This design comes from an exercise in tuning for small area and a short achievable clock period on the open sky130 flow, not from production work. Where RTL was checked, it was by simulation tests only, not by an equivalence proof against the original. Not every run is shown, and edits may drop behaviour that the tests do not exercise. Function not checked in runs 2 to 13: the RTL went through the layout flow alone. The flow treats the clock pin as an ideal source, which a real chip does not have.

Run 1, supply network:
Scale: 1.5 px per um. Pins as bars on the die edge.
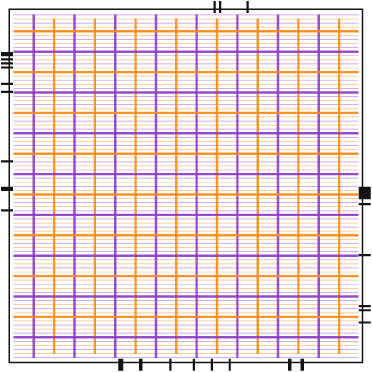
Run 1, cell classes on the final placement:
Scale: 2 px per um. Fill, decap, tap and diode cells in gray.
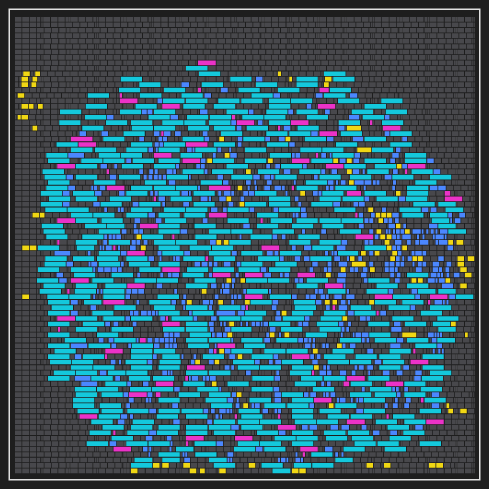
Run 1, clock network drawn from the DEF:
Scale: 2 px per um.
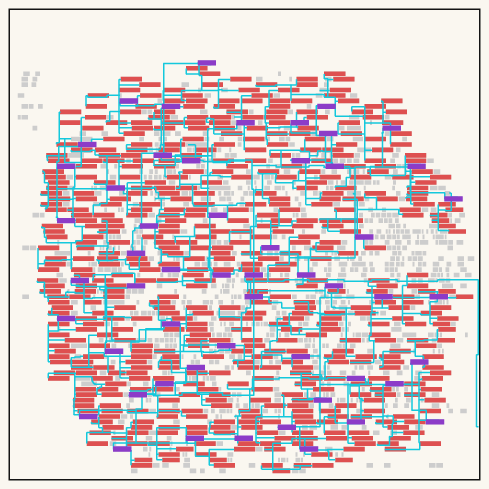
Run 1, wiring by layer:
Scale: 1.5 px per um. Only two layers are drawn.
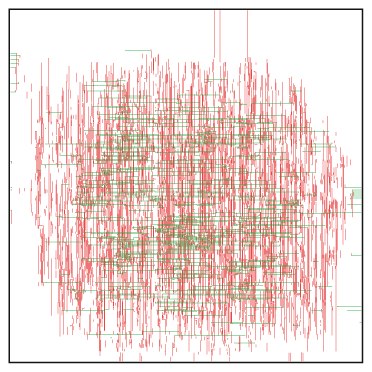
`design/flow/run.sh`:
```
#!/bin/bash
# synth_recipe.tcl (not shown) runs the flow's synth.tcl, then flattens the netlist and writes it again
# the make line also repeats each setting of config.mk as NAME=value (left out here)
make -C /OpenROAD-flow-scripts/flow DESIGN_CONFIG=/design/flow/config.mk WORK_HOME=/design/flow/orfs CLKGATE_MAP_FILE= SYNTH_SCRIPT=/design/flow/synth_recipe.tcl finish
```
`design/flow/config.mk`:
```
export PLATFORM = sky130hd
export DESIGN_NAME = fifo
export DESIGN_NICKNAME = fifo
export VERILOG_FILES = /design/flow/design.v
export SDC_FILE = /design/flow/constraint.sdc
export NUM_CORES = 4
export LEC_CHECK = 0
export CAP_MARGIN = 20
export CORE_MARGIN = 2
export CORE_UTILIZATION = 40
export SLEW_MARGIN = 20
```
`design/flow/constraint.sdc`:
```
create_clock -name core_clock -period 4.0 [get_ports {clk_i}]
set_input_delay 0.8000 -clock core_clock [delete_from_list [all_inputs] [get_ports {clk_i}]]
set_output_delay 0.8000 -clock core_clock [all_outputs]
set_load 0.01 [all_outputs]
```
`design/flow/design.v`:
```
module fifo #(
    parameter LENGTH = 32,
    parameter WIDTH  = 16
) (
    input logic reset_i,
    input logic clk_i,
    input logic read_en,
    input logic write_en,
    input logic [WIDTH-1:0] data_i,
    output logic empty_o,
    output logic full_o,
    output logic [WIDTH-1:0] data_o
);
  logic [$clog2(LENGTH):0] write_ptr;
  logic [$clog2(LENGTH):0] read_ptr;
  logic [WIDTH-1:0] mem [LENGTH-1:0];
  assign empty_o = (write_ptr == read_ptr) | reset_i;
  assign full_o = (write_ptr[$clog2(LENGTH)] != read_ptr[$clog2(LENGTH)] && write_ptr[$clog2(LENGTH)-1:0] == read_ptr[$clog2(LENGTH)-1:0]) & ~reset_i;
  always_ff @(posedge clk_i, posedge reset_i) begin
    if (reset_i) begin
      write_ptr <= 0;
      read_ptr  <= 0;
      data_o    <= 0;
    end else begin
      if (read_en & ~empty_o) begin
        data_o          <= mem[read_ptr[$clog2(LENGTH)-1:0]];
        read_ptr        <= read_ptr + 1;
      end
      if (write_en & ~full_o) begin
        mem[write_ptr[$clog2(LENGTH)-1:0]]   <= data_i;
        write_ptr        <= write_ptr + 1;
      end
    end
  end
endmodule
```
==> results.py, run 1 <==
metrics = {
    "global_routing": {
        "grt_pass1_vias": 13200,
        "grt_max_degree": 53,
    },
    "detailed_routing": {
        "vias": 13500,
        "first_pass_iters": 8,
        "met1Wirelength_um": 27200,
        "drc": 0,
        "routedWlPerCell_um": 33.4,
        "top_layer_used": "met4",
    },
    "timing": {
        "setup_slack_ps": 397,
        "rsz0062_at_grt": "no",
    },
    "clock_network": {
        "clock_latency_ps": 620,
        "hold_buffers": 0,
    },
    "placement": {
        "place_inst": 2025,
    },
    "worst_setup_path": {
        "path_cells": "inv_1 -> ha_1 -> inv_1 -> a22oi_1 -> a311oi_4 -> or4_1 -> o32ai_1 -> o21ai_1",
        "crit_path_end": "data_o[3]",
        "r2r_slack_ps": 400,
        "cpPeakStageDelay_ps": 740,
        "critical_path.slowest_cell": "ha_1",
    },
    "logic_synthesis": {
        "synth_compound_area_share_pct": 10.0,
        "syn_inst": 1295,
        "yosys-top-cells-area": "edfxtp_1, dfrtp_1, a22oi_1",
    },
    "floorplanning": {
        "core-area_um2": 52600,
    },
    "status": {
        "status": "complete, no violations",
    },
    "final_layout": {
        "inverters": 13,
        "final_cells": 2124,
        "area_growth_pct": 15.4,
        "nMultiInputCombCells": 659,
    },
    "min_path": {
        "hold_path_depth": 2,
    },
}
-- 'supply network' (at the start) --
| color | net |
|---|---|
| orange | VDD |
| purple | VSS |
signal pins: 38
rows: 84

-- 'cell classes on the final placement' (at the start) --
| color | class | cells | share of their area |
|---|---|---|---|
| magenta | clock drivers and dummy loads | 99 | 7.0% |
| yellow | remaining buffers and delay cells | 125 | 4.5% |
| blue | remaining logic cells | 672 | 21% |
| cyan | registers | 540 | 68% |

-- 'clock network drawn from the DEF' (at the start) --
[red] flip-flops | count: 540
[cyan] clock wires | length: 6320 um
[purple] clock-net drivers | count: 53
flops lie: all over the die

-- 'wiring by layer' (at the start) --
| color | layer | wire length |
|---|---|---|
| red | M2 | 31.4 mm |
| green | M3 | 8220 um |

==> run 2: changes to the inputs <==
==> design/flow/design.v (replaced) <==
module fifo #(
    parameter LENGTH = 32,
    parameter WIDTH  = 16
) (
    input logic reset_i,
    input logic clk_i,
    input logic read_en,
    input logic write_en,
    input logic [WIDTH-1:0] data_i,
    output logic empty_o,
    output logic full_o,
    output logic [WIDTH-1:0] data_o
);
  localparam AW = $clog2(LENGTH);
  logic [AW-1:0] write_ptr;
  logic [AW-1:0] read_ptr;
  logic empty_r, full_r;
  logic [WIDTH-1:0] mem [LENGTH-1:0];
  wire rd = read_en & ~empty_r;
  wire wr = write_en & ~full_r;
  wire one_left = (read_ptr + 1'b1) == write_ptr;
  wire one_free = (write_ptr + 1'b1) == read_ptr;
  assign empty_o = empty_r | reset_i;
  assign full_o  = full_r & ~reset_i;
  always_ff @(posedge clk_i, posedge reset_i) begin
    if (reset_i) begin
      write_ptr <= 0;
      read_ptr  <= 0;
      empty_r   <= 1'b1;
      full_r    <= 1'b0;
      data_o    <= 0;
    end else begin
      if (rd) begin
        data_o   <= mem[read_ptr];
        read_ptr <= read_ptr + 1'b1;
      end
      if (wr) write_ptr <= write_ptr + 1'b1;
      empty_r <= ~wr & (empty_r | (rd & one_left));
      full_r  <= ~rd & (full_r | (wr & one_free));
    end
  end
  always_ff @(posedge clk_i) begin
    if (~full_r) mem[write_ptr] <= data_i;
  end
endmodule
==> run 2 against run 1 <==
Clock skew about the same. Wire length fell by 27%. Largest cell class unchanged. Utilization down 0.97 points. Flip-flop and latch count is the same. Via count shrank 17%. Maximum frequency up 11%. Cell area decreased by 0.12%. Still clean on timing, DRC and antenna.
==> results.py, run 2 <==
metrics = {
    "timing": {
        "fin_worst_skew_ps": 26.2,
        "rsz0062_at_grt": "no",
        "timing.fmax_mhz": 307,
        "setup_slack_ps": 746,
    },
    "final_layout": {
        "inverters": 4,
        "final_cells": 2015,
        "final_nets": 1301,
        "diodes": 0,
        "area_growth_pct": 13.3,
        "nMultiInputCombCells": 583,
    },
    "global_routing": {
        "grt_antenna_before_repair": 1,
        "grt_max_degree": 70,
        "grt_pass1_vias": 10900,
    },
    "worst_setup_path": {
        "critical_path.slowest_cell": "dfrtp_4",
        "crit_cells": 5,
        "cpPeakStageDelay_ps": 1000,
        "r2r_slack_ps": 750,
        "crit_path_end": "data_o[15]",
        "path_cells": "buf_4 -> mux2i_1 -> o22ai_1 -> nor3_1 -> o41ai_2",
    },
    "clock_network": {
        "clkSinkCount": 540,
        "clock_latency_ps": 610,
        "hold_buffers": 0,
    },
    "detailed_routing": {
        "top_layer_used": "met4",
        "met1Wirelength_um": 23100,
        "ant_nets": 0,
        "drc": 0,
        "first_pass_iters": 5,
    },
    "logic_synthesis": {
        "synth-simple-area-share_pct": 3.29,
        "synth_compound_area_share_pct": 6.11,
        "muxShareOfSynthArea_pct": 12.7,
        "synth_warnings": 1,
        "syn_avg_cell_area_um2": 18.0,
        "ys_seq_area_share_pct": 74.4,
        "yosys-top-cells-area": "edfxtp_1, mux2i_1, mux2_2",
        "syn_inst": 1200,
    },
    "floorplanning": {
        "core-area_um2": 53600,
        "n_tap_cell": 696,
    },
    "min_path": {
        "hold_path_depth": 2,
        "hold_path_class": "reg2reg",
    },
    "status": {
        "status": "complete, no violations",
    },
    "placement": {
        "place_inst": 1916,
    },
}
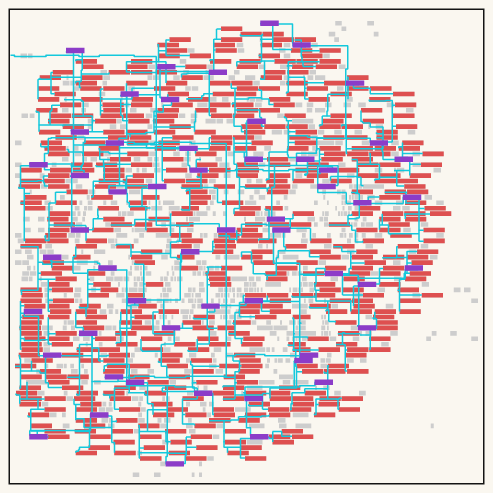
Run 2: clock network drawn from the DEF
Scale: 2 px per um.
[red] flip-flops | count: 540
[cyan] clock wires | length: 6210 um
[purple] clock-net drivers | count: 54
routed clock nets: 55

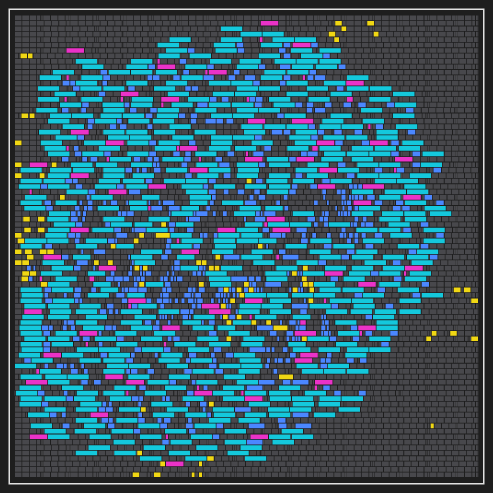
Run 2: cell classes on the final placement
Scale: 2 px per um. Fill, decap, tap and diode cells in gray.
| color | class | cells | share of their area |
|---|---|---|---|
| magenta | clock drivers and dummy loads | 99 | 7.2% |
| blue | remaining logic cells | 587 | 21% |
| yellow | remaining buffers and delay cells | 93 | 3.4% |
| cyan | registers | 540 | 68% |

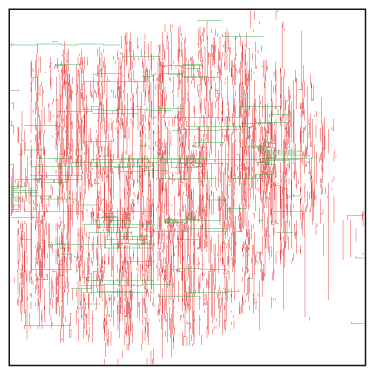
Run 2: wiring by layer
Scale: 1.5 px per um. Only two layers are drawn.
| color | layer | wire length |
|---|---|---|
| red | M2 | 24.9 mm |
| green | M3 | 2970 um |
vias: 11200
Wirelength per Cell: 25.8 um
Tot GR Track Use: 18.6%
DRT Wirelength: 52000 um

==> run 3: changes to the inputs <==
--- a/design/flow/config.mk
+++ b/design/flow/config.mk
@@ -7,5 +7,6 @@
 export LEC_CHECK = 0
 export CAP_MARGIN = 20
 export CORE_MARGIN = 2
-export CORE_UTILIZATION = 40
+export CORE_UTILIZATION = 60
+export SETUP_SLACK_MARGIN = 2.2
 export SLEW_MARGIN = 20
==> run 3 against run 2 <==
Worst hold slack lost 170 ps. Still clean on timing, DRC and antenna. Synthesized area is the same. Non-clock buffer count grew 76. Utilization grew 28 points.
==> results.py, run 3 <==
metrics = {
    "final_layout": {
        "diodes": 2,
        "final_nets": 1379,
        "nMultiInputCombCells": 586,
        "area_growth_pct": 21.5,
        "final_cells": 1860,
    },
    "timing": {
        "setup_slack_ps": 1860,
        "timing.fmax_mhz": 467,
        "rsz0062_at_grt": "yes",
        "fin_worst_skew_ps": 18.7,
    },
    "status": {
        "status": "complete, no violations",
    },
    "floorplanning": {
        "n_tap_cell": 461,
        "core-area_um2": 35500,
    },
    "clock_network": {
        "hold_buffers": 0,
        "clkSinkCount": 540,
        "clock_latency_ps": 590,
        "post_cts_buffers": 59,
    },
    "detailed_routing": {
        "top_layer_used": "met5",
        "routed_wl_um": 53500,
        "routedWlPerCell_um": 28.8,
        "drc": 0,
        "first_pass_iters": 5,
        "ant_nets": 0,
        "vias": 11600,
    },
    "logic_synthesis": {
        "ys_seq_area_share_pct": 74.4,
        "synth_compound_area_share_pct": 6.11,
        "syn_avg_cell_area_um2": 18.0,
        "muxShareOfSynthArea_pct": 12.7,
        "yosys.area_share.adder_pct": 0.289,
        "synth-simple-area-share_pct": 3.29,
        "yosys-top-cells-area": "edfxtp_1, mux2i_1, mux2_2",
        "syn_inst": 1200,
        "synth_warnings": 1,
    },
    "worst_setup_path": {
        "crit_cells": 8,
        "cpPeakStageDelay_ps": 560,
        "r2r_slack_ps": 1860,
        "critical_path.slowest_cell": "dfrtp_4",
        "path_cells": "buf_12 -> buf_16 -> buf_6 -> nor2_4 -> buf_6 -> a22oi_1 -> a21oi_2 -> o41ai_2",
        "crit_path_end": "data_o[1]",
    },
    "global_routing": {
        "grt_pass1_vias": 11600,
        "grt_antenna_before_repair": 2,
        "grt_usage_pct": 28.7,
    },
    "placement": {
        "gp_congestion": 0.818,
        "place_inst": 1673,
    },
    "min_path": {
        "hold_path_class": "in2async",
    },
}
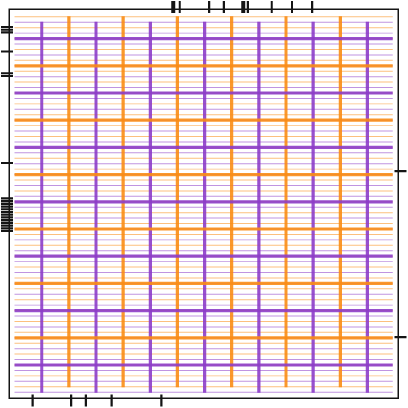
Run 3: supply network
Scale: 2 px per um. Pins as bars on the die edge.
| color | net |
|---|---|
| purple | VSS |
| orange | VDD |
rows: 69
met4 straps: 13
met1 rails: 70
signal pins: 38
met5 straps: 13

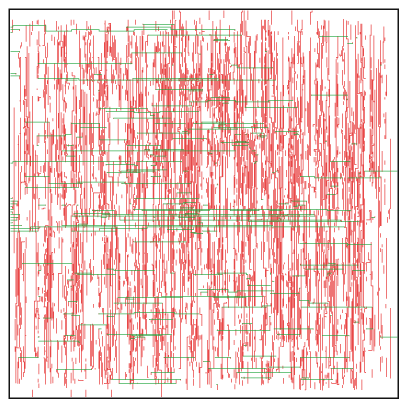
Run 3: wiring by layer
Scale: 2 px per um. Only two layers are drawn.
| color | layer | wire length |
|---|---|---|
| red | M2 | 26.4 mm |
| green | M3 | 3720 um |

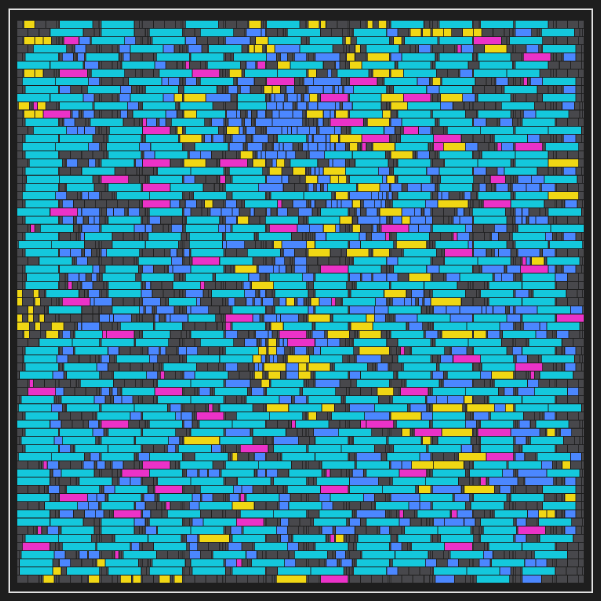
Run 3: cell classes on the final placement
Scale: 3 px per um. Fill, decap, tap and diode cells in gray.
| color | class | cells | share of their area |
|---|---|---|---|
| blue | remaining logic cells | 590 | 23% |
| magenta | clock drivers and dummy loads | 98 | 6.4% |
| cyan | registers | 540 | 63% |
| yellow | remaining buffers and delay cells | 169 | 8.3% |

==> run 4: changes to the inputs <==
--- a/design/flow/config.mk
+++ b/design/flow/config.mk
@@ -8,5 +8,5 @@
 export CAP_MARGIN = 20
 export CORE_MARGIN = 2
 export CORE_UTILIZATION = 60
-export SETUP_SLACK_MARGIN = 2.2
+export SETUP_SLACK_MARGIN = 1.9
 export SLEW_MARGIN = 20
==> run 4 against run 3 <==
Still clean. Register-to-register slack gained 50 ps. Flip-flop and latch count is the same. Via count shrank 2.3%. Utilization shrank 3.2 points. Maximum frequency shrank 4.3%. Cell count shrank 2.2%. Cell area shrank 4.4%. Critical path type is now reg2out. Highest routed layer is now met4.
==> results.py, run 4 <==
metrics = {
    "status": {
        "status": "complete, no violations",
    },
    "final_layout": {
        "largest_cell_class": "registers",
        "inverters": 4,
        "area_growth_pct": 16.2,
        "nMultiInputCombCells": 586,
        "final_nets": 1345,
    },
    "logic_synthesis": {
        "synth-simple-area-share_pct": 3.29,
        "ys_seq_area_share_pct": 74.4,
        "muxShareOfSynthArea_pct": 12.7,
        "synth_warnings": 1,
        "syn_avg_cell_area_um2": 18.0,
        "syn_inst": 1200,
        "yosys.area_share.adder_pct": 0.289,
    },
    "detailed_routing": {
        "drc": 0,
        "ant_nets": 0,
        "first_pass_iters": 5,
        "met1Wirelength_um": 20800,
    },
    "global_routing": {
        "grt_pass1_vias": 11100,
        "grt_max_degree": 38,
        "grt_antenna_before_repair": 1,
    },
    "clock_network": {
        "post_cts_buffers": 20,
        "hold_buffers": 0,
        "clock_latency_ps": 590,
        "clkSinkCount": 540,
    },
    "timing": {
        "setup_slack_ps": 1760,
        "timing.fmax_mhz": 446,
        "rsz0062_at_grt": "yes",
        "fin_worst_skew_ps": 18.0,
    },
    "min_path": {
        "hold_path_class": "in2async",
    },
    "placement": {
        "place_inst": 1680,
        "place_ws_ps": 1190,
        "gp_congestion": 0.838,
    },
    "worst_setup_path": {
        "worstPathMaxFanout": 4,
        "r2r_slack_ps": 1910,
        "crit_path_end": "empty_o",
        "critical_path.slowest_cell": "dfstp_2",
        "path_cells": "or2_4 -> buf_6",
    },
    "floorplanning": {
        "n_tap_cell": 461,
    },
}
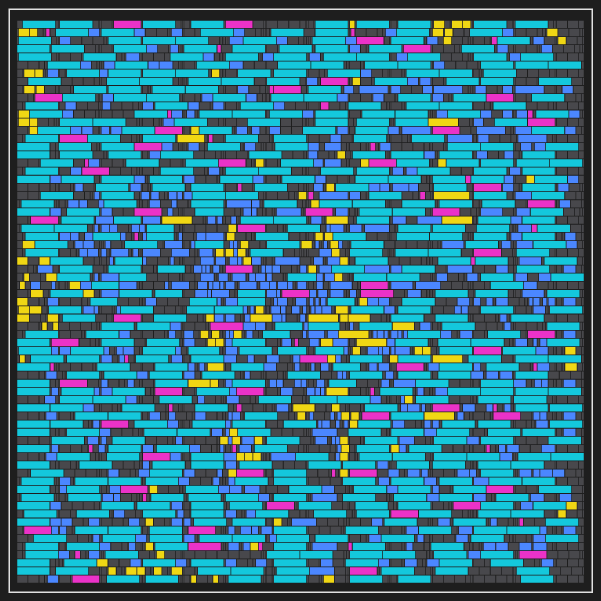
Run 4: cell classes on the final placement
Scale: 3 px per um. Fill, decap, tap and diode cells in gray.
| color | class | cells | share of their area |
|---|---|---|---|
| magenta | clock drivers and dummy loads | 91 | 6.4% |
| blue | remaining logic cells | 590 | 22% |
| cyan | registers | 540 | 66% |
| yellow | remaining buffers and delay cells | 135 | 5.6% |
core area: 35500 um^2
Post-Layout Inst Area: 25100 um^2

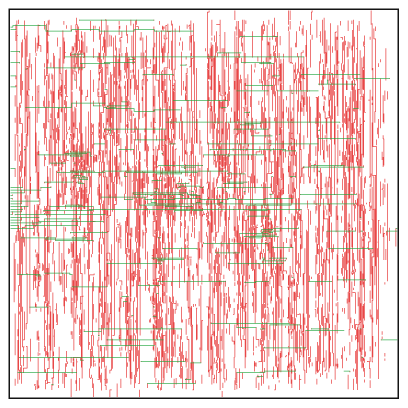
Run 4: wiring by layer
Scale: 2 px per um. Only two layers are drawn.
| color | layer | wire length |
|---|---|---|
| green | M3 | 3140 um |
| red | M2 | 25.6 mm |
Wirelength per Cell: 28.1 um
vias: 11400
Tot GR Track Use: 27.3%
DRT Wirelength: 51100 um

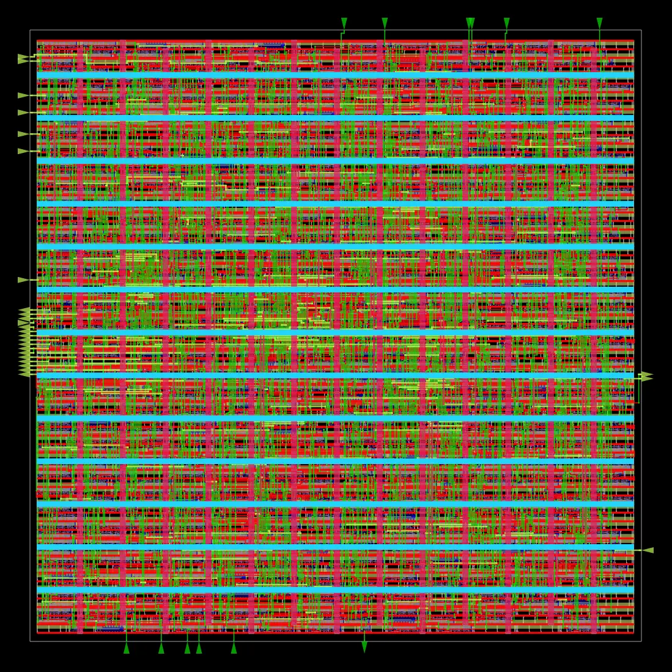
Run 4: top view of the die
Layout Utilization: 70.8%
Die Wd: 194 um
non-filler cells in the finished layout: 1819
I/O pin count: 38

==> run 5: changes to the inputs <==
--- a/design/flow/config.mk
+++ b/design/flow/config.mk
@@ -7,6 +7,6 @@
 export LEC_CHECK = 0
 export CAP_MARGIN = 20
 export CORE_MARGIN = 2
-export CORE_UTILIZATION = 60
-export SETUP_SLACK_MARGIN = 1.9
+export CORE_UTILIZATION = 70
+export SETUP_SLACK_MARGIN = 1.7
 export SLEW_MARGIN = 20
==> run 5 against run 4 <==
Still clean. Count of clock-buffer cells in the layout grew 7. Cell count shrank 4.9%. Maximum frequency shrank 1.0%. Synthesized cell count is the same. Largest cell class unchanged. Non-clock buffer count shrank 22. Global-route usage grew 3.4 points. Register-to-register slack lost 170 ps. Worst setup slack lost 23 ps.
==> results.py, run 5 <==
metrics = {
    "final_layout": {
        "final_nets": 1319,
        "area_growth_pct": 12.7,
        "nMultiInputCombCells": 584,
        "fin_util_pct": 79.9,
        "diodes": 0,
        "largest_cell_class": "registers",
    },
    "clock_network": {
        "clock_latency_ps": 560,
        "post_cts_buffers": 11,
        "hold_buffers": 0,
    },
    "placement": {
        "gp_congestion": 0.935,
        "place_inst": 1623,
        "place_ws_ps": 1200,
    },
    "timing": {
        "rsz0062_at_grt": "yes",
        "setup_slack_ps": 1740,
        "timing.fmax_mhz": 442,
    },
    "status": {
        "status": "complete, no violations",
    },
    "floorplanning": {
        "core-area_um2": 30500,
    },
    "worst_setup_path": {
        "worstPathMaxFanout": 38,
        "cpPeakStageDelay_ps": 480,
        "path_cells": "buf_8 -> mux2_2 -> o22ai_1 -> nor2_1 -> o22ai_1 -> o41ai_2",
        "critical_path.slowest_cell": "dfrtp_2",
        "crit_cells": 6,
        "crit_path_end": "data_o[2]",
    },
    "global_routing": {
        "grt_max_degree": 43,
        "grt_pass1_vias": 11300,
        "grt_antenna_before_repair": 1,
        "grt_usage_pct": 30.7,
    },
    "detailed_routing": {
        "top_layer_used": "met4",
        "routed_wl_um": 49400,
        "first_pass_iters": 5,
    },
    "logic_synthesis": {
        "muxShareOfSynthArea_pct": 12.7,
        "synth-simple-area-share_pct": 3.29,
        "synth_warnings": 1,
        "yosys.area_share.adder_pct": 0.289,
        "ys_seq_area_share_pct": 74.4,
        "syn_inst": 1200,
    },
}
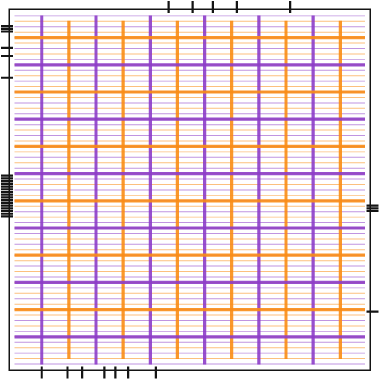
Run 5: supply network
Scale: 2 px per um. Pins as bars on the die edge.
| color | net |
|---|---|
| purple | VSS |
| orange | VDD |
met5 straps: 12
rows: 64
met4 straps: 12
met1 rails: 65
signal pins: 38

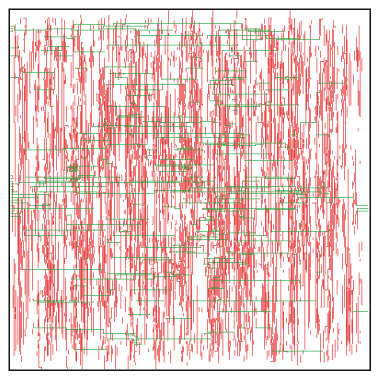
Run 5: wiring by layer
Scale: 2 px per um. Only two layers are drawn.
| color | layer | wire length |
|---|---|---|
| red | M2 | 24.9 mm |
| green | M3 | 3740 um |
vias: 11400
Wirelength per Cell: 28.5 um

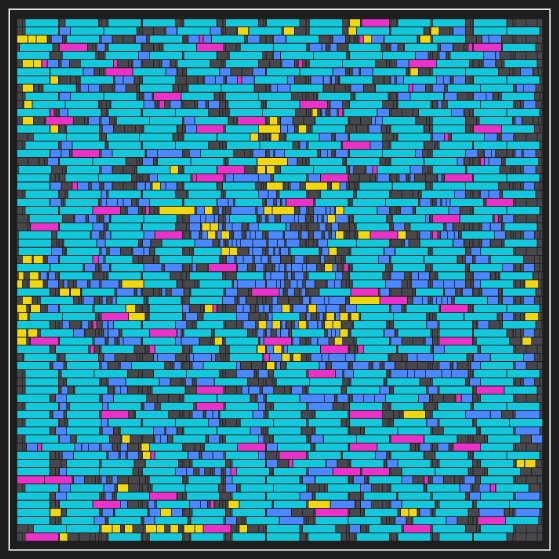
Run 5: cell classes on the final placement
Scale: 3 px per um. Fill, decap, tap and diode cells in gray.
| color | class | cells | share of their area |
|---|---|---|---|
| cyan | registers | 540 | 67% |
| magenta | clock drivers and dummy loads | 93 | 6.8% |
| yellow | remaining buffers and delay cells | 113 | 4.5% |
| blue | remaining logic cells | 588 | 21% |
sequential share of cell area: 66.0%
Post-Layout Inst Area: 24400 um^2
FP Rows: 64

==> run 6: changes to the inputs <==
--- a/design/flow/design.v
+++ b/design/flow/design.v
@@ -13,26 +13,31 @@
 );
   localparam AW = $clog2(LENGTH);
   logic [AW-1:0] write_ptr;
-  logic [AW-1:0] read_ptr;
+  logic [LENGTH-1:0] rsel;
   logic empty_r, full_r;
   logic [WIDTH-1:0] mem [LENGTH-1:0];
   wire rd = read_en & ~empty_r;
   wire wr = write_en & ~full_r;
-  wire one_left = (read_ptr + 1'b1) == write_ptr;
-  wire one_free = (write_ptr + 1'b1) == read_ptr;
+  wire one_left = rsel[write_ptr - 1'b1];
+  wire one_free = rsel[write_ptr + 1'b1];
   assign empty_o = empty_r | reset_i;
   assign full_o  = full_r & ~reset_i;
+  logic [WIDTH-1:0] rdata;
+  always_comb begin
+    rdata = '0;
+    for (int i = 0; i < LENGTH; i++) rdata = rdata | (mem[i] & {WIDTH{rsel[i]}});
+  end
   always_ff @(posedge clk_i, posedge reset_i) begin
     if (reset_i) begin
       write_ptr <= 0;
-      read_ptr  <= 0;
+      rsel      <= LENGTH'(1);
       empty_r   <= 1'b1;
       full_r    <= 1'b0;
       data_o    <= 0;
     end else begin
       if (rd) begin
-        data_o   <= mem[read_ptr];
-        read_ptr <= read_ptr + 1'b1;
+        data_o <= rdata;
+        rsel   <= {rsel[LENGTH-2:0], rsel[LENGTH-1]};
       end
       if (wr) write_ptr <= write_ptr + 1'b1;
       empty_r <= ~wr & (empty_r | (rd & one_left));
--- a/design/flow/config.mk
+++ b/design/flow/config.mk
@@ -7,6 +7,6 @@
 export LEC_CHECK = 0
 export CAP_MARGIN = 20
 export CORE_MARGIN = 2
-export CORE_UTILIZATION = 70
-export SETUP_SLACK_MARGIN = 1.7
+export CORE_UTILIZATION = 60
+export SETUP_SLACK_MARGIN = 1.9
 export SLEW_MARGIN = 20
==> run 6 against run 5 <==
Still clean. Via count is 16% higher. Wire length is 41% higher. Cell area is 0.86% higher. Die area is 13% higher. Critical endpoint is now empty_r.
==> results.py, run 6 <==
metrics = {
    "clock_network": {
        "clock_latency_ps": 610,
        "post_cts_buffers": 24,
        "hold_buffers": 0,
        "clkSinkCount": 567,
    },
    "floorplanning": {
        "pin_count": 38,
        "n_tap_cell": 455,
        "core-area_um2": 34500,
    },
    "timing": {
        "setup_slack_ps": 1850,
        "fin_worst_skew_ps": 26.2,
        "final_hold_viol_count": 0,
        "timing.fmax_mhz": 465,
        "rsz0062_at_grt": "yes",
        "slew_headroom_pct": 25.8,
    },
    "status": {
        "status": "complete, no violations",
    },
    "final_layout": {
        "nMultiInputCombCells": 585,
        "inverters": 4,
        "final_common_cell": "edfxtp_1",
        "buffer_area_share_pct": 4.96,
        "final_cells": 1843,
        "area_growth_pct": 16.8,
        "drive_above_1_share_pct": 19.0,
        "most-common-layout-cells": "edfxtp_1, a22oi_1, nand2_1",
        "largest_cell_class": "registers",
    },
    "detailed_routing": {
        "top_layer_used": "met4",
        "drc": 0,
        "first_pass_iters": 5,
        "routedWlPerCell_um": 37.7,
        "ant_nets": 0,
        "vias": 13300,
    },
    "global_routing": {
        "grt_antenna_before_repair": 0,
        "grt_usage_pct": 39.1,
        "grt_pass1_vias": 12600,
    },
    "min_path": {
        "hold_path_class": "reg2reg",
        "hp-start": "data_o[7]",
    },
    "logic_synthesis": {
        "synth_warnings": 1,
        "yosys.area_share.adder_pct": 0.297,
        "syn_inst": 1244,
        "synth-xor-area-share_pct": 0.375,
        "muxShareOfSynthArea_pct": 2.20,
        "syn_avg_cell_area_um2": 16.9,
        "synth_compound_area_share_pct": 9.92,
        "synth-simple-area-share_pct": 5.88,
        "synth_cell_types": 39,
    },
    "worst_setup_path": {
        "path_cells": "inv_6 -> ha_4 -> mux4_2 -> mux4_2 -> o2111ai_2 -> o21ai_1",
        "critical_path.slowest_cell": "mux4_2",
        "crit_cells": 6,
        "cpPeakStageDelay_ps": 500,
        "crit_path_end": "empty_r",
    },
    "placement": {
        "place_ws_ps": 1150,
        "gp_congestion": 0.837,
        "place_inst": 1713,
    },
}
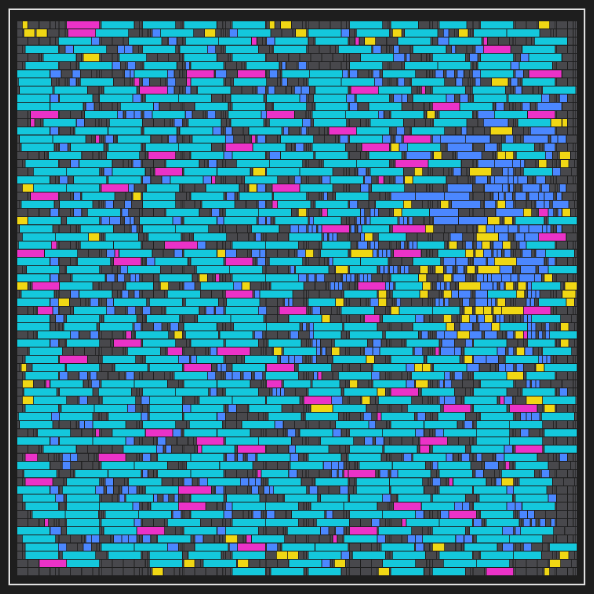
Run 6: cell classes on the final placement
Scale: 3 px per um. Fill, decap, tap and diode cells in gray.
| color | class | cells | share of their area |
|---|---|---|---|
| magenta | clock drivers and dummy loads | 101 | 7.4% |
| blue | remaining logic cells | 589 | 18% |
| yellow | remaining buffers and delay cells | 131 | 5.1% |
| cyan | registers | 567 | 70% |
FP Rows: 68
Layout Utilization: 71.2%
Post-Layout Inst Area: 24600 um^2

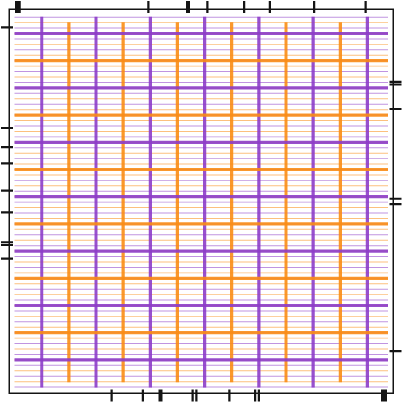
Run 6: supply network
Scale: 2 px per um. Pins as bars on the die edge.
| color | net |
|---|---|
| purple | VSS |
| orange | VDD |
signal pins: 38
met1 rails: 69

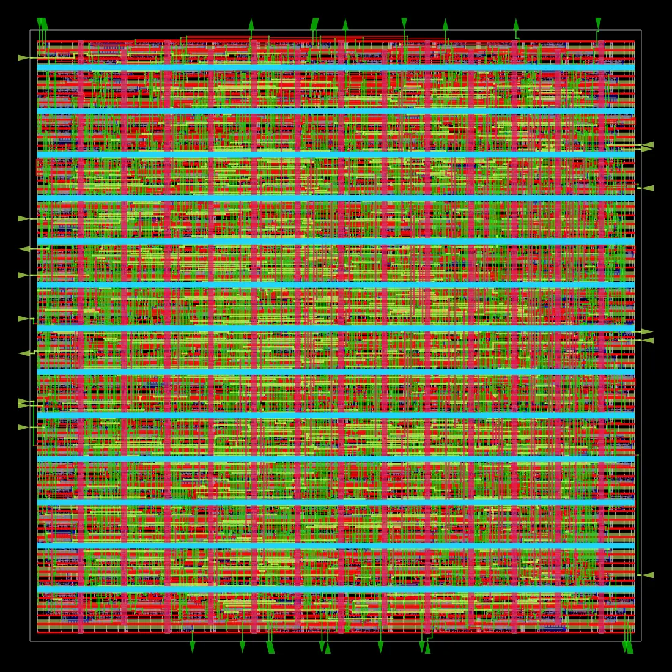
Run 6: top view of the die
Die Footprint: 36600 um^2
Die Wd: 191 um
DRT Wirelength: 69400 um

==> run 7: changes to the inputs <==
--- a/design/flow/config.mk
+++ b/design/flow/config.mk
@@ -8,5 +8,5 @@
 export CAP_MARGIN = 20
 export CORE_MARGIN = 2
 export CORE_UTILIZATION = 60
-export SETUP_SLACK_MARGIN = 1.9
+export SETUP_SLACK_MARGIN = 2.1
 export SLEW_MARGIN = 20
==> run 7 against run 6 <==
Cell area rose by 2.4%. Die area did not move. Cell count rose by 1.8%. Critical path type unchanged. Highest routed layer unchanged. Flip-flop and latch count did not move. Still clean on timing, DRC and antenna.
==> results.py, run 7 <==
metrics = {
    "status": {
        "status": "complete, no violations",
    },
    "timing": {
        "slew_headroom_pct": 28.4,
        "rsz0062_at_grt": "yes",
        "fin_worst_skew_ps": 20.0,
        "final_hold_viol_count": 0,
        "setup_slack_ps": 1770,
    },
    "logic_synthesis": {
        "synth_cell_types": 39,
        "yosys-top-cells-area": "edfxtp_1, a22oi_1, dfrtp_1",
        "muxShareOfSynthArea_pct": 2.20,
        "ys_seq_area_share_pct": 79.6,
        "synth_compound_area_share_pct": 9.92,
        "syn_avg_cell_area_um2": 16.9,
        "synth_warnings": 1,
    },
    "final_layout": {
        "area_growth_pct": 19.6,
        "final_common_cell": "edfxtp_1",
        "diodes": 0,
        "buffer_area_share_pct": 7.12,
        "most-common-layout-cells": "edfxtp_1, a22oi_1, nand2_1",
        "nMultiInputCombCells": 585,
        "inverters": 4,
        "seq_share_pct": 66.7,
    },
    "detailed_routing": {
        "ant_nets": 0,
        "met1Wirelength_um": 25200,
        "drc": 0,
    },
    "min_path": {
        "hold_path_class": "reg2reg",
        "hp-start": "empty_r",
        "hold_path_depth": 2,
    },
    "floorplanning": {
        "n_tap_cell": 455,
        "rows": 68,
        "pin_count": 38,
        "core-area_um2": 34500,
        "dieArea_um2": 36600,
        "die_w_um": 191,
    },
    "clock_network": {
        "clock_latency_ps": 610,
        "clkSinkCount": 567,
        "hold_buffers": 0,
    },
    "worst_setup_path": {
        "path_cells": "buf_12 -> inv_8 -> ha_4 -> buf_6 -> buf_6 -> mux4_2 -> mux2_4 -> o32ai_2 -> o31ai_1",
        "critical_path.slowest_cell": "mux4_2",
        "worstPathMaxFanout": 6,
        "crit_cells": 9,
    },
    "placement": {
        "place_ws_ps": 1100,
        "place_inst": 1696,
    },
    "global_routing": {
        "grt_max_degree": 56,
        "grt_pass1_vias": 12800,
        "grt_antenna_before_repair": 0,
    },
}
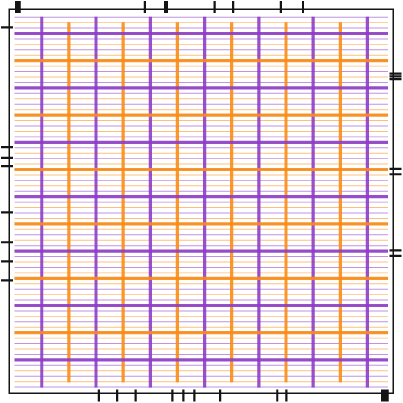
Run 7: supply network
Scale: 2 px per um. Pins as bars on the die edge.
| color | net |
|---|---|
| orange | VDD |
| purple | VSS |
met4 straps: 13
met1 rails: 69
signal pins: 38

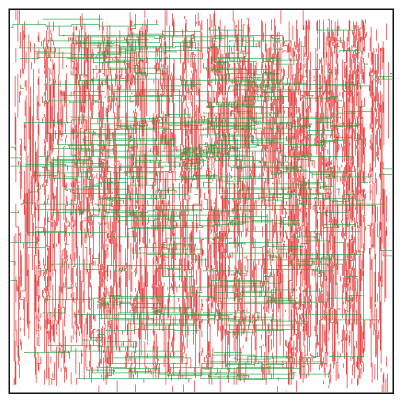
Run 7: wiring by layer
Scale: 2 px per um. Only two layers are drawn.
| color | layer | wire length |
|---|---|---|
| red | M2 | 31.9 mm |
| green | M3 | 9270 um |
DRT Wirelength: 70100 um
Wirelength per Cell: 37.4 um
vias: 13500
Tot GR Track Use: 39.2%

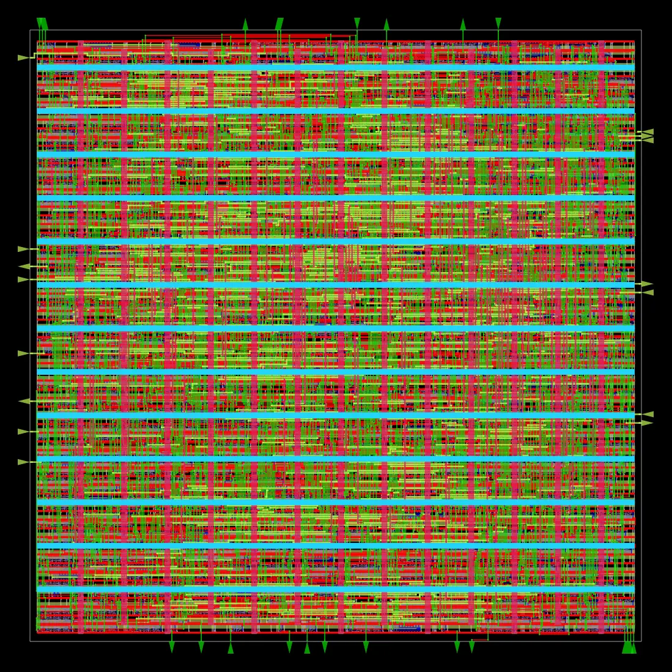
Run 7: top view of the die
Post-Layout Inst Area: 25200 um^2
die height: 191 um
non-filler cells in the finished layout: 1877

==> run 8: changes to the inputs <==
==> design/flow/design.v (replaced) <==
module fifo #(
    parameter LENGTH = 32,
    parameter WIDTH  = 16
) (
    input logic reset_i,
    input logic clk_i,
    input logic read_en,
    input logic write_en,
    input logic [WIDTH-1:0] data_i,
    output logic empty_o,
    output logic full_o,
    output logic [WIDTH-1:0] data_o
);
  localparam AW = $clog2(LENGTH);
  logic [AW-1:0] last;
  logic empty_r, full_r;
  logic [WIDTH-1:0] mem [LENGTH-1:0];
  wire rd = read_en & ~empty_r;
  wire wr = write_en & ~full_r;
  wire last_zero = (last == 0);
  wire last_top  = (last == LENGTH - 2);
  assign empty_o = empty_r | reset_i;
  assign full_o  = full_r & ~reset_i;
  logic [WIDTH-1:0] rdata;
  always_comb begin
    rdata = '0;
    for (int i = 0; i < LENGTH; i++)
      rdata = rdata | (mem[i] & {WIDTH{last == i}});
  end
  always_ff @(posedge clk_i, posedge reset_i) begin
    if (reset_i) begin
      last    <= '1;
      empty_r <= 1'b1;
      full_r  <= 1'b0;
      data_o  <= 0;
    end else begin
      if (rd) data_o <= rdata;
      if (wr & ~rd) last <= last + 1'b1;
      else if (rd & ~wr) last <= last - 1'b1;
      empty_r <= ~wr & (empty_r | (rd & last_zero));
      full_r  <= ~rd & (full_r | (wr & last_top & ~empty_r));
    end
  end
  always_ff @(posedge clk_i) begin
    if (wr) begin
      mem[0] <= data_i;
      for (int i = 1; i < LENGTH; i++) mem[i] <= mem[i-1];
    end
  end
endmodule
--- a/design/flow/config.mk
+++ b/design/flow/config.mk
@@ -8,5 +8,5 @@
 export CAP_MARGIN = 20
 export CORE_MARGIN = 2
 export CORE_UTILIZATION = 60
-export SETUP_SLACK_MARGIN = 2.1
+export SETUP_SLACK_MARGIN = 1.9
 export SLEW_MARGIN = 20
==> run 8 against run 7 <==
Still clean on timing, DRC and antenna. Global-route usage is 3.8 points lower. Non-clock buffer count is 92 higher. Flip-flop and latch count is 32 lower. Worst setup slack worse by 260 ps. Synthesized cell count is 6.8% lower. Die area is 3.5% lower. Register-to-register slack worse by 260 ps. Critical path type unchanged. Critical endpoint is now data_o[10]. Highest routed layer is now met5.
==> results.py, run 8 <==
metrics = {
    "logic_synthesis": {
        "syn_inst": 1159,
        "synth_cell_types": 63,
        "muxShareOfSynthArea_pct": 2.96,
        "ys_seq_area_share_pct": 78.7,
        "yosys-top-cells-area": "edfxtp_1, a22oi_1, dfrtp_1",
        "yosys.area_share.adder_pct": 0.493,
        "synth-xor-area-share_pct": 0.173,
    },
    "timing": {
        "setup_slack_ps": 1510,
        "timing.fmax_mhz": 402,
        "rsz0062_at_grt": "yes",
        "final_hold_viol_count": 0,
    },
    "floorplanning": {
        "n_tap_cell": 448,
        "dieArea_um2": 35300,
        "rows": 67,
        "die_w_um": 188,
        "die_y_um": 188,
        "core-area_um2": 33400,
    },
    "worst_setup_path": {
        "crit_path_end": "data_o[10]",
        "crit_cells": 8,
        "cpPeakStageDelay_ps": 720,
    },
    "global_routing": {
        "grt_pass1_vias": 12900,
        "grt_max_degree": 116,
        "grt_usage_pct": 35.4,
    },
    "final_layout": {
        "drive_above_1_share_pct": 30.4,
        "buffer_area_share_pct": 11.2,
        "area_growth_pct": 27.5,
        "nMultiInputCombCells": 539,
        "inverters": 14,
        "final_common_cell": "edfxtp_1",
        "largest_cell_class": "registers",
        "final_nets": 1430,
    },
    "clock_network": {
        "clkSinkCount": 535,
        "clock_latency_ps": 620,
        "post_cts_buffers": 106,
        "hold_buffers": 0,
    },
    "placement": {
        "gp_congestion": 0.853,
        "place_ws_ps": 800,
    },
    "min_path": {
        "hold_path_class": "in2async",
    },
    "detailed_routing": {
        "first_pass_iters": 5,
        "vias": 13200,
        "routed_wl_um": 63500,
        "top_layer_used": "met5",
        "drc": 0,
        "met1Wirelength_um": 23500,
    },
    "status": {
        "status": "complete, no violations",
    },
}
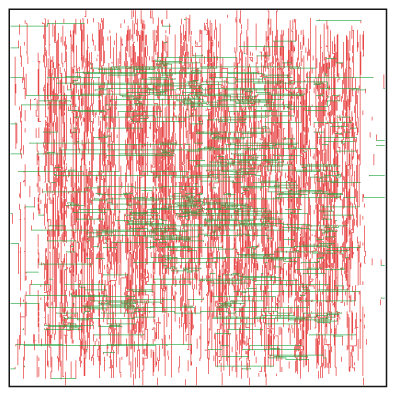
Run 8: wiring by layer
Scale: 2 px per um. Only two layers are drawn.
| color | layer | wire length |
|---|---|---|
| green | M3 | 7570 um |
| red | M2 | 29.1 mm |

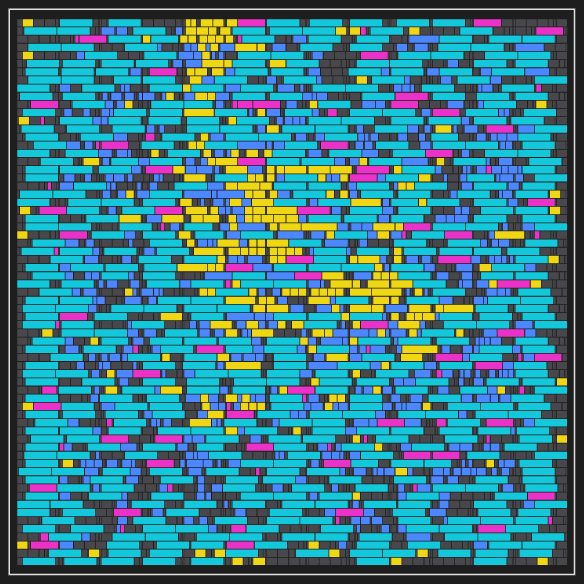
Run 8: cell classes on the final placement
Scale: 3 px per um. Fill, decap, tap and diode cells in gray.
| color | class | cells | share of their area |
|---|---|---|---|
| cyan | registers | 535 | 63% |
| blue | remaining logic cells | 553 | 19% |
| yellow | remaining buffers and delay cells | 260 | 11% |
| magenta | clock drivers and dummy loads | 98 | 6.7% |

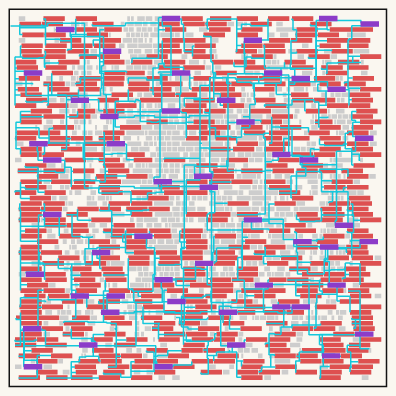
Run 8: clock network drawn from the DEF
Scale: 2 px per um.
[purple] clock-net drivers | count: 52
[cyan] clock wires | length: 6250 um
[red] flip-flops | count: 535
routed clock nets: 53

==> run 9: changes to the inputs <==
--- a/design/flow/config.mk
+++ b/design/flow/config.mk
@@ -8,5 +8,5 @@
 export CAP_MARGIN = 20
 export CORE_MARGIN = 2
 export CORE_UTILIZATION = 60
-export SETUP_SLACK_MARGIN = 1.9
+export SETUP_SLACK_MARGIN = 1.6
 export SLEW_MARGIN = 20
==> run 9 against run 8 <==
Global-route usage is 2.5 points lower. Clock skew is 0.86 ps lower. Count of clock-buffer cells in the layout is 4 higher. Sequential share of layout area is 4.4 points higher. Synthesized area stayed put. Synthesized cell count stayed put. Cell count is 6.3% lower. Utilization is 5.1 points lower. Wire length is 8.4% lower. Worst setup slack better by 52 ps. Largest cell class unchanged. Highest routed layer is now met4.
==> results.py, run 9 <==
metrics = {
    "status": {
        "status": "complete, no violations",
    },
    "worst_setup_path": {
        "crit_path_end": "data_o[13]",
        "path_cells": "ha_2 -> and3_4 -> ha_4 -> buf_4 -> a221o_1 -> a221oi_2 -> o2111ai_1 -> o32a_1",
        "cpPeakStageDelay_ps": 390,
        "r2r_slack_ps": 1560,
        "worstPathMaxFanout": 8,
        "crit_cells": 8,
        "critical_path.slowest_cell": "dfstp_2",
    },
    "final_layout": {
        "seq_share_pct": 66.1,
        "final_nets": 1311,
        "drive_above_1_share_pct": 20.2,
        "nMultiInputCombCells": 538,
        "diodes": 0,
        "inverters": 14,
        "buffer_area_share_pct": 6.39,
        "final_common_cell": "edfxtp_1",
        "most-common-layout-cells": "edfxtp_1, a22oi_1, buf_4",
        "largest_cell_class": "registers",
        "area_growth_pct": 19.0,
    },
    "global_routing": {
        "grt_max_degree": 147,
        "grt_usage_pct": 32.9,
        "grt_pass1_vias": 12000,
        "grt_antenna_before_repair": 0,
    },
    "clock_network": {
        "clock_latency_ps": 610,
        "post_cts_buffers": 31,
    },
    "logic_synthesis": {
        "yosys-top-cells-area": "edfxtp_1, a22oi_1, dfrtp_1",
        "yosys.area_share.adder_pct": 0.493,
        "synth-simple-area-share_pct": 4.15,
        "synth_compound_area_share_pct": 11.6,
        "syn_avg_cell_area_um2": 17.5,
        "syn_inst": 1159,
        "muxShareOfSynthArea_pct": 2.96,
        "synth_warnings": 2,
        "synth-xor-area-share_pct": 0.173,
    },
    "detailed_routing": {
        "met1Wirelength_um": 22300,
        "routedWlPerCell_um": 32.8,
        "first_pass_iters": 6,
        "ant_nets": 0,
        "drc": 0,
        "wl_met3_um": 7180,
        "top_layer_used": "met4",
    },
    "placement": {
        "place_ws_ps": 944,
        "gp_congestion": 0.848,
    },
    "timing": {
        "final_hold_viol_count": 0,
        "setup_slack_ps": 1560,
        "fin_worst_skew_ps": 27.4,
        "timing.fmax_mhz": 410,
    },
    "floorplanning": {
        "pin_count": 38,
        "n_tap_cell": 448,
    },
    "min_path": {
        "hp-start": "mem[26][8]",
        "hold_path_class": "reg2reg",
        "hold_path_depth": 0,
    },
}
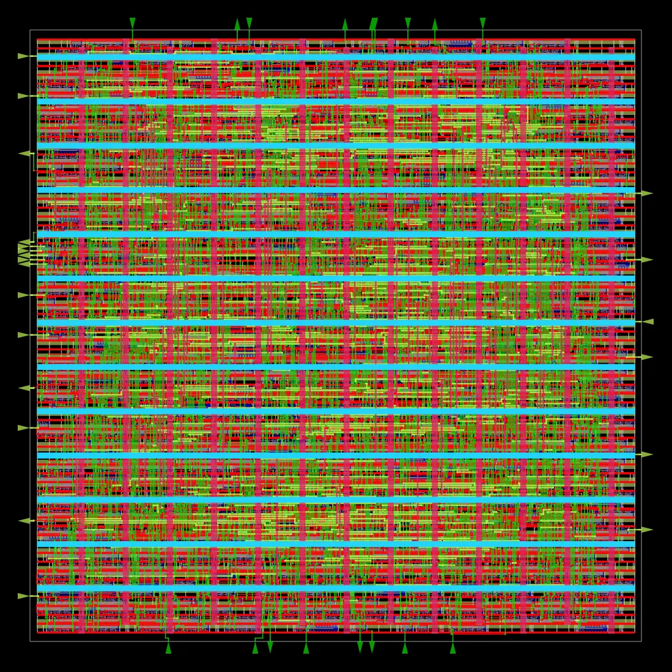
Run 9: top view of the die
Die Footprint: 35300 um^2
Layout Utilization: 72.2%
FP Rows: 67

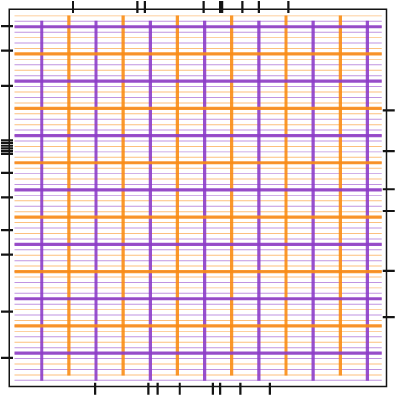
Run 9: supply network
Scale: 2 px per um. Pins as bars on the die edge.
| color | net |
|---|---|
| purple | VSS |
| orange | VDD |
met5 straps: 13
rows: 67
met4 straps: 13
Die Wd: 188 um
die height: 188 um
core area: 33400 um^2

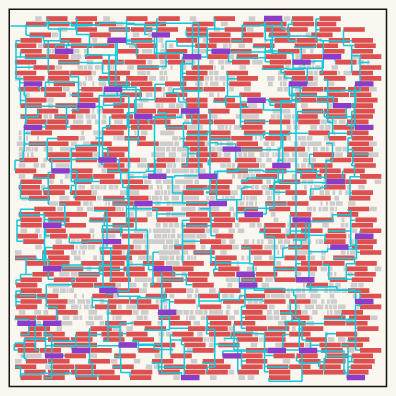
Run 9: clock network drawn from the DEF
Scale: 2 px per um.
[red] flip-flops | count: 535
[cyan] clock wires | length: 6200 um
[purple] clock-net drivers | count: 52
flops lie: all over the die
routed clock nets: 53

==> run 10: changes to the inputs <==
==> design/flow/design.v (replaced) <==
module fifo #(
    parameter LENGTH = 32,
    parameter WIDTH  = 16
) (
    input logic reset_i,
    input logic clk_i,
    input logic read_en,
    input logic write_en,
    input logic [WIDTH-1:0] data_i,
    output logic empty_o,
    output logic full_o,
    output logic [WIDTH-1:0] data_o
);
  localparam LO = 4;
  localparam HI = LENGTH / LO;
  logic [LO-1:0] wlo, rlo;
  logic [HI-1:0] whi, rhi;
  logic nonempty_r, full_r;
  logic [WIDTH-1:0] mem [LENGTH-1:0];
  wire rd = read_en & nonempty_r;
  wire wr = write_en & ~full_r;
  wire [LO-1:0] rlo_n = {rlo[LO-2:0], rlo[LO-1]};
  wire [HI-1:0] rhi_n = rlo[LO-1] ? {rhi[HI-2:0], rhi[HI-1]} : rhi;
  wire [LO-1:0] wlo_n = {wlo[LO-2:0], wlo[LO-1]};
  wire [HI-1:0] whi_n = wlo[LO-1] ? {whi[HI-2:0], whi[HI-1]} : whi;
  wire one_left = |(rlo_n & wlo) & |(rhi_n & whi);
  wire one_free = |(wlo_n & rlo) & |(whi_n & rhi);
  assign empty_o = ~nonempty_r | reset_i;
  assign full_o  = full_r & ~reset_i;
  logic [WIDTH-1:0] rdata;
  always_comb begin
    rdata = '0;
    for (int j = 0; j < HI; j++)
      for (int i = 0; i < LO; i++)
        rdata = rdata | (mem[LO*j+i] & {WIDTH{rhi[j] & rlo[i]}});
  end
  always_ff @(posedge clk_i, posedge reset_i) begin
    if (reset_i) begin
      wlo        <= LO'(1);
      whi        <= HI'(1);
      rlo        <= LO'(1);
      rhi        <= HI'(1);
      nonempty_r <= 1'b0;
      full_r     <= 1'b0;
      data_o     <= 0;
    end else begin
      if (rd) begin
        data_o <= rdata;
        rlo    <= rlo_n;
        rhi    <= rhi_n;
      end
      if (wr) begin
        wlo <= wlo_n;
        whi <= whi_n;
      end
      nonempty_r <= wr | (nonempty_r & ~(rd & one_left));
      full_r     <= ~rd & (full_r | (wr & one_free));
    end
  end
  always_ff @(posedge clk_i) begin
    for (int j = 0; j < HI; j++)
      for (int i = 0; i < LO; i++)
        if (~full_r & whi[j] & wlo[i]) mem[LO*j+i] <= data_i;
  end
endmodule
--- a/design/flow/config.mk
+++ b/design/flow/config.mk
@@ -8,5 +8,5 @@
 export CAP_MARGIN = 20
 export CORE_MARGIN = 2
 export CORE_UTILIZATION = 60
-export SETUP_SLACK_MARGIN = 1.6
+export SETUP_SLACK_MARGIN = 1.9
 export SLEW_MARGIN = 20
==> run 10 against run 9 <==
Still clean on timing, DRC and antenna. Sequential share of layout area increased by 2.6 points. Global-route usage increased by 2.9 points. First-iteration DRC count decreased by 7.1%. Clock skew decreased by 17 ps. Cell area decreased by 0.71%. Wire length increased by 9.6%. Register-to-register slack improved by 350 ps. Worst hold slack improved by 49 ps. Via count increased by 1.2%. Critical path type is now in2out.
==> results.py, run 10 <==
metrics = {
    "final_layout": {
        "seq_share_pct": 68.7,
        "most-common-layout-cells": "edfxtp_1, a22oi_1, a22o_1",
        "nMultiInputCombCells": 545,
        "area_growth_pct": 15.1,
        "final_cell_area_um2": 24000,
        "inverters": 10,
        "largest_cell_class": "registers",
        "diodes": 1,
        "drive_above_1_share_pct": 18.0,
    },
    "floorplanning": {
        "dieArea_um2": 36200,
        "pin_count": 38,
    },
    "clock_network": {
        "clock_latency_ps": 590,
        "clkSinkCount": 554,
        "post_cts_buffers": 29,
        "hold_buffers": 0,
    },
    "logic_synthesis": {
        "yosys-top-cells-area": "edfxtp_1, a22oi_1, dfrtp_1",
        "synth-xor-area-share_pct": 0,
        "ys_seq_area_share_pct": 78.9,
        "muxShareOfSynthArea_pct": 1.24,
        "synth_warnings": 2,
        "synth_compound_area_share_pct": 13.5,
        "synth-simple-area-share_pct": 3.98,
        "yosys.area_share.adder_pct": 0,
    },
    "status": {
        "status": "complete, no violations",
    },
    "worst_setup_path": {
        "cpPeakStageDelay_ps": 260,
        "critical_path.slowest_cell": "dlygate4sd2_1",
        "path_cells": "dlygate4sd2_1 -> clkinvlp_4 -> nand2_2 -> clkbuf_2",
        "crit_path_end": "empty_o",
        "crit_cells": 4,
    },
    "min_path": {
        "hold_path_depth": 2,
        "hp-start": "wlo[0]",
        "hold_path_class": "reg2reg",
    },
    "global_routing": {
        "grt_pass1_vias": 11900,
        "grt_max_degree": 63,
    },
    "timing": {
        "rsz0062_at_grt": "yes",
        "setup_slack_ps": 1860,
        "slew_headroom_pct": 27.7,
    },
    "detailed_routing": {
        "vias": 12700,
        "met1Wirelength_um": 23600,
        "first_pass_iters": 6,
        "routedWlPerCell_um": 35.6,
    },
    "placement": {
        "place_ws_ps": 1180,
    },
}
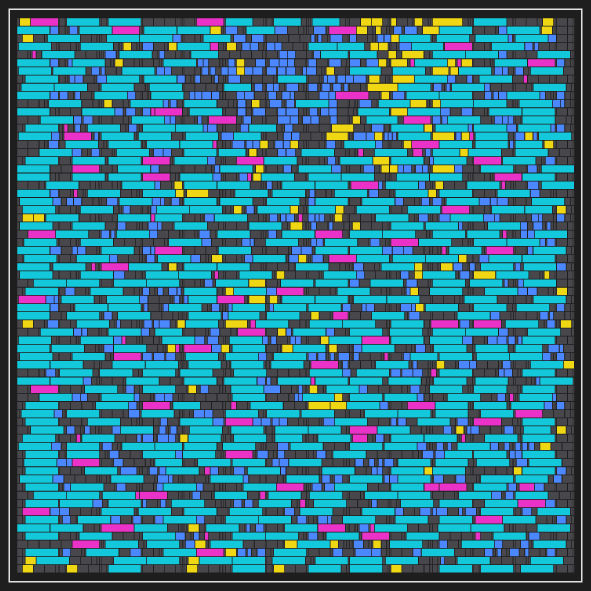
Run 10: cell classes on the final placement
Scale: 3 px per um. Fill, decap, tap and diode cells in gray.
| color | class | cells | share of their area |
|---|---|---|---|
| blue | remaining logic cells | 555 | 17% |
| magenta | clock drivers and dummy loads | 98 | 7.0% |
| yellow | remaining buffers and delay cells | 128 | 5.5% |
| cyan | registers | 554 | 70% |

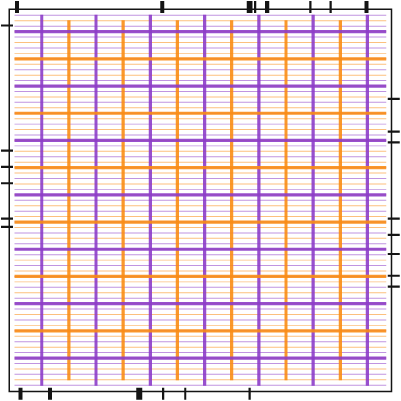
Run 10: supply network
Scale: 2 px per um. Pins as bars on the die edge.
| color | net |
|---|---|
| purple | VSS |
| orange | VDD |
signal pins: 38
rows: 68
met1 rails: 69

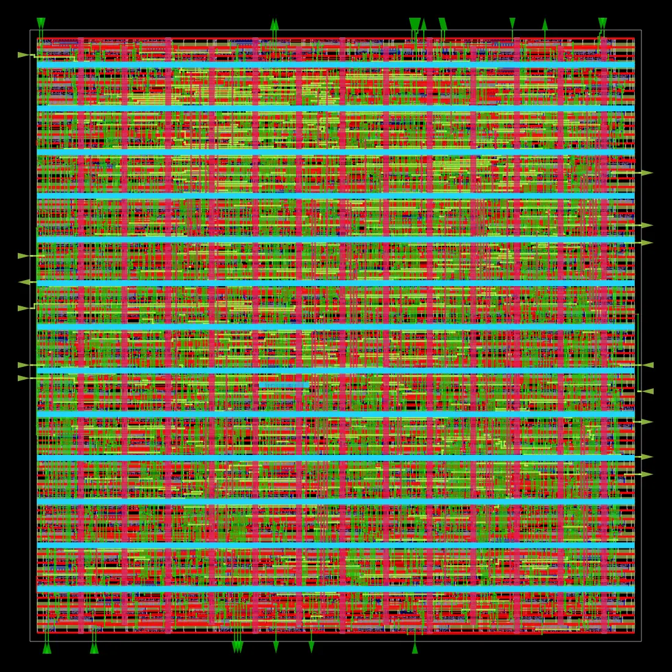
Run 10: top view of the die
non-filler cells in the finished layout: 1791
FP Rows: 68
Layout Utilization: 69.8%
DRT Wirelength: 63700 um

==> run 11: changes to the inputs <==
--- a/design/flow/config.mk
+++ b/design/flow/config.mk
@@ -7,6 +7,6 @@
 export LEC_CHECK = 0
 export CAP_MARGIN = 20
 export CORE_MARGIN = 2
-export CORE_UTILIZATION = 60
-export SETUP_SLACK_MARGIN = 1.9
+export CORE_UTILIZATION = 70
+export SETUP_SLACK_MARGIN = 2.1
 export SLEW_MARGIN = 20
==> run 11 against run 10 <==
Synthesized cell count is the same. Synthesized area unchanged. Critical path depth up 2. Worst setup slack worse by 6.5 ps. Highest routed layer unchanged. First-iteration DRC count increased by 74%. Utilization grew 15 points. Critical endpoint is now data_o[4].
==> results.py, run 11 <==
metrics = {
    "logic_synthesis": {
        "synth-simple-area-share_pct": 3.98,
        "synth_cell_types": 43,
        "synth_warnings": 2,
        "syn_inst": 1199,
        "synth_compound_area_share_pct": 13.5,
        "synth-xor-area-share_pct": 0,
    },
    "timing": {
        "timing.fmax_mhz": 466,
        "final_hold_viol_count": 0,
        "fin_worst_skew_ps": 16.2,
        "rsz0062_at_grt": "yes",
        "setup_slack_ps": 1860,
    },
    "final_layout": {
        "final_common_cell": "edfxtp_1",
        "largest_cell_class": "registers",
        "area_growth_pct": 20.6,
        "diodes": 1,
    },
    "status": {
        "status": "complete, no violations",
    },
    "worst_setup_path": {
        "critical_path.slowest_cell": "a222oi_1",
        "r2r_slack_ps": 1860,
        "cpPeakStageDelay_ps": 580,
        "path_cells": "buf_12 -> buf_16 -> a222oi_1 -> inv_1 -> a222oi_1 -> a31oi_1",
    },
    "detailed_routing": {
        "met1Wirelength_um": 22200,
        "top_layer_used": "met5",
        "drc": 0,
    },
    "floorplanning": {
        "core-area_um2": 29500,
        "pin_count": 38,
    },
    "global_routing": {
        "grt_pass1_vias": 12700,
        "grt_antenna_before_repair": 2,
    },
    "placement": {
        "place_ws_ps": 1110,
    },
    "min_path": {
        "hold_path_class": "in2async",
    },
}
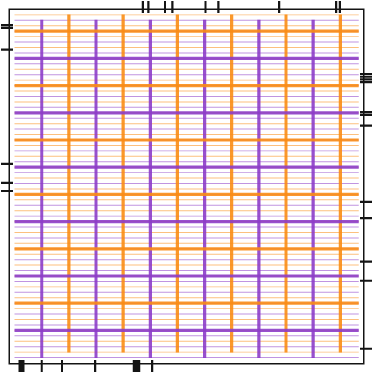
Run 11: supply network
Scale: 2 px per um. Pins as bars on the die edge.
| color | net |
|---|---|
| orange | VDD |
| purple | VSS |
rows: 63
met5 straps: 12
met1 rails: 64
signal pins: 38

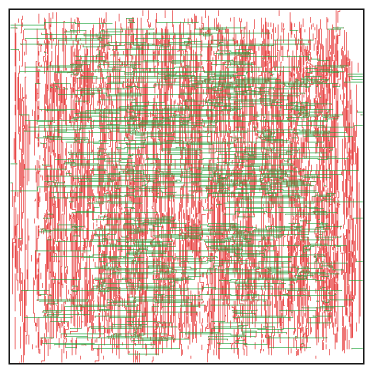
Run 11: wiring by layer
Scale: 2 px per um. Only two layers are drawn.
| color | layer | wire length |
|---|---|---|
| green | M3 | 11900 um |
| red | M2 | 30.1 mm |
Wirelength per Cell: 37.9 um
vias: 13900
Tot GR Track Use: 43.3%
DRT Wirelength: 68500 um

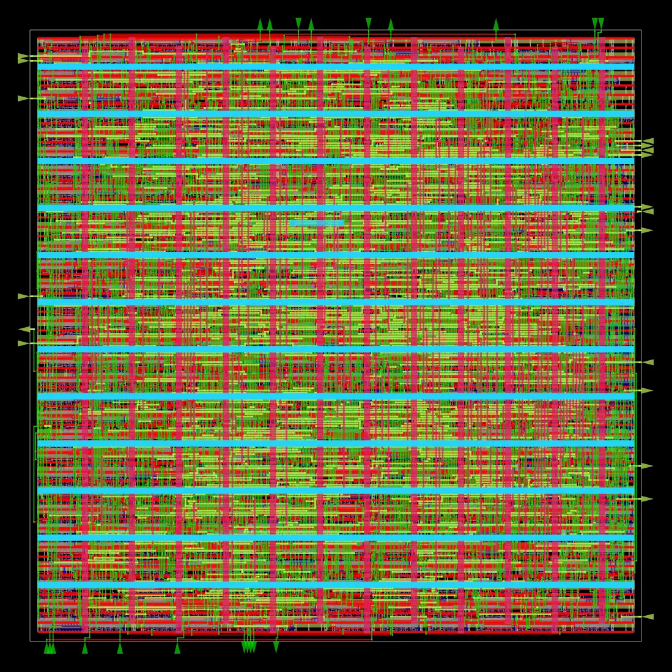
Run 11: top view of the die
non-filler cells in the finished layout: 1807
die height: 177 um
Post-Layout Inst Area: 25100 um^2
Die Footprint: 31200 um^2
FP Rows: 63

==> run 12: changes to the inputs <==
==> design/flow/flow/run.sh (new file) <==
#!/bin/bash
bash standard.sh MATCH_CELL_FOOTPRINT=0 "BUFFER_PORTS_ARGS=-buffer_cell sky130_fd_sc_hd__buf_4" finish > standard.log 2>&1
==> design/flow/standard.sh (new file) <==
#!/bin/bash
# synth_recipe.tcl (not shown) runs the flow's synth.tcl, then flattens the netlist and writes it again
# the make line also repeats each setting of config.mk as NAME=value (left out here)
make -C /OpenROAD-flow-scripts/flow DESIGN_CONFIG=/design/flow/config.mk WORK_HOME=/design/flow/orfs CLKGATE_MAP_FILE= SYNTH_SCRIPT=/design/flow/synth_recipe.tcl "${@:-finish}"
--- a/design/flow/config.mk
+++ b/design/flow/config.mk
@@ -7,6 +7,6 @@
 export LEC_CHECK = 0
 export CAP_MARGIN = 20
 export CORE_MARGIN = 2
-export CORE_UTILIZATION = 70
-export SETUP_SLACK_MARGIN = 2.1
+export CORE_UTILIZATION = 60
+export SETUP_SLACK_MARGIN = 1.9
 export SLEW_MARGIN = 20
removed: design/flow/run.sh
==> run 12 against run 11 <==
Still clean on timing, DRC and antenna. Global-route usage fell by 8.0 points. Utilization shrank 16 points. Worst hold slack improved by 56 ps. Count of clock-buffer cells in the layout decreased by 6. Via count decreased by 9.3%. Die area is 16% higher. Flip-flop and latch count unchanged.
==> results.py, run 12 <==
metrics = {
    "clock_network": {
        "clock_latency_ps": 590,
        "clkSinkCount": 554,
        "post_cts_buffers": 17,
    },
    "floorplanning": {
        "rows": 68,
        "dieArea_um2": 36200,
        "core-area_um2": 34400,
        "pin_count": 38,
        "n_tap_cell": 455,
    },
    "final_layout": {
        "inverters": 10,
        "seq_share_pct": 69.2,
        "final_cell_area_um2": 23800,
        "diodes": 0,
        "buffer_area_share_pct": 4.46,
        "largest_cell_class": "registers",
        "drive_above_1_share_pct": 19.4,
        "area_growth_pct": 14.2,
        "fin_util_pct": 69.2,
        "most-common-layout-cells": "edfxtp_1, a22oi_1, buf_4",
        "final_common_cell": "edfxtp_1",
        "final_nets": 1295,
        "nMultiInputCombCells": 545,
    },
    "logic_synthesis": {
        "ys_seq_area_share_pct": 78.9,
        "synth_cell_types": 43,
        "syn_inst": 1199,
        "synth-xor-area-share_pct": 0,
        "yosys-top-cells-area": "edfxtp_1, a22oi_1, dfrtp_1",
        "synth_warnings": 2,
        "yosys.area_share.adder_pct": 0,
        "syn_avg_cell_area_um2": 17.4,
        "muxShareOfSynthArea_pct": 1.24,
        "synth-simple-area-share_pct": 3.98,
    },
    "timing": {
        "rsz0062_at_grt": "yes",
        "setup_slack_ps": 1880,
        "fin_worst_skew_ps": 23.8,
        "timing.fmax_mhz": 472,
        "slew_headroom_pct": 36.0,
        "final_hold_viol_count": 0,
    },
    "global_routing": {
        "grt_antenna_before_repair": 1,
        "grt_max_degree": 58,
        "grt_pass1_vias": 12100,
    },
    "worst_setup_path": {
        "r2r_slack_ps": 1880,
        "cpPeakStageDelay_ps": 880,
        "crit_path_end": "mem[25][5]",
        "worstPathMaxFanout": 16,
        "path_cells": "nor2b_1 -> and2_2",
        "critical_path.slowest_cell": "and2_2",
        "crit_cells": 2,
    },
    "detailed_routing": {
        "ant_nets": 0,
        "top_layer_used": "met5",
        "drc": 0,
        "met1Wirelength_um": 24100,
        "vias": 12600,
    },
    "status": {
        "status": "complete, no violations",
    },
    "placement": {
        "place_inst": 1643,
    },
}
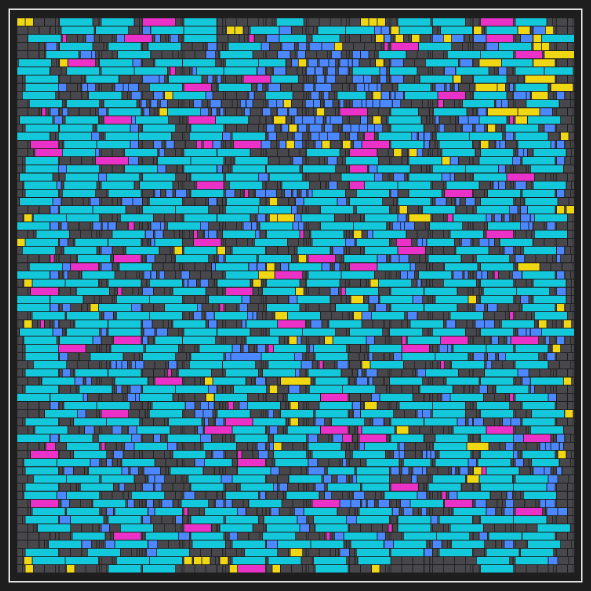
Run 12: cell classes on the final placement
Scale: 3 px per um. Fill, decap, tap and diode cells in gray.
| color | class | cells | share of their area |
|---|---|---|---|
| blue | remaining logic cells | 555 | 17% |
| magenta | clock drivers and dummy loads | 99 | 7.2% |
| yellow | remaining buffers and delay cells | 110 | 4.6% |
| cyan | registers | 554 | 71% |

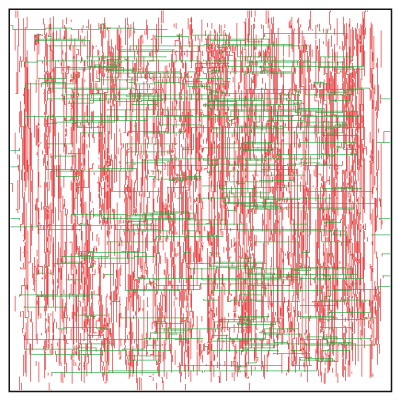
Run 12: wiring by layer
Scale: 2 px per um. Only two layers are drawn.
| color | layer | wire length |
|---|---|---|
| red | M2 | 28.5 mm |
| green | M3 | 7400 um |
Wirelength per Cell: 35.3 um
DRT Wirelength: 62600 um
Tot GR Track Use: 35.3%

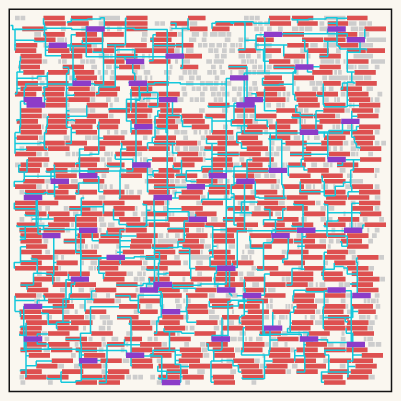
Run 12: clock network drawn from the DEF
Scale: 2 px per um.
[red] flip-flops | count: 554
[purple] clock-net drivers | count: 54
[cyan] clock wires | length: 5690 um
routed clock nets: 55
flops lie: all over the die

==> run 13: changes to the inputs <==
==> design/flow/flow/run.sh (replaced) <==
#!/bin/bash
bash standard.sh MATCH_CELL_FOOTPRINT=0 "BUFFER_PORTS_ARGS=-buffer_cell sky130_fd_sc_hd__buf_4" \
  "CTS_ARGS=-sink_clustering_enable -repair_clock_nets -dont_use_dummy_load -sink_clustering_size 24 -sink_clustering_max_diameter 80" \
  finish > standard.log 2>&1
==> run 13 against run 12 <==
Wire length down 1.2%. Die area unchanged. Count of clock-buffer cells in the layout shrank 40. Still clean. Register-to-register slack barely moved.
==> results.py, run 13 <==
metrics = {
    "floorplanning": {
        "dieArea_um2": 36200,
        "die_w_um": 190,
        "die_y_um": 190,
        "core-area_um2": 34400,
        "n_tap_cell": 455,
    },
    "final_layout": {
        "nMultiInputCombCells": 545,
        "seq_share_pct": 72.2,
        "final_nets": 1270,
        "buffer_area_share_pct": 4.61,
        "largest_cell_class": "registers",
        "final_cells": 1703,
        "final_common_cell": "edfxtp_1",
        "drive_above_1_share_pct": 17.0,
    },
    "logic_synthesis": {
        "synth_warnings": 2,
        "muxShareOfSynthArea_pct": 1.24,
        "syn_inst": 1199,
        "yosys-top-cells-area": "edfxtp_1, a22oi_1, dfrtp_1",
        "synth-simple-area-share_pct": 3.98,
        "ys_seq_area_share_pct": 78.9,
        "synth_compound_area_share_pct": 13.5,
        "syn_avg_cell_area_um2": 17.4,
    },
    "worst_setup_path": {
        "crit_path_end": "mem[25][6]",
        "path_cells": "nor2b_1 -> and2_2",
        "crit_cells": 2,
        "critical_path.slowest_cell": "and2_2",
        "worstPathMaxFanout": 16,
        "cpPeakStageDelay_ps": 870,
    },
    "timing": {
        "slew_headroom_pct": 36.6,
        "timing.fmax_mhz": 474,
        "rsz0062_at_grt": "yes",
        "setup_slack_ps": 1890,
        "final_hold_viol_count": 0,
    },
    "detailed_routing": {
        "vias": 12500,
        "wl_met3_um": 6500,
        "first_pass_iters": 6,
        "met1Wirelength_um": 24100,
        "ant_nets": 0,
        "routedWlPerCell_um": 36.3,
    },
    "global_routing": {
        "grt_max_degree": 58,
    },
    "clock_network": {
        "hold_buffers": 0,
        "post_cts_buffers": 15,
    },
    "min_path": {
        "hold_path_class": "in2async",
    },
    "status": {
        "status": "complete, no violations",
    },
    "placement": {
        "place_inst": 1643,
        "place_ws_ps": 1110,
    },
}
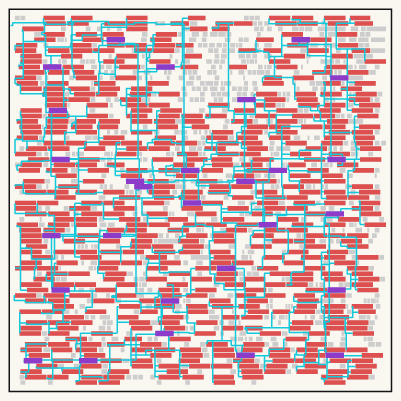
Run 13: clock network drawn from the DEF
Scale: 2 px per um.
[red] flip-flops | count: 554
[purple] clock-net drivers | count: 28
[cyan] clock wires | length: 5250 um
routed clock nets: 29
Clock Skew: 44.9 ps
Clk Latency, worst-skew pair: 600 ps

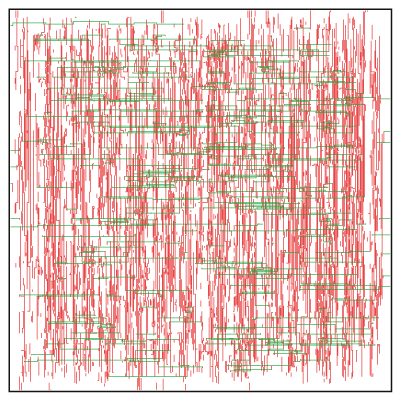
Run 13: wiring by layer
Scale: 2 px per um. Only two layers are drawn.
| color | layer | wire length |
|---|---|---|
| red | M2 | 29.3 mm |
| green | M3 | 6500 um |

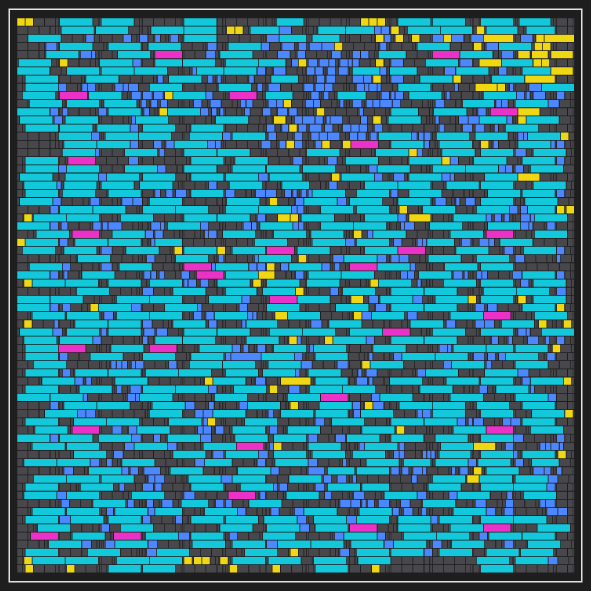
Run 13: cell classes on the final placement
Scale: 3 px per um. Fill, decap, tap and diode cells in gray.
| color | class | cells | share of their area |
|---|---|---|---|
| cyan | registers | 554 | 74% |
| magenta | clock-net drivers | 28 | 3.1% |
| blue | remaining logic cells | 555 | 18% |
| yellow | remaining buffers and delay cells | 111 | 4.7% |
Post-Layout Inst Area: 22800 um^2
FP Rows: 68
Layout Utilization: 66.4%

==> run 14: changes to the inputs <==
==> design/flow/design.v (replaced) <==
module fifo #(
    parameter LENGTH = 32,
    parameter WIDTH  = 16
) (
    input logic reset_i,
    input logic clk_i,
    input logic read_en,
    input logic write_en,
    input logic [WIDTH-1:0] data_i,
    output logic empty_o,
    output logic full_o,
    output logic [WIDTH-1:0] data_o
);
  localparam LO = 4;
  localparam HI = LENGTH / LO;
  logic [LO-1:0] lo;
  logic [HI-1:0] hi;
  logic nonempty_r, full_r;
  logic [WIDTH-1:0] mem [LENGTH-1:0];
  wire rd = read_en & nonempty_r;
  wire wr = write_en & ~full_r;
  wire one_left = lo[0] & hi[0];           
  wire one_free = lo[LO-2] & hi[HI-1];     
  assign empty_o = ~nonempty_r | reset_i;
  assign full_o  = full_r & ~reset_i;
  logic [WIDTH-1:0] rdata;
  always_comb begin
    rdata = '0;
    for (int j = 0; j < HI; j++)
      for (int i = 0; i < LO; i++)
        rdata = rdata | (mem[LO*j+i] & {WIDTH{hi[j] & lo[i]}});
  end
  always_ff @(posedge clk_i, posedge reset_i) begin
    if (reset_i) begin
      lo         <= LO'(1) << (LO - 1);
      hi         <= HI'(1) << (HI - 1);
      nonempty_r <= 1'b0;
      full_r     <= 1'b0;
      data_o     <= 0;
    end else begin
      if (rd) data_o <= rdata;
      if (wr & ~rd) begin
        lo <= {lo[LO-2:0], lo[LO-1]};
        if (lo[LO-1]) hi <= {hi[HI-2:0], hi[HI-1]};
      end else if (rd & ~wr) begin
        lo <= {lo[0], lo[LO-1:1]};
        if (lo[0]) hi <= {hi[0], hi[HI-1:1]};
      end
      nonempty_r <= wr | (nonempty_r & ~(rd & one_left));
      full_r     <= ~rd & (full_r | (wr & one_free));
    end
  end
  always_ff @(posedge clk_i) begin
    if (wr) begin
      mem[0] <= data_i;
      for (int i = 1; i < LENGTH; i++) mem[i] <= mem[i-1];
    end
  end
endmodule
--- a/design/flow/config.mk
+++ b/design/flow/config.mk
@@ -8,5 +8,5 @@
 export CAP_MARGIN = 20
 export CORE_MARGIN = 2
 export CORE_UTILIZATION = 60
-export SETUP_SLACK_MARGIN = 1.9
+export SETUP_SLACK_MARGIN = 2.2
 export SLEW_MARGIN = 20
==> run 14 against run 13 <==
Still clean. Via count fell by 6.0%. Synthesized area shrank 4.5%. Maximum frequency increased by 5.3%. Wire length is 17% lower. Flip-flop and latch count fell by 12. Cell count down 0.82%. Worst hold slack worse by 75 ps. Global-route usage decreased by 6.5 points. Count of clock-buffer cells in the layout is 2 lower. Critical endpoint is now full_o. Highest routed layer is now met4.
==> results.py, run 14 <==
metrics = {
    "logic_synthesis": {
        "synth_warnings": 2,
        "ys_seq_area_share_pct": 81.0,
        "muxShareOfSynthArea_pct": 0.553,
        "synth-xor-area-share_pct": 0,
        "synth-simple-area-share_pct": 3.34,
        "syn_avg_cell_area_um2": 17.5,
        "yosys.area_share.adder_pct": 0.126,
        "synth_compound_area_share_pct": 12.9,
        "synth_cell_types": 39,
        "yosys-top-cells-area": "edfxtp_1, a22oi_1, dfrtp_1",
    },
    "timing": {
        "setup_slack_ps": 2000,
        "final_hold_viol_count": 0,
        "timing.fmax_mhz": 499,
        "fin_worst_skew_ps": 20.2,
        "rsz0062_at_grt": "yes",
    },
    "detailed_routing": {
        "drc": 0,
        "routedWlPerCell_um": 30.4,
        "met1Wirelength_um": 21200,
        "top_layer_used": "met4",
        "ant_nets": 0,
        "first_pass_iters": 8,
    },
    "worst_setup_path": {
        "worstPathMaxFanout": 2,
        "path_cells": "nor2b_4 -> buf_6",
        "critical_path.slowest_cell": "dfrtp_1",
        "crit_path_end": "full_o",
        "r2r_slack_ps": 2110,
        "crit_cells": 2,
    },
    "global_routing": {
        "grt_pass1_vias": 11000,
        "grt_antenna_before_repair": 0,
        "grt_max_degree": 84,
        "grt_usage_pct": 28.1,
    },
    "floorplanning": {
        "n_tap_cell": 442,
        "dieArea_um2": 34600,
    },
    "final_layout": {
        "nMultiInputCombCells": 504,
        "diodes": 0,
        "drive_above_1_share_pct": 18.1,
        "final_common_cell": "edfxtp_1",
        "largest_cell_class": "registers",
        "final_nets": 1271,
        "most-common-layout-cells": "edfxtp_1, a22oi_1, buf_4",
        "buffer_area_share_pct": 8.60,
        "final_cells": 1689,
        "inverters": 15,
        "area_growth_pct": 15.0,
    },
    "min_path": {
        "hp-start": "data_i[15]",
        "hold_path_class": "in2reg",
        "hold_path_depth": 1,
    },
    "placement": {
        "place_ws_ps": 981,
        "place_inst": 1563,
        "gp_congestion": 0.780,
    },
    "clock_network": {
        "clock_latency_ps": 570,
    },
    "status": {
        "status": "complete, no violations",
    },
}
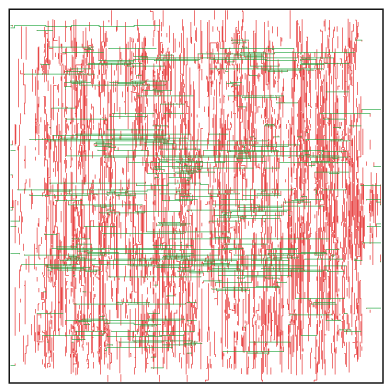
Run 14: wiring by layer
Scale: 2 px per um. Only two layers are drawn.
| color | layer | wire length |
|---|---|---|
| red | M2 | 23.2 mm |
| green | M3 | 5830 um |

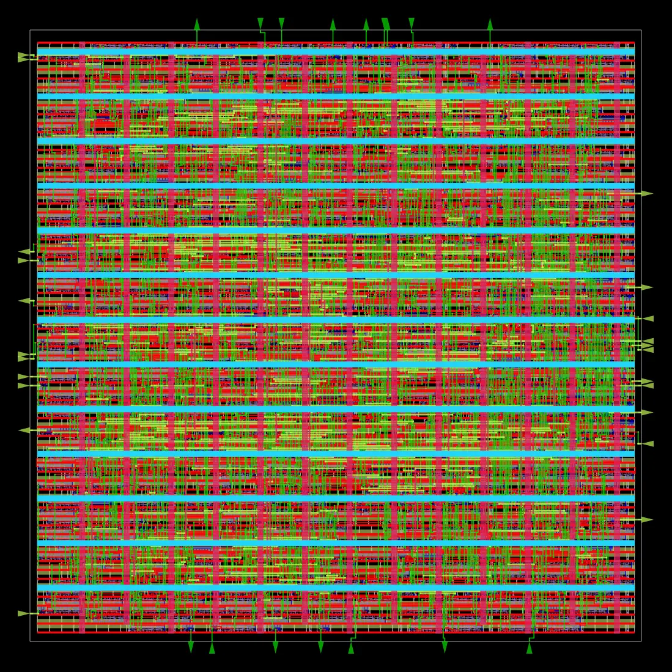
Run 14: top view of the die
FP Rows: 66
die height: 186 um
Die Wd: 186 um
DRT Wirelength: 51400 um
Layout Utilization: 70.1%

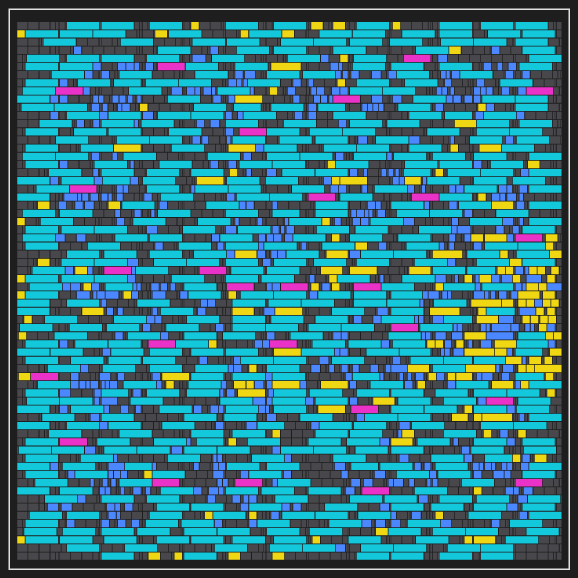
Run 14: cell classes on the final placement
Scale: 3 px per um. Fill, decap, tap and diode cells in gray.
| color | class | cells | share of their area |
|---|---|---|---|
| blue | remaining logic cells | 519 | 16% |
| magenta | clock-net drivers | 26 | 2.9% |
| yellow | remaining buffers and delay cells | 160 | 8.8% |
| cyan | registers | 542 | 72% |
core area: 32600 um^2
sequential share of cell area: 70.6%
Post-Layout Inst Area: 22900 um^2

==> run 15: changes to the inputs <==
--- a/design/flow/config.mk
+++ b/design/flow/config.mk
@@ -8,5 +8,5 @@
 export CAP_MARGIN = 20
 export CORE_MARGIN = 2
 export CORE_UTILIZATION = 60
-export SETUP_SLACK_MARGIN = 2.2
+export SETUP_SLACK_MARGIN = 2.12
 export SLEW_MARGIN = 20
==> run 15 against run 14 <==
Synthesized area is the same. Still clean. Utilization shrank 2.0 points. First-iteration DRC count down 1.2%. Critical path type unchanged. Critical endpoint unchanged. Cell area down 2.9%. Sequential share of layout area is 2.1 points higher. Cell count shrank 2.3%. Global-route usage fell by 0.74 points.
==> results.py, run 15 <==
metrics = {
    "status": {
        "status": "complete, no violations",
    },
    "min_path": {
        "hp-start": "data_i[15]",
        "hold_path_class": "in2reg",
    },
    "logic_synthesis": {
        "synth_compound_area_share_pct": 12.9,
        "synth_warnings": 2,
        "muxShareOfSynthArea_pct": 0.553,
        "syn_avg_cell_area_um2": 17.5,
        "syn_inst": 1140,
        "synth-xor-area-share_pct": 0,
        "ys_seq_area_share_pct": 81.0,
        "yosys-top-cells-area": "edfxtp_1, a22oi_1, dfrtp_1",
    },
    "worst_setup_path": {
        "r2r_slack_ps": 2030,
        "cpPeakStageDelay_ps": 380,
        "critical_path.slowest_cell": "dfrtp_1",
        "worstPathMaxFanout": 2,
    },
    "final_layout": {
        "final_common_cell": "edfxtp_1",
        "nMultiInputCombCells": 504,
        "drive_above_1_share_pct": 14.6,
        "inverters": 15,
        "most-common-layout-cells": "edfxtp_1, a22oi_1, buf_4",
    },
    "placement": {
        "gp_congestion": 0.780,
    },
    "global_routing": {
        "grt_usage_pct": 27.3,
        "grt_pass1_vias": 11000,
        "grt_antenna_before_repair": 0,
        "grt_max_degree": 166,
    },
    "timing": {
        "timing.fmax_mhz": 502,
        "rsz0062_at_grt": "yes",
        "fin_worst_skew_ps": 19.2,
        "slew_headroom_pct": 41.0,
    },
    "detailed_routing": {
        "routedWlPerCell_um": 29.1,
        "drc": 0,
        "first_pass_iters": 6,
        "top_layer_used": "met4",
    },
    "clock_network": {
        "hold_buffers": 0,
        "clkSinkCount": 542,
    },
    "floorplanning": {
        "rows": 66,
        "n_tap_cell": 442,
        "pin_count": 38,
    },
}
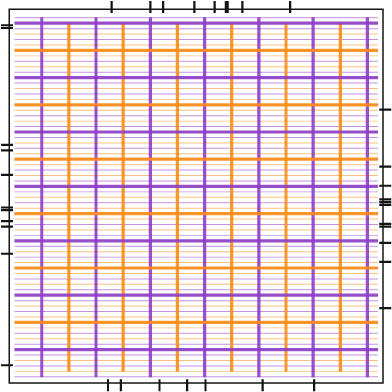
Run 15: supply network
Scale: 2 px per um. Pins as bars on the die edge.
| color | net |
|---|---|
| orange | VDD |
| purple | VSS |
met4 straps: 13
met5 straps: 13
signal pins: 38

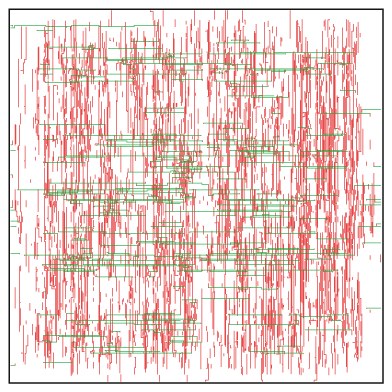
Run 15: wiring by layer
Scale: 2 px per um. Only two layers are drawn.
| color | layer | wire length |
|---|---|---|
| red | M2 | 21.5 mm |
| green | M3 | 5030 um |

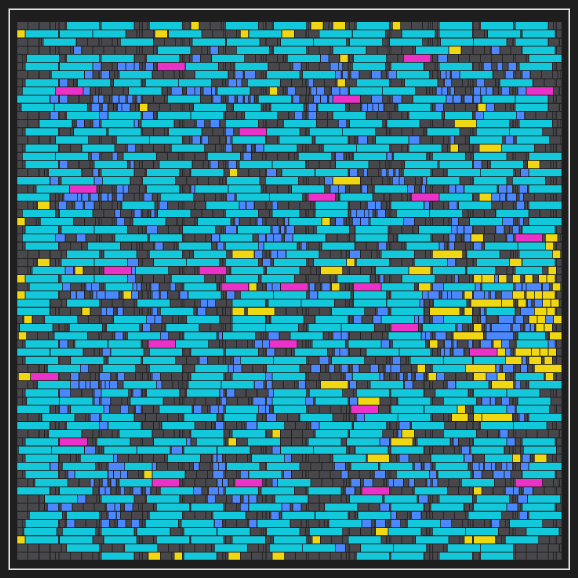
Run 15: cell classes on the final placement
Scale: 3 px per um. Fill, decap, tap and diode cells in gray.
| color | class | cells | share of their area |
|---|---|---|---|
| yellow | remaining buffers and delay cells | 121 | 6.3% |
| blue | remaining logic cells | 519 | 16% |
| magenta | clock-net drivers | 26 | 3.0% |
| cyan | registers | 542 | 75% |
sequential share of cell area: 72.8%
Post-Layout Inst Area: 22200 um^2
Layout Utilization: 68.1%

==> run 16: changes to the inputs <==
--- a/design/flow/config.mk
+++ b/design/flow/config.mk
@@ -8,5 +8,5 @@
 export CAP_MARGIN = 20
 export CORE_MARGIN = 2
 export CORE_UTILIZATION = 60
-export SETUP_SLACK_MARGIN = 2.12
+export SETUP_SLACK_MARGIN = 1.9
 export SLEW_MARGIN = 20
==> run 16 against run 15 <==
Clock skew rose by 2.9 ps. Non-clock buffer count fell by 50. Via count fell by 2.9%. Maximum frequency fell by 3.4%. Synthesized cell count did not move. Die area did not move. Cell count fell by 3.0%. Flip-flop and latch count did not move. Critical path type is now reg2reg.
==> results.py, run 16 <==
metrics = {
    "min_path": {
        "hp-start": "data_i[15]",
    },
    "final_layout": {
        "nMultiInputCombCells": 504,
        "largest_cell_class": "registers",
        "final_nets": 1182,
        "inverters": 15,
        "most-common-layout-cells": "edfxtp_1, a22oi_1, buf_4",
        "final_cells": 1600,
    },
    "floorplanning": {
        "n_tap_cell": 442,
    },
    "worst_setup_path": {
        "path_cells": "nand2b_4 -> clkinvlp_4 -> buf_16",
        "cpPeakStageDelay_ps": 530,
    },
    "global_routing": {
        "grt_max_degree": 205,
        "grt_pass1_vias": 10600,
    },
    "detailed_routing": {
        "drc": 0,
        "first_pass_iters": 6,
        "ant_nets": 0,
    },
    "placement": {
        "place_inst": 1563,
        "place_ws_ps": 981,
        "gp_congestion": 0.780,
    },
    "logic_synthesis": {
        "yosys.area_share.adder_pct": 0.126,
        "ys_seq_area_share_pct": 81.0,
        "synth-simple-area-share_pct": 3.34,
    },
    "timing": {
        "final_hold_viol_count": 0,
        "fin_worst_skew_ps": 22.1,
        "timing.fmax_mhz": 485,
        "rsz0062_at_grt": "yes",
    },
    "status": {
        "status": "complete, no violations",
    },
    "clock_network": {
        "post_cts_buffers": 1,
    },
}
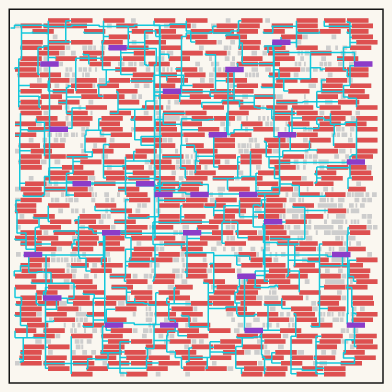
Run 16: clock network drawn from the DEF
Scale: 2 px per um.
[cyan] clock wires | length: 5270 um
[red] flip-flops | count: 542
[purple] clock-net drivers | count: 26
routed clock nets: 27
flops lie: all over the die

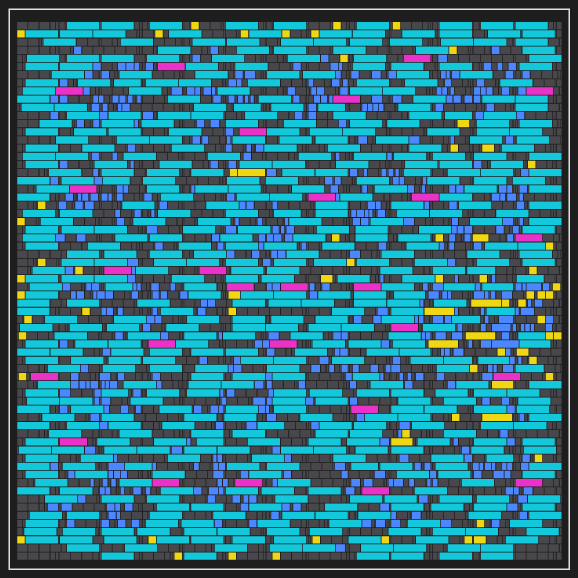
Run 16: cell classes on the final placement
Scale: 3 px per um. Fill, decap, tap and diode cells in gray.
| color | class | cells | share of their area |
|---|---|---|---|
| cyan | registers | 542 | 77% |
| yellow | remaining buffers and delay cells | 71 | 3.4% |
| blue | remaining logic cells | 519 | 17% |
| magenta | clock-net drivers | 26 | 3.1% |
Layout Utilization: 66.0%
Post-Layout Inst Area: 21500 um^2
sequential share of cell area: 75.0%

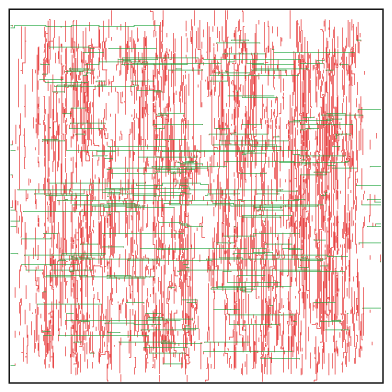
Run 16: wiring by layer
Scale: 2 px per um. Only two layers are drawn.
| color | layer | wire length |
|---|---|---|
| green | M3 | 4360 um |
| red | M2 | 20.6 mm |
Tot GR Track Use: 25.9%
vias: 11000
DRT Wirelength: 45400 um
Wirelength per Cell: 28.4 um

==> run 17: changes to the inputs <==
--- a/design/flow/config.mk
+++ b/design/flow/config.mk
@@ -8,5 +8,6 @@
 export CAP_MARGIN = 20
 export CORE_MARGIN = 2
 export CORE_UTILIZATION = 60
-export SETUP_SLACK_MARGIN = 1.9
+export GPL_TIMING_DRIVEN = 1
+export SETUP_SLACK_MARGIN = 2.05
 export SLEW_MARGIN = 20
==> run 17 against run 16 <==
Wire length grew 3.5%. First-iteration DRC count grew 11%. Worst setup slack gained 71 ps. Highest routed layer unchanged. Critical endpoint is now full_o. Non-clock buffer count grew 24. Worst hold slack gained 4.0 ps. Cell count grew 1.5%. Via count grew 1.5%.
==> results.py, run 17 <==
metrics = {
    "floorplanning": {
        "n_tap_cell": 442,
        "die_y_um": 186,
        "pin_count": 38,
    },
    "placement": {
        "place_inst": 1563,
        "place_ws_ps": 981,
    },
    "detailed_routing": {
        "wl_met3_um": 4870,
    },
    "logic_synthesis": {
        "synth_compound_area_share_pct": 12.9,
        "ys_seq_area_share_pct": 81.0,
        "synth_warnings": 2,
        "synth-xor-area-share_pct": 0,
        "synth-simple-area-share_pct": 3.34,
    },
    "worst_setup_path": {
        "r2r_slack_ps": 2040,
        "crit_path_end": "full_o",
        "crit_cells": 2,
        "path_cells": "nor2b_1 -> buf_4",
    },
    "final_layout": {
        "most-common-layout-cells": "edfxtp_1, a22oi_1, buf_4",
        "final_common_cell": "edfxtp_1",
        "buffer_area_share_pct": 4.64,
        "diodes": 0,
        "drive_above_1_share_pct": 12.4,
        "largest_cell_class": "registers",
        "nMultiInputCombCells": 504,
        "final_cell_area_um2": 21900,
    },
    "timing": {
        "rsz0062_at_grt": "yes",
        "timing.fmax_mhz": 502,
        "setup_slack_ps": 2010,
    },
    "clock_network": {
        "clkSinkCount": 542,
        "hold_buffers": 0,
    },
    "status": {
        "status": "complete, no violations",
    },
    "global_routing": {
        "grt_antenna_before_repair": 0,
    },
}
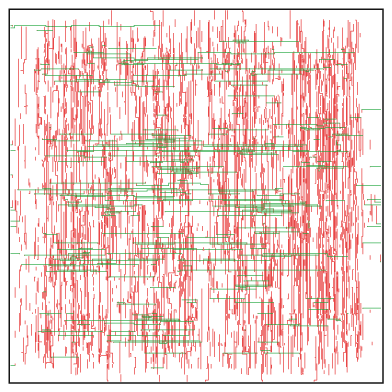
Run 17: wiring by layer
Scale: 2 px per um. Only two layers are drawn.
| color | layer | wire length |
|---|---|---|
| red | M2 | 21.1 mm |
| green | M3 | 4870 um |
Tot GR Track Use: 26.9%
Wirelength per Cell: 28.9 um
DRT Wirelength: 47000 um
vias: 11200

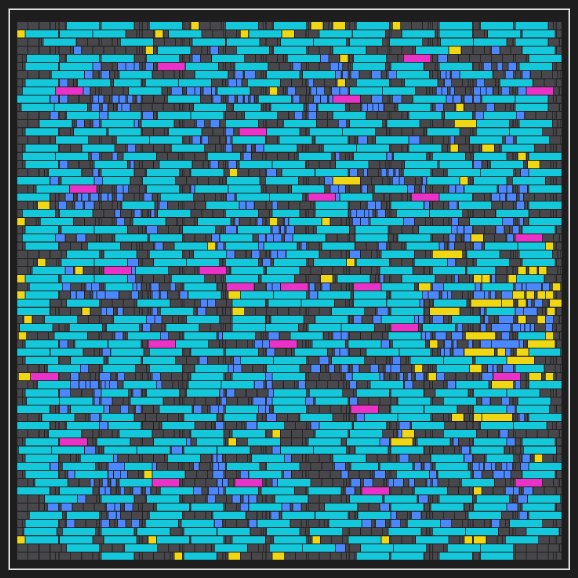
Run 17: cell classes on the final placement
Scale: 3 px per um. Fill, decap, tap and diode cells in gray.
| color | class | cells | share of their area |
|---|---|---|---|
| yellow | remaining buffers and delay cells | 95 | 4.8% |
| magenta | clock-net drivers | 26 | 3.1% |
| blue | remaining logic cells | 519 | 16% |
| cyan | registers | 542 | 76% |

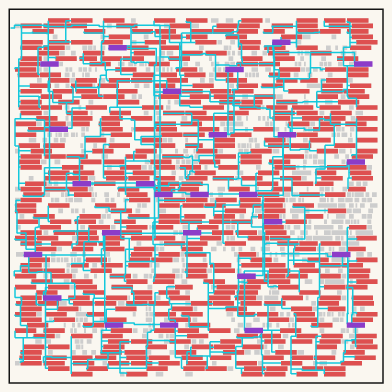
Run 17: clock network drawn from the DEF
Scale: 2 px per um.
[cyan] clock wires | length: 5290 um
[red] flip-flops | count: 542
[purple] clock-net drivers | count: 26
routed clock nets: 27
Clock Skew: 19.7 ps
Clk Latency, worst-skew pair: 560 ps

==> run 18: changes to the inputs <==
--- a/design/flow/config.mk
+++ b/design/flow/config.mk
@@ -8,6 +8,5 @@
 export CAP_MARGIN = 20
 export CORE_MARGIN = 2
 export CORE_UTILIZATION = 60
-export GPL_TIMING_DRIVEN = 1
 export SETUP_SLACK_MARGIN = 2.05
 export SLEW_MARGIN = 20
==> run 18 against run 17 <==
Critical path depth is the same. Worst hold slack is the same. Clock skew is the same. Register-to-register slack is essentially flat. Maximum frequency is the same. Synthesized cell count is the same. Synthesized area is the same.
==> results.py, run 18 <==
metrics = {
    "timing": {
        "slew_headroom_pct": 41.8,
        "final_hold_viol_count": 0,
        "timing.fmax_mhz": 502,
        "fin_worst_skew_ps": 19.7,
    },
    "detailed_routing": {
        "routed_wl_um": 47000,
        "wl_met3_um": 4870,
        "ant_nets": 0,
        "met1Wirelength_um": 20100,
        "vias": 11200,
    },
    "worst_setup_path": {
        "r2r_slack_ps": 2040,
        "worstPathMaxFanout": 2,
        "critical_path.slowest_cell": "dfrtp_1",
        "path_cells": "nor2b_1 -> buf_4",
    },
    "final_layout": {
        "largest_cell_class": "registers",
        "area_growth_pct": 9.81,
        "final_cells": 1624,
        "drive_above_1_share_pct": 12.4,
        "buffer_area_share_pct": 4.64,
        "most-common-layout-cells": "edfxtp_1, a22oi_1, buf_4",
    },
    "floorplanning": {
        "n_tap_cell": 442,
        "rows": 66,
        "pin_count": 38,
        "die_y_um": 186,
    },
    "logic_synthesis": {
        "synth-simple-area-share_pct": 3.34,
        "yosys.area_share.adder_pct": 0.126,
        "syn_avg_cell_area_um2": 17.5,
        "synth_warnings": 2,
        "syn_inst": 1140,
        "synth_compound_area_share_pct": 12.9,
        "ys_seq_area_share_pct": 81.0,
        "yosys-top-cells-area": "edfxtp_1, a22oi_1, dfrtp_1",
        "synth_cell_types": 39,
    },
    "placement": {
        "place_inst": 1563,
    },
    "status": {
        "status": "complete, no violations",
    },
    "global_routing": {
        "grt_max_degree": 166,
        "grt_pass1_vias": 10800,
        "grt_usage_pct": 26.9,
    },
    "min_path": {
        "hp-start": "data_i[15]",
    },
}
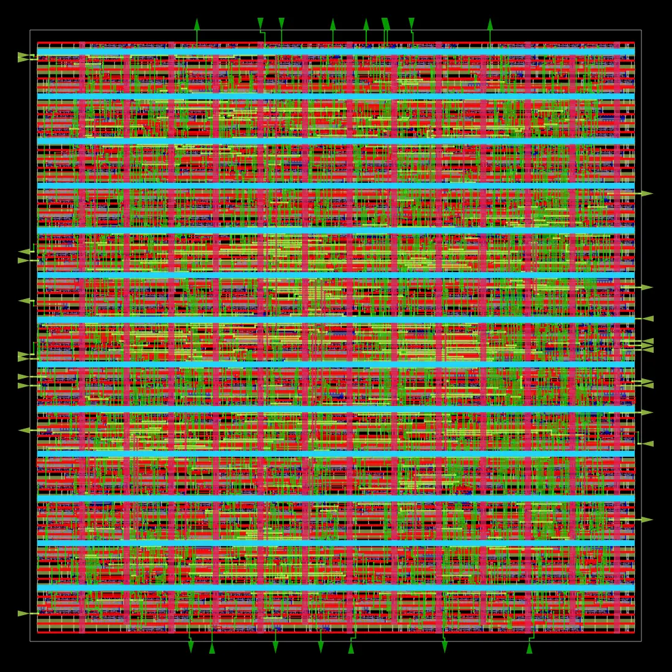
Run 18: top view of the die
Post-Layout Inst Area: 21900 um^2
Layout Utilization: 67.0%
Die Footprint: 34600 um^2

==> run 19: changes to the inputs <==
--- a/design/flow/config.mk
+++ b/design/flow/config.mk
@@ -7,6 +7,6 @@
 export LEC_CHECK = 0
 export CAP_MARGIN = 20
 export CORE_MARGIN = 2
-export CORE_UTILIZATION = 60
+export CORE_UTILIZATION = 72
 export SETUP_SLACK_MARGIN = 2.05
 export SLEW_MARGIN = 20
==> run 19 against run 18 <==
Still clean on timing, DRC and antenna. Cell count fell by 6.2%. Critical path depth did not move. Global-route usage rose by 5.6 points. First-iteration DRC count grew 23%. Clock skew is 8.0 ps higher. Register-to-register slack gained 50 ps. Wire length decreased by 1.6%. Synthesized area stayed put. Highest routed layer unchanged.
==> results.py, run 19 <==
metrics = {
    "detailed_routing": {
        "met1Wirelength_um": 18200,
        "first_pass_iters": 6,
        "ant_nets": 0,
        "top_layer_used": "met4",
    },
    "final_layout": {
        "drive_above_1_share_pct": 12.7,
        "most-common-layout-cells": "edfxtp_1, a22oi_1, buf_4",
        "inverters": 14,
        "area_growth_pct": 8.93,
        "buffer_area_share_pct": 4.46,
        "final_common_cell": "edfxtp_1",
    },
    "timing": {
        "final_hold_viol_count": 0,
        "timing.fmax_mhz": 498,
        "rsz0062_at_grt": "yes",
    },
    "worst_setup_path": {
        "r2r_slack_ps": 2090,
        "path_cells": "nor2b_1 -> buf_4",
        "crit_cells": 2,
    },
    "global_routing": {
        "grt_max_degree": 160,
        "grt_antenna_before_repair": 0,
        "grt_usage_pct": 32.5,
    },
    "min_path": {
        "hold_path_depth": 1,
        "hp-start": "data_i[7]",
    },
    "clock_network": {
        "hold_buffers": 0,
        "clkSinkCount": 542,
        "clock_latency_ps": 570,
        "post_cts_buffers": 24,
    },
    "logic_synthesis": {
        "synth_warnings": 2,
        "muxShareOfSynthArea_pct": 0.553,
    },
    "status": {
        "status": "complete, no violations",
    },
    "floorplanning": {
        "dieArea_um2": 29000,
        "n_tap_cell": 341,
    },
}
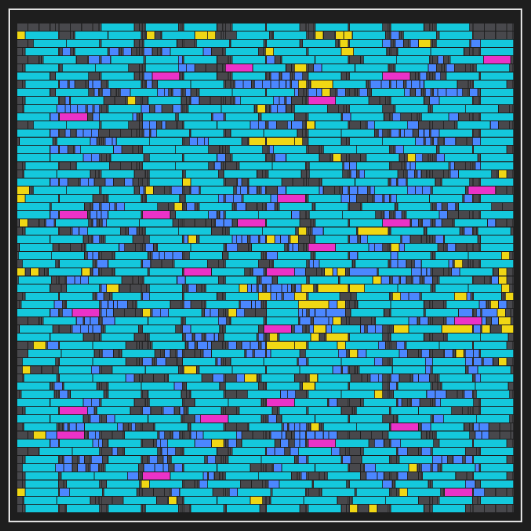
Run 19: cell classes on the final placement
Scale: 3 px per um. Fill, decap, tap and diode cells in gray.
| color | class | cells | share of their area |
|---|---|---|---|
| blue | remaining logic cells | 518 | 16% |
| cyan | registers | 542 | 76% |
| yellow | remaining buffers and delay cells | 97 | 4.6% |
| magenta | clock-net drivers | 26 | 3.1% |

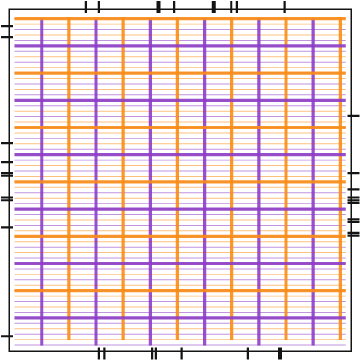
Run 19: supply network
Scale: 2 px per um. Pins as bars on the die edge.
| color | net |
|---|---|
| orange | VDD |
| purple | VSS |
met4 straps: 12
rows: 60
core area: 27000 um^2
Die Wd: 170 um
die height: 170 um

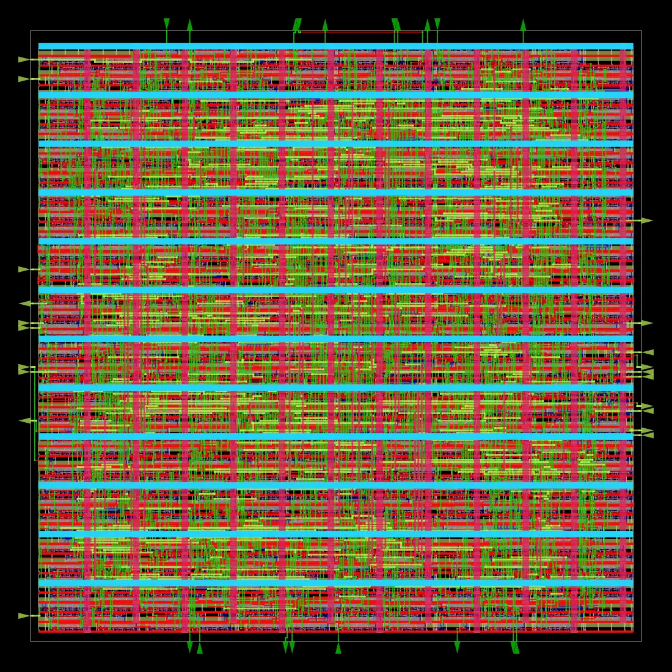
Run 19: top view of the die
FP Rows: 60
DRT Wirelength: 46200 um
non-filler cells in the finished layout: 1524

==> run 20: changes to the inputs <==
==> design/flow/flow/run.sh (replaced) <==
#!/bin/bash
bash standard.sh MATCH_CELL_FOOTPRINT=0 "BUFFER_PORTS_ARGS=-buffer_cell sky130_fd_sc_hd__buf_4" \
  "CTS_ARGS=-sink_clustering_enable -repair_clock_nets -dont_use_dummy_load -sink_clustering_size 32 -sink_clustering_max_diameter 100" \
  finish > standard.log 2>&1
--- a/design/flow/config.mk
+++ b/design/flow/config.mk
@@ -7,6 +7,6 @@
 export LEC_CHECK = 0
 export CAP_MARGIN = 20
 export CORE_MARGIN = 2
-export CORE_UTILIZATION = 72
+export CORE_UTILIZATION = 60
 export SETUP_SLACK_MARGIN = 2.05
 export SLEW_MARGIN = 20
==> run 20 against run 19 <==
Flip-flop and latch count unchanged. Clock skew shrank 1.6 ps. Cell area up 0.33%. Non-clock buffer count is 2 higher. Synthesized cell count is the same. Global-route usage decreased by 5.6 points. Critical path depth is the same. Count of clock-buffer cells in the layout down 6. Worst setup slack improved by 15 ps. Highest routed layer unchanged.
==> results.py, run 20 <==
metrics = {
    "min_path": {
        "hold_path_depth": 1,
        "hp-start": "data_i[15]",
        "hold_path_class": "in2reg",
    },
    "worst_setup_path": {
        "critical_path.slowest_cell": "dfrtp_1",
        "path_cells": "nor2b_1 -> buf_4",
        "crit_path_end": "full_o",
        "cpPeakStageDelay_ps": 390,
        "crit_cells": 2,
        "worstPathMaxFanout": 2,
        "r2r_slack_ps": 2020,
    },
    "final_layout": {
        "final_nets": 1204,
        "inverters": 15,
        "final_common_cell": "edfxtp_1",
        "most-common-layout-cells": "edfxtp_1, a22oi_1, buf_4",
        "drive_above_1_share_pct": 12.5,
        "largest_cell_class": "registers",
        "nMultiInputCombCells": 504,
        "area_growth_pct": 9.29,
        "fin_util_pct": 66.7,
        "seq_share_pct": 74.3,
        "buffer_area_share_pct": 4.79,
    },
    "timing": {
        "timing.fmax_mhz": 502,
        "final_hold_viol_count": 0,
        "setup_slack_ps": 2010,
        "fin_worst_skew_ps": 26.0,
        "rsz0062_at_grt": "yes",
    },
    "logic_synthesis": {
        "synth_cell_types": 39,
        "yosys-top-cells-area": "edfxtp_1, a22oi_1, dfrtp_1",
        "synth_compound_area_share_pct": 12.9,
        "synth-xor-area-share_pct": 0,
        "synth-simple-area-share_pct": 3.34,
        "syn_inst": 1140,
        "synth_warnings": 2,
        "syn_avg_cell_area_um2": 17.5,
        "ys_seq_area_share_pct": 81.0,
    },
    "clock_network": {
        "hold_buffers": 0,
        "clock_latency_ps": 560,
        "clkSinkCount": 542,
        "post_cts_buffers": 15,
    },
    "detailed_routing": {
        "drc": 0,
        "met1Wirelength_um": 20000,
        "ant_nets": 0,
        "wl_met3_um": 4860,
        "top_layer_used": "met4",
    },
    "placement": {
        "gp_congestion": 0.780,
    },
    "floorplanning": {
        "n_tap_cell": 442,
        "die_w_um": 186,
        "pin_count": 38,
        "core-area_um2": 32600,
        "dieArea_um2": 34600,
        "rows": 66,
    },
    "status": {
        "status": "complete, no violations",
    },
    "global_routing": {
        "grt_antenna_before_repair": 0,
    },
}
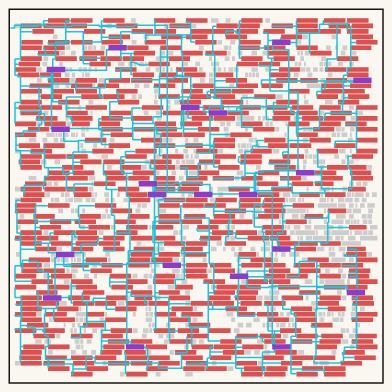
Run 20: clock network drawn from the DEF
Scale: 2 px per um.
[red] flip-flops | count: 542
[purple] clock-net drivers | count: 20
[cyan] clock wires | length: 5220 um
flops lie: all over the die
routed clock nets: 21

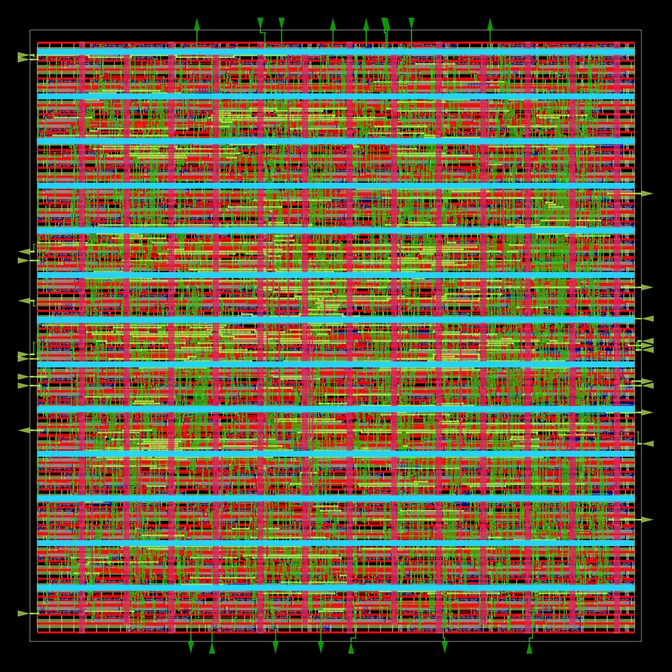
Run 20: top view of the die
die height: 186 um
DRT Wirelength: 47000 um
Post-Layout Inst Area: 21800 um^2

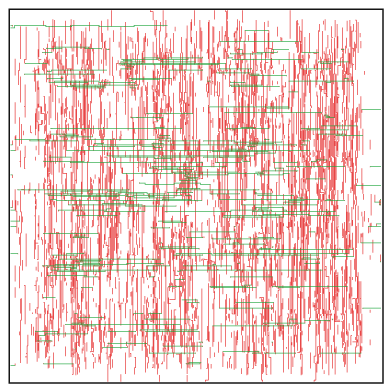
Run 20: wiring by layer
Scale: 2 px per um. Only two layers are drawn.
| color | layer | wire length |
|---|---|---|
| green | M3 | 4860 um |
| red | M2 | 21.2 mm |
vias: 11200
Tot GR Track Use: 26.9%
Wirelength per Cell: 29.0 um


==> notes/layouts.md <==
Pictures saved along the way, in no particular order.

Cell classes on the final placement.
Scale: 3 px per um. Fill, decap, tap and diode cells in gray.
(a)
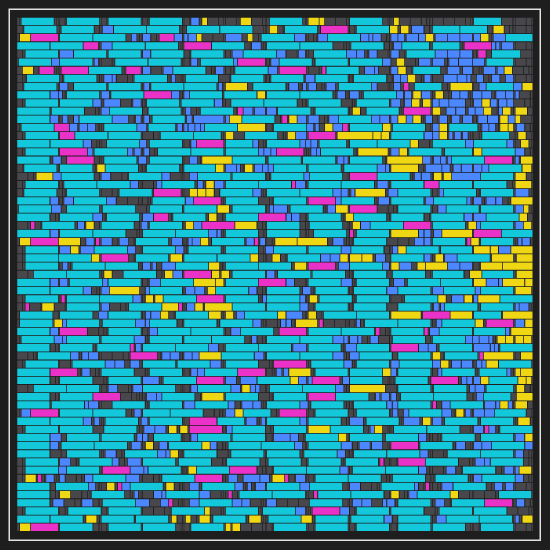
(b)
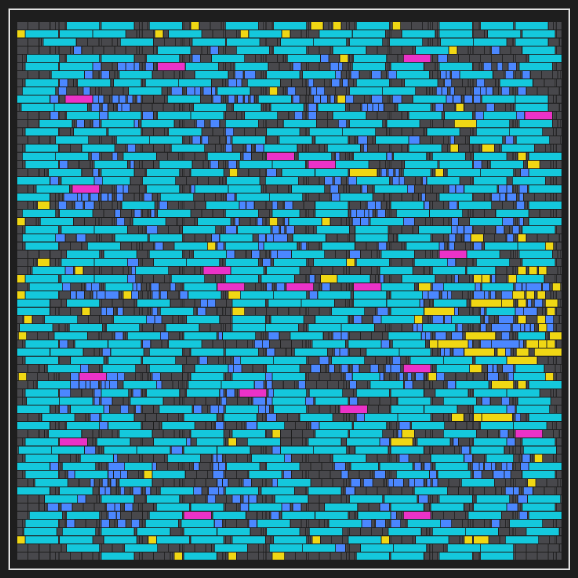
(c)
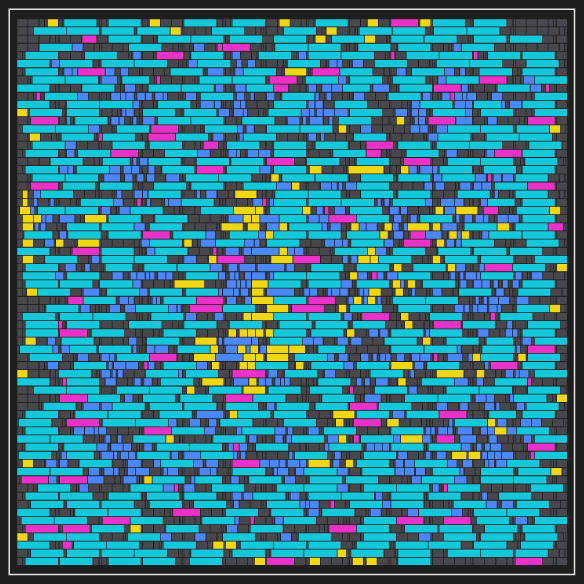
(d)
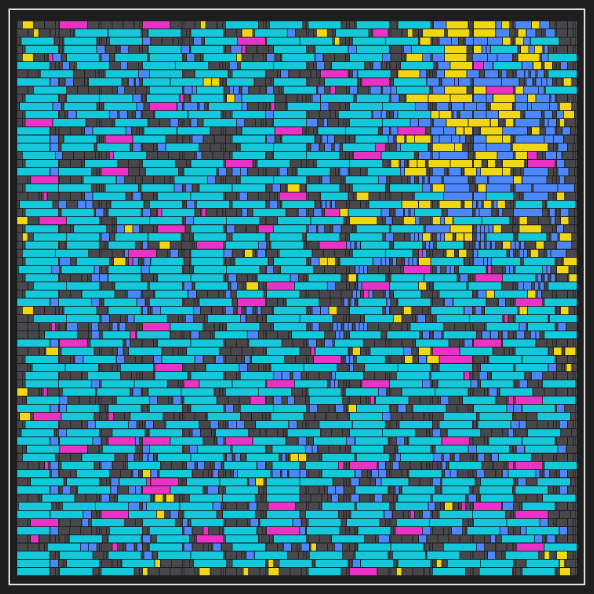
For run 11, see (a).
For run 7, see (d).
For run 9, see (c).
For run 20, see (b).
Of these, highest utilization: (a)


## Gallery

Wiring by layer.
Scale: 2 px per um. Only two layers are drawn.
panel A
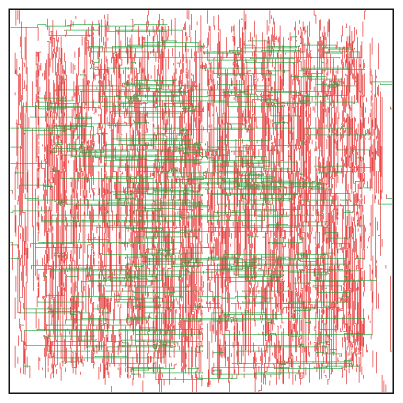
panel B
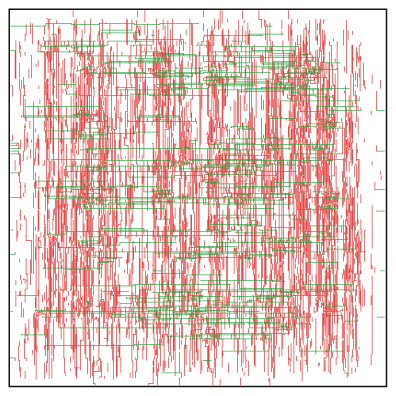
panel C
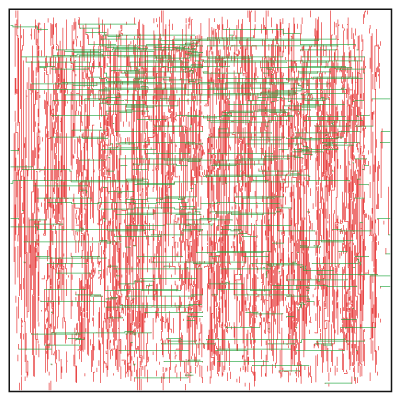
panel D
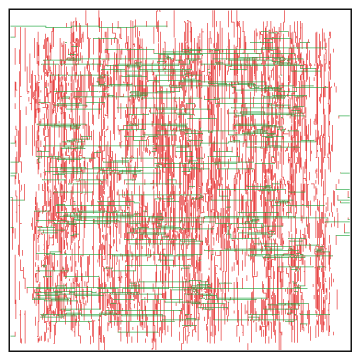
Panel A is run 6.
Panel C is run 10.
Panel D is run 19.
Panel B is run 9.
The one with the smallest die is panel D.
The one with the least wire is panel D.

Key to panel D:
| color | layer | wire length |
|---|---|---|
| green | M3 | 5620 um |
| red | M2 | 20.7 mm |

[re-timing with driven ports]
The results above use ideal ports. As a check the final layouts listed here were re-extracted and re-timed, cells and wires unchanged.
Step 1 sets driving cells, clkbuf_16 on the clock port and buf_2 on the other inputs (assumed; they add their load-dependent delay and slew).
Step 2 adds t to the input delays and takes it off the output delays; t is the mean of the earliest and latest rising clock arrival at the registers after step 1. Input paths then give back, and output paths get back, about the clock's delay inside the block.
Slacks: ideal / step 1 / step 2; pairs: ideal / step 1.
run | t, ns | slack for setup (ns) | worst slew at a driven data input, ns
run 1 | 0.663 | 0.397 / 0.397 / 0.397 | 0.04
run 2 | 0.649 | 0.746 / 0.746 / 0.746 | 0.04
run 3 | 0.643 | 1.857 / 1.814 / 1.624 | 0.08
run 4 | 0.639 | 1.760 / 1.705 / 1.552 | 0.08
run 5 | 0.607 | 1.737 / 1.710 / 1.428 | 0.04
run 6 | 0.655 | 1.850 / 1.797 / 1.585 | 0.05
run 7 | 0.657 | 1.774 / 1.774 / 1.539 | 0.07
run 8 | 0.657 | 1.512 / 1.512 / 1.037 | 0.05
run 9 | 0.647 | 1.564 / 1.564 / 1.010 | 0.04
run 10 | 0.643 | 1.862 / 1.809 / 1.278 | 0.10
run 11 | 0.614 | 1.856 / 1.856 / 1.565 | 0.10
run 12 | 0.633 | 1.882 / 1.865 / 1.522 | 0.10
run 13 | 0.628 | 1.891 / 1.856 / 1.551 | 0.10
run 14 | 0.615 | 1.997 / 1.943 / 1.633 | 0.04
run 15 | 0.613 | 2.008 / 1.955 / 1.651 | 0.04
run 16 | 0.611 | 1.937 / 1.937 / 1.439 | 0.04
run 17 | 0.609 | 2.008 / 1.956 / 1.645 | 0.04
run 18 | 0.609 | 2.008 / 1.956 / 1.645 | 0.04
run 19 | 0.604 | 1.993 / 1.942 / 1.723 | 0.05
run 20 | 0.598 | 2.008 / 1.955 / 1.614 | 0.04
After both steps setup and hold are still met in every run listed. For run 10, which loses most, drivers alone change the setup slack by -0.053 ns; drivers and shift together by -0.584 ns. Setup slack includes reset recovery checks.
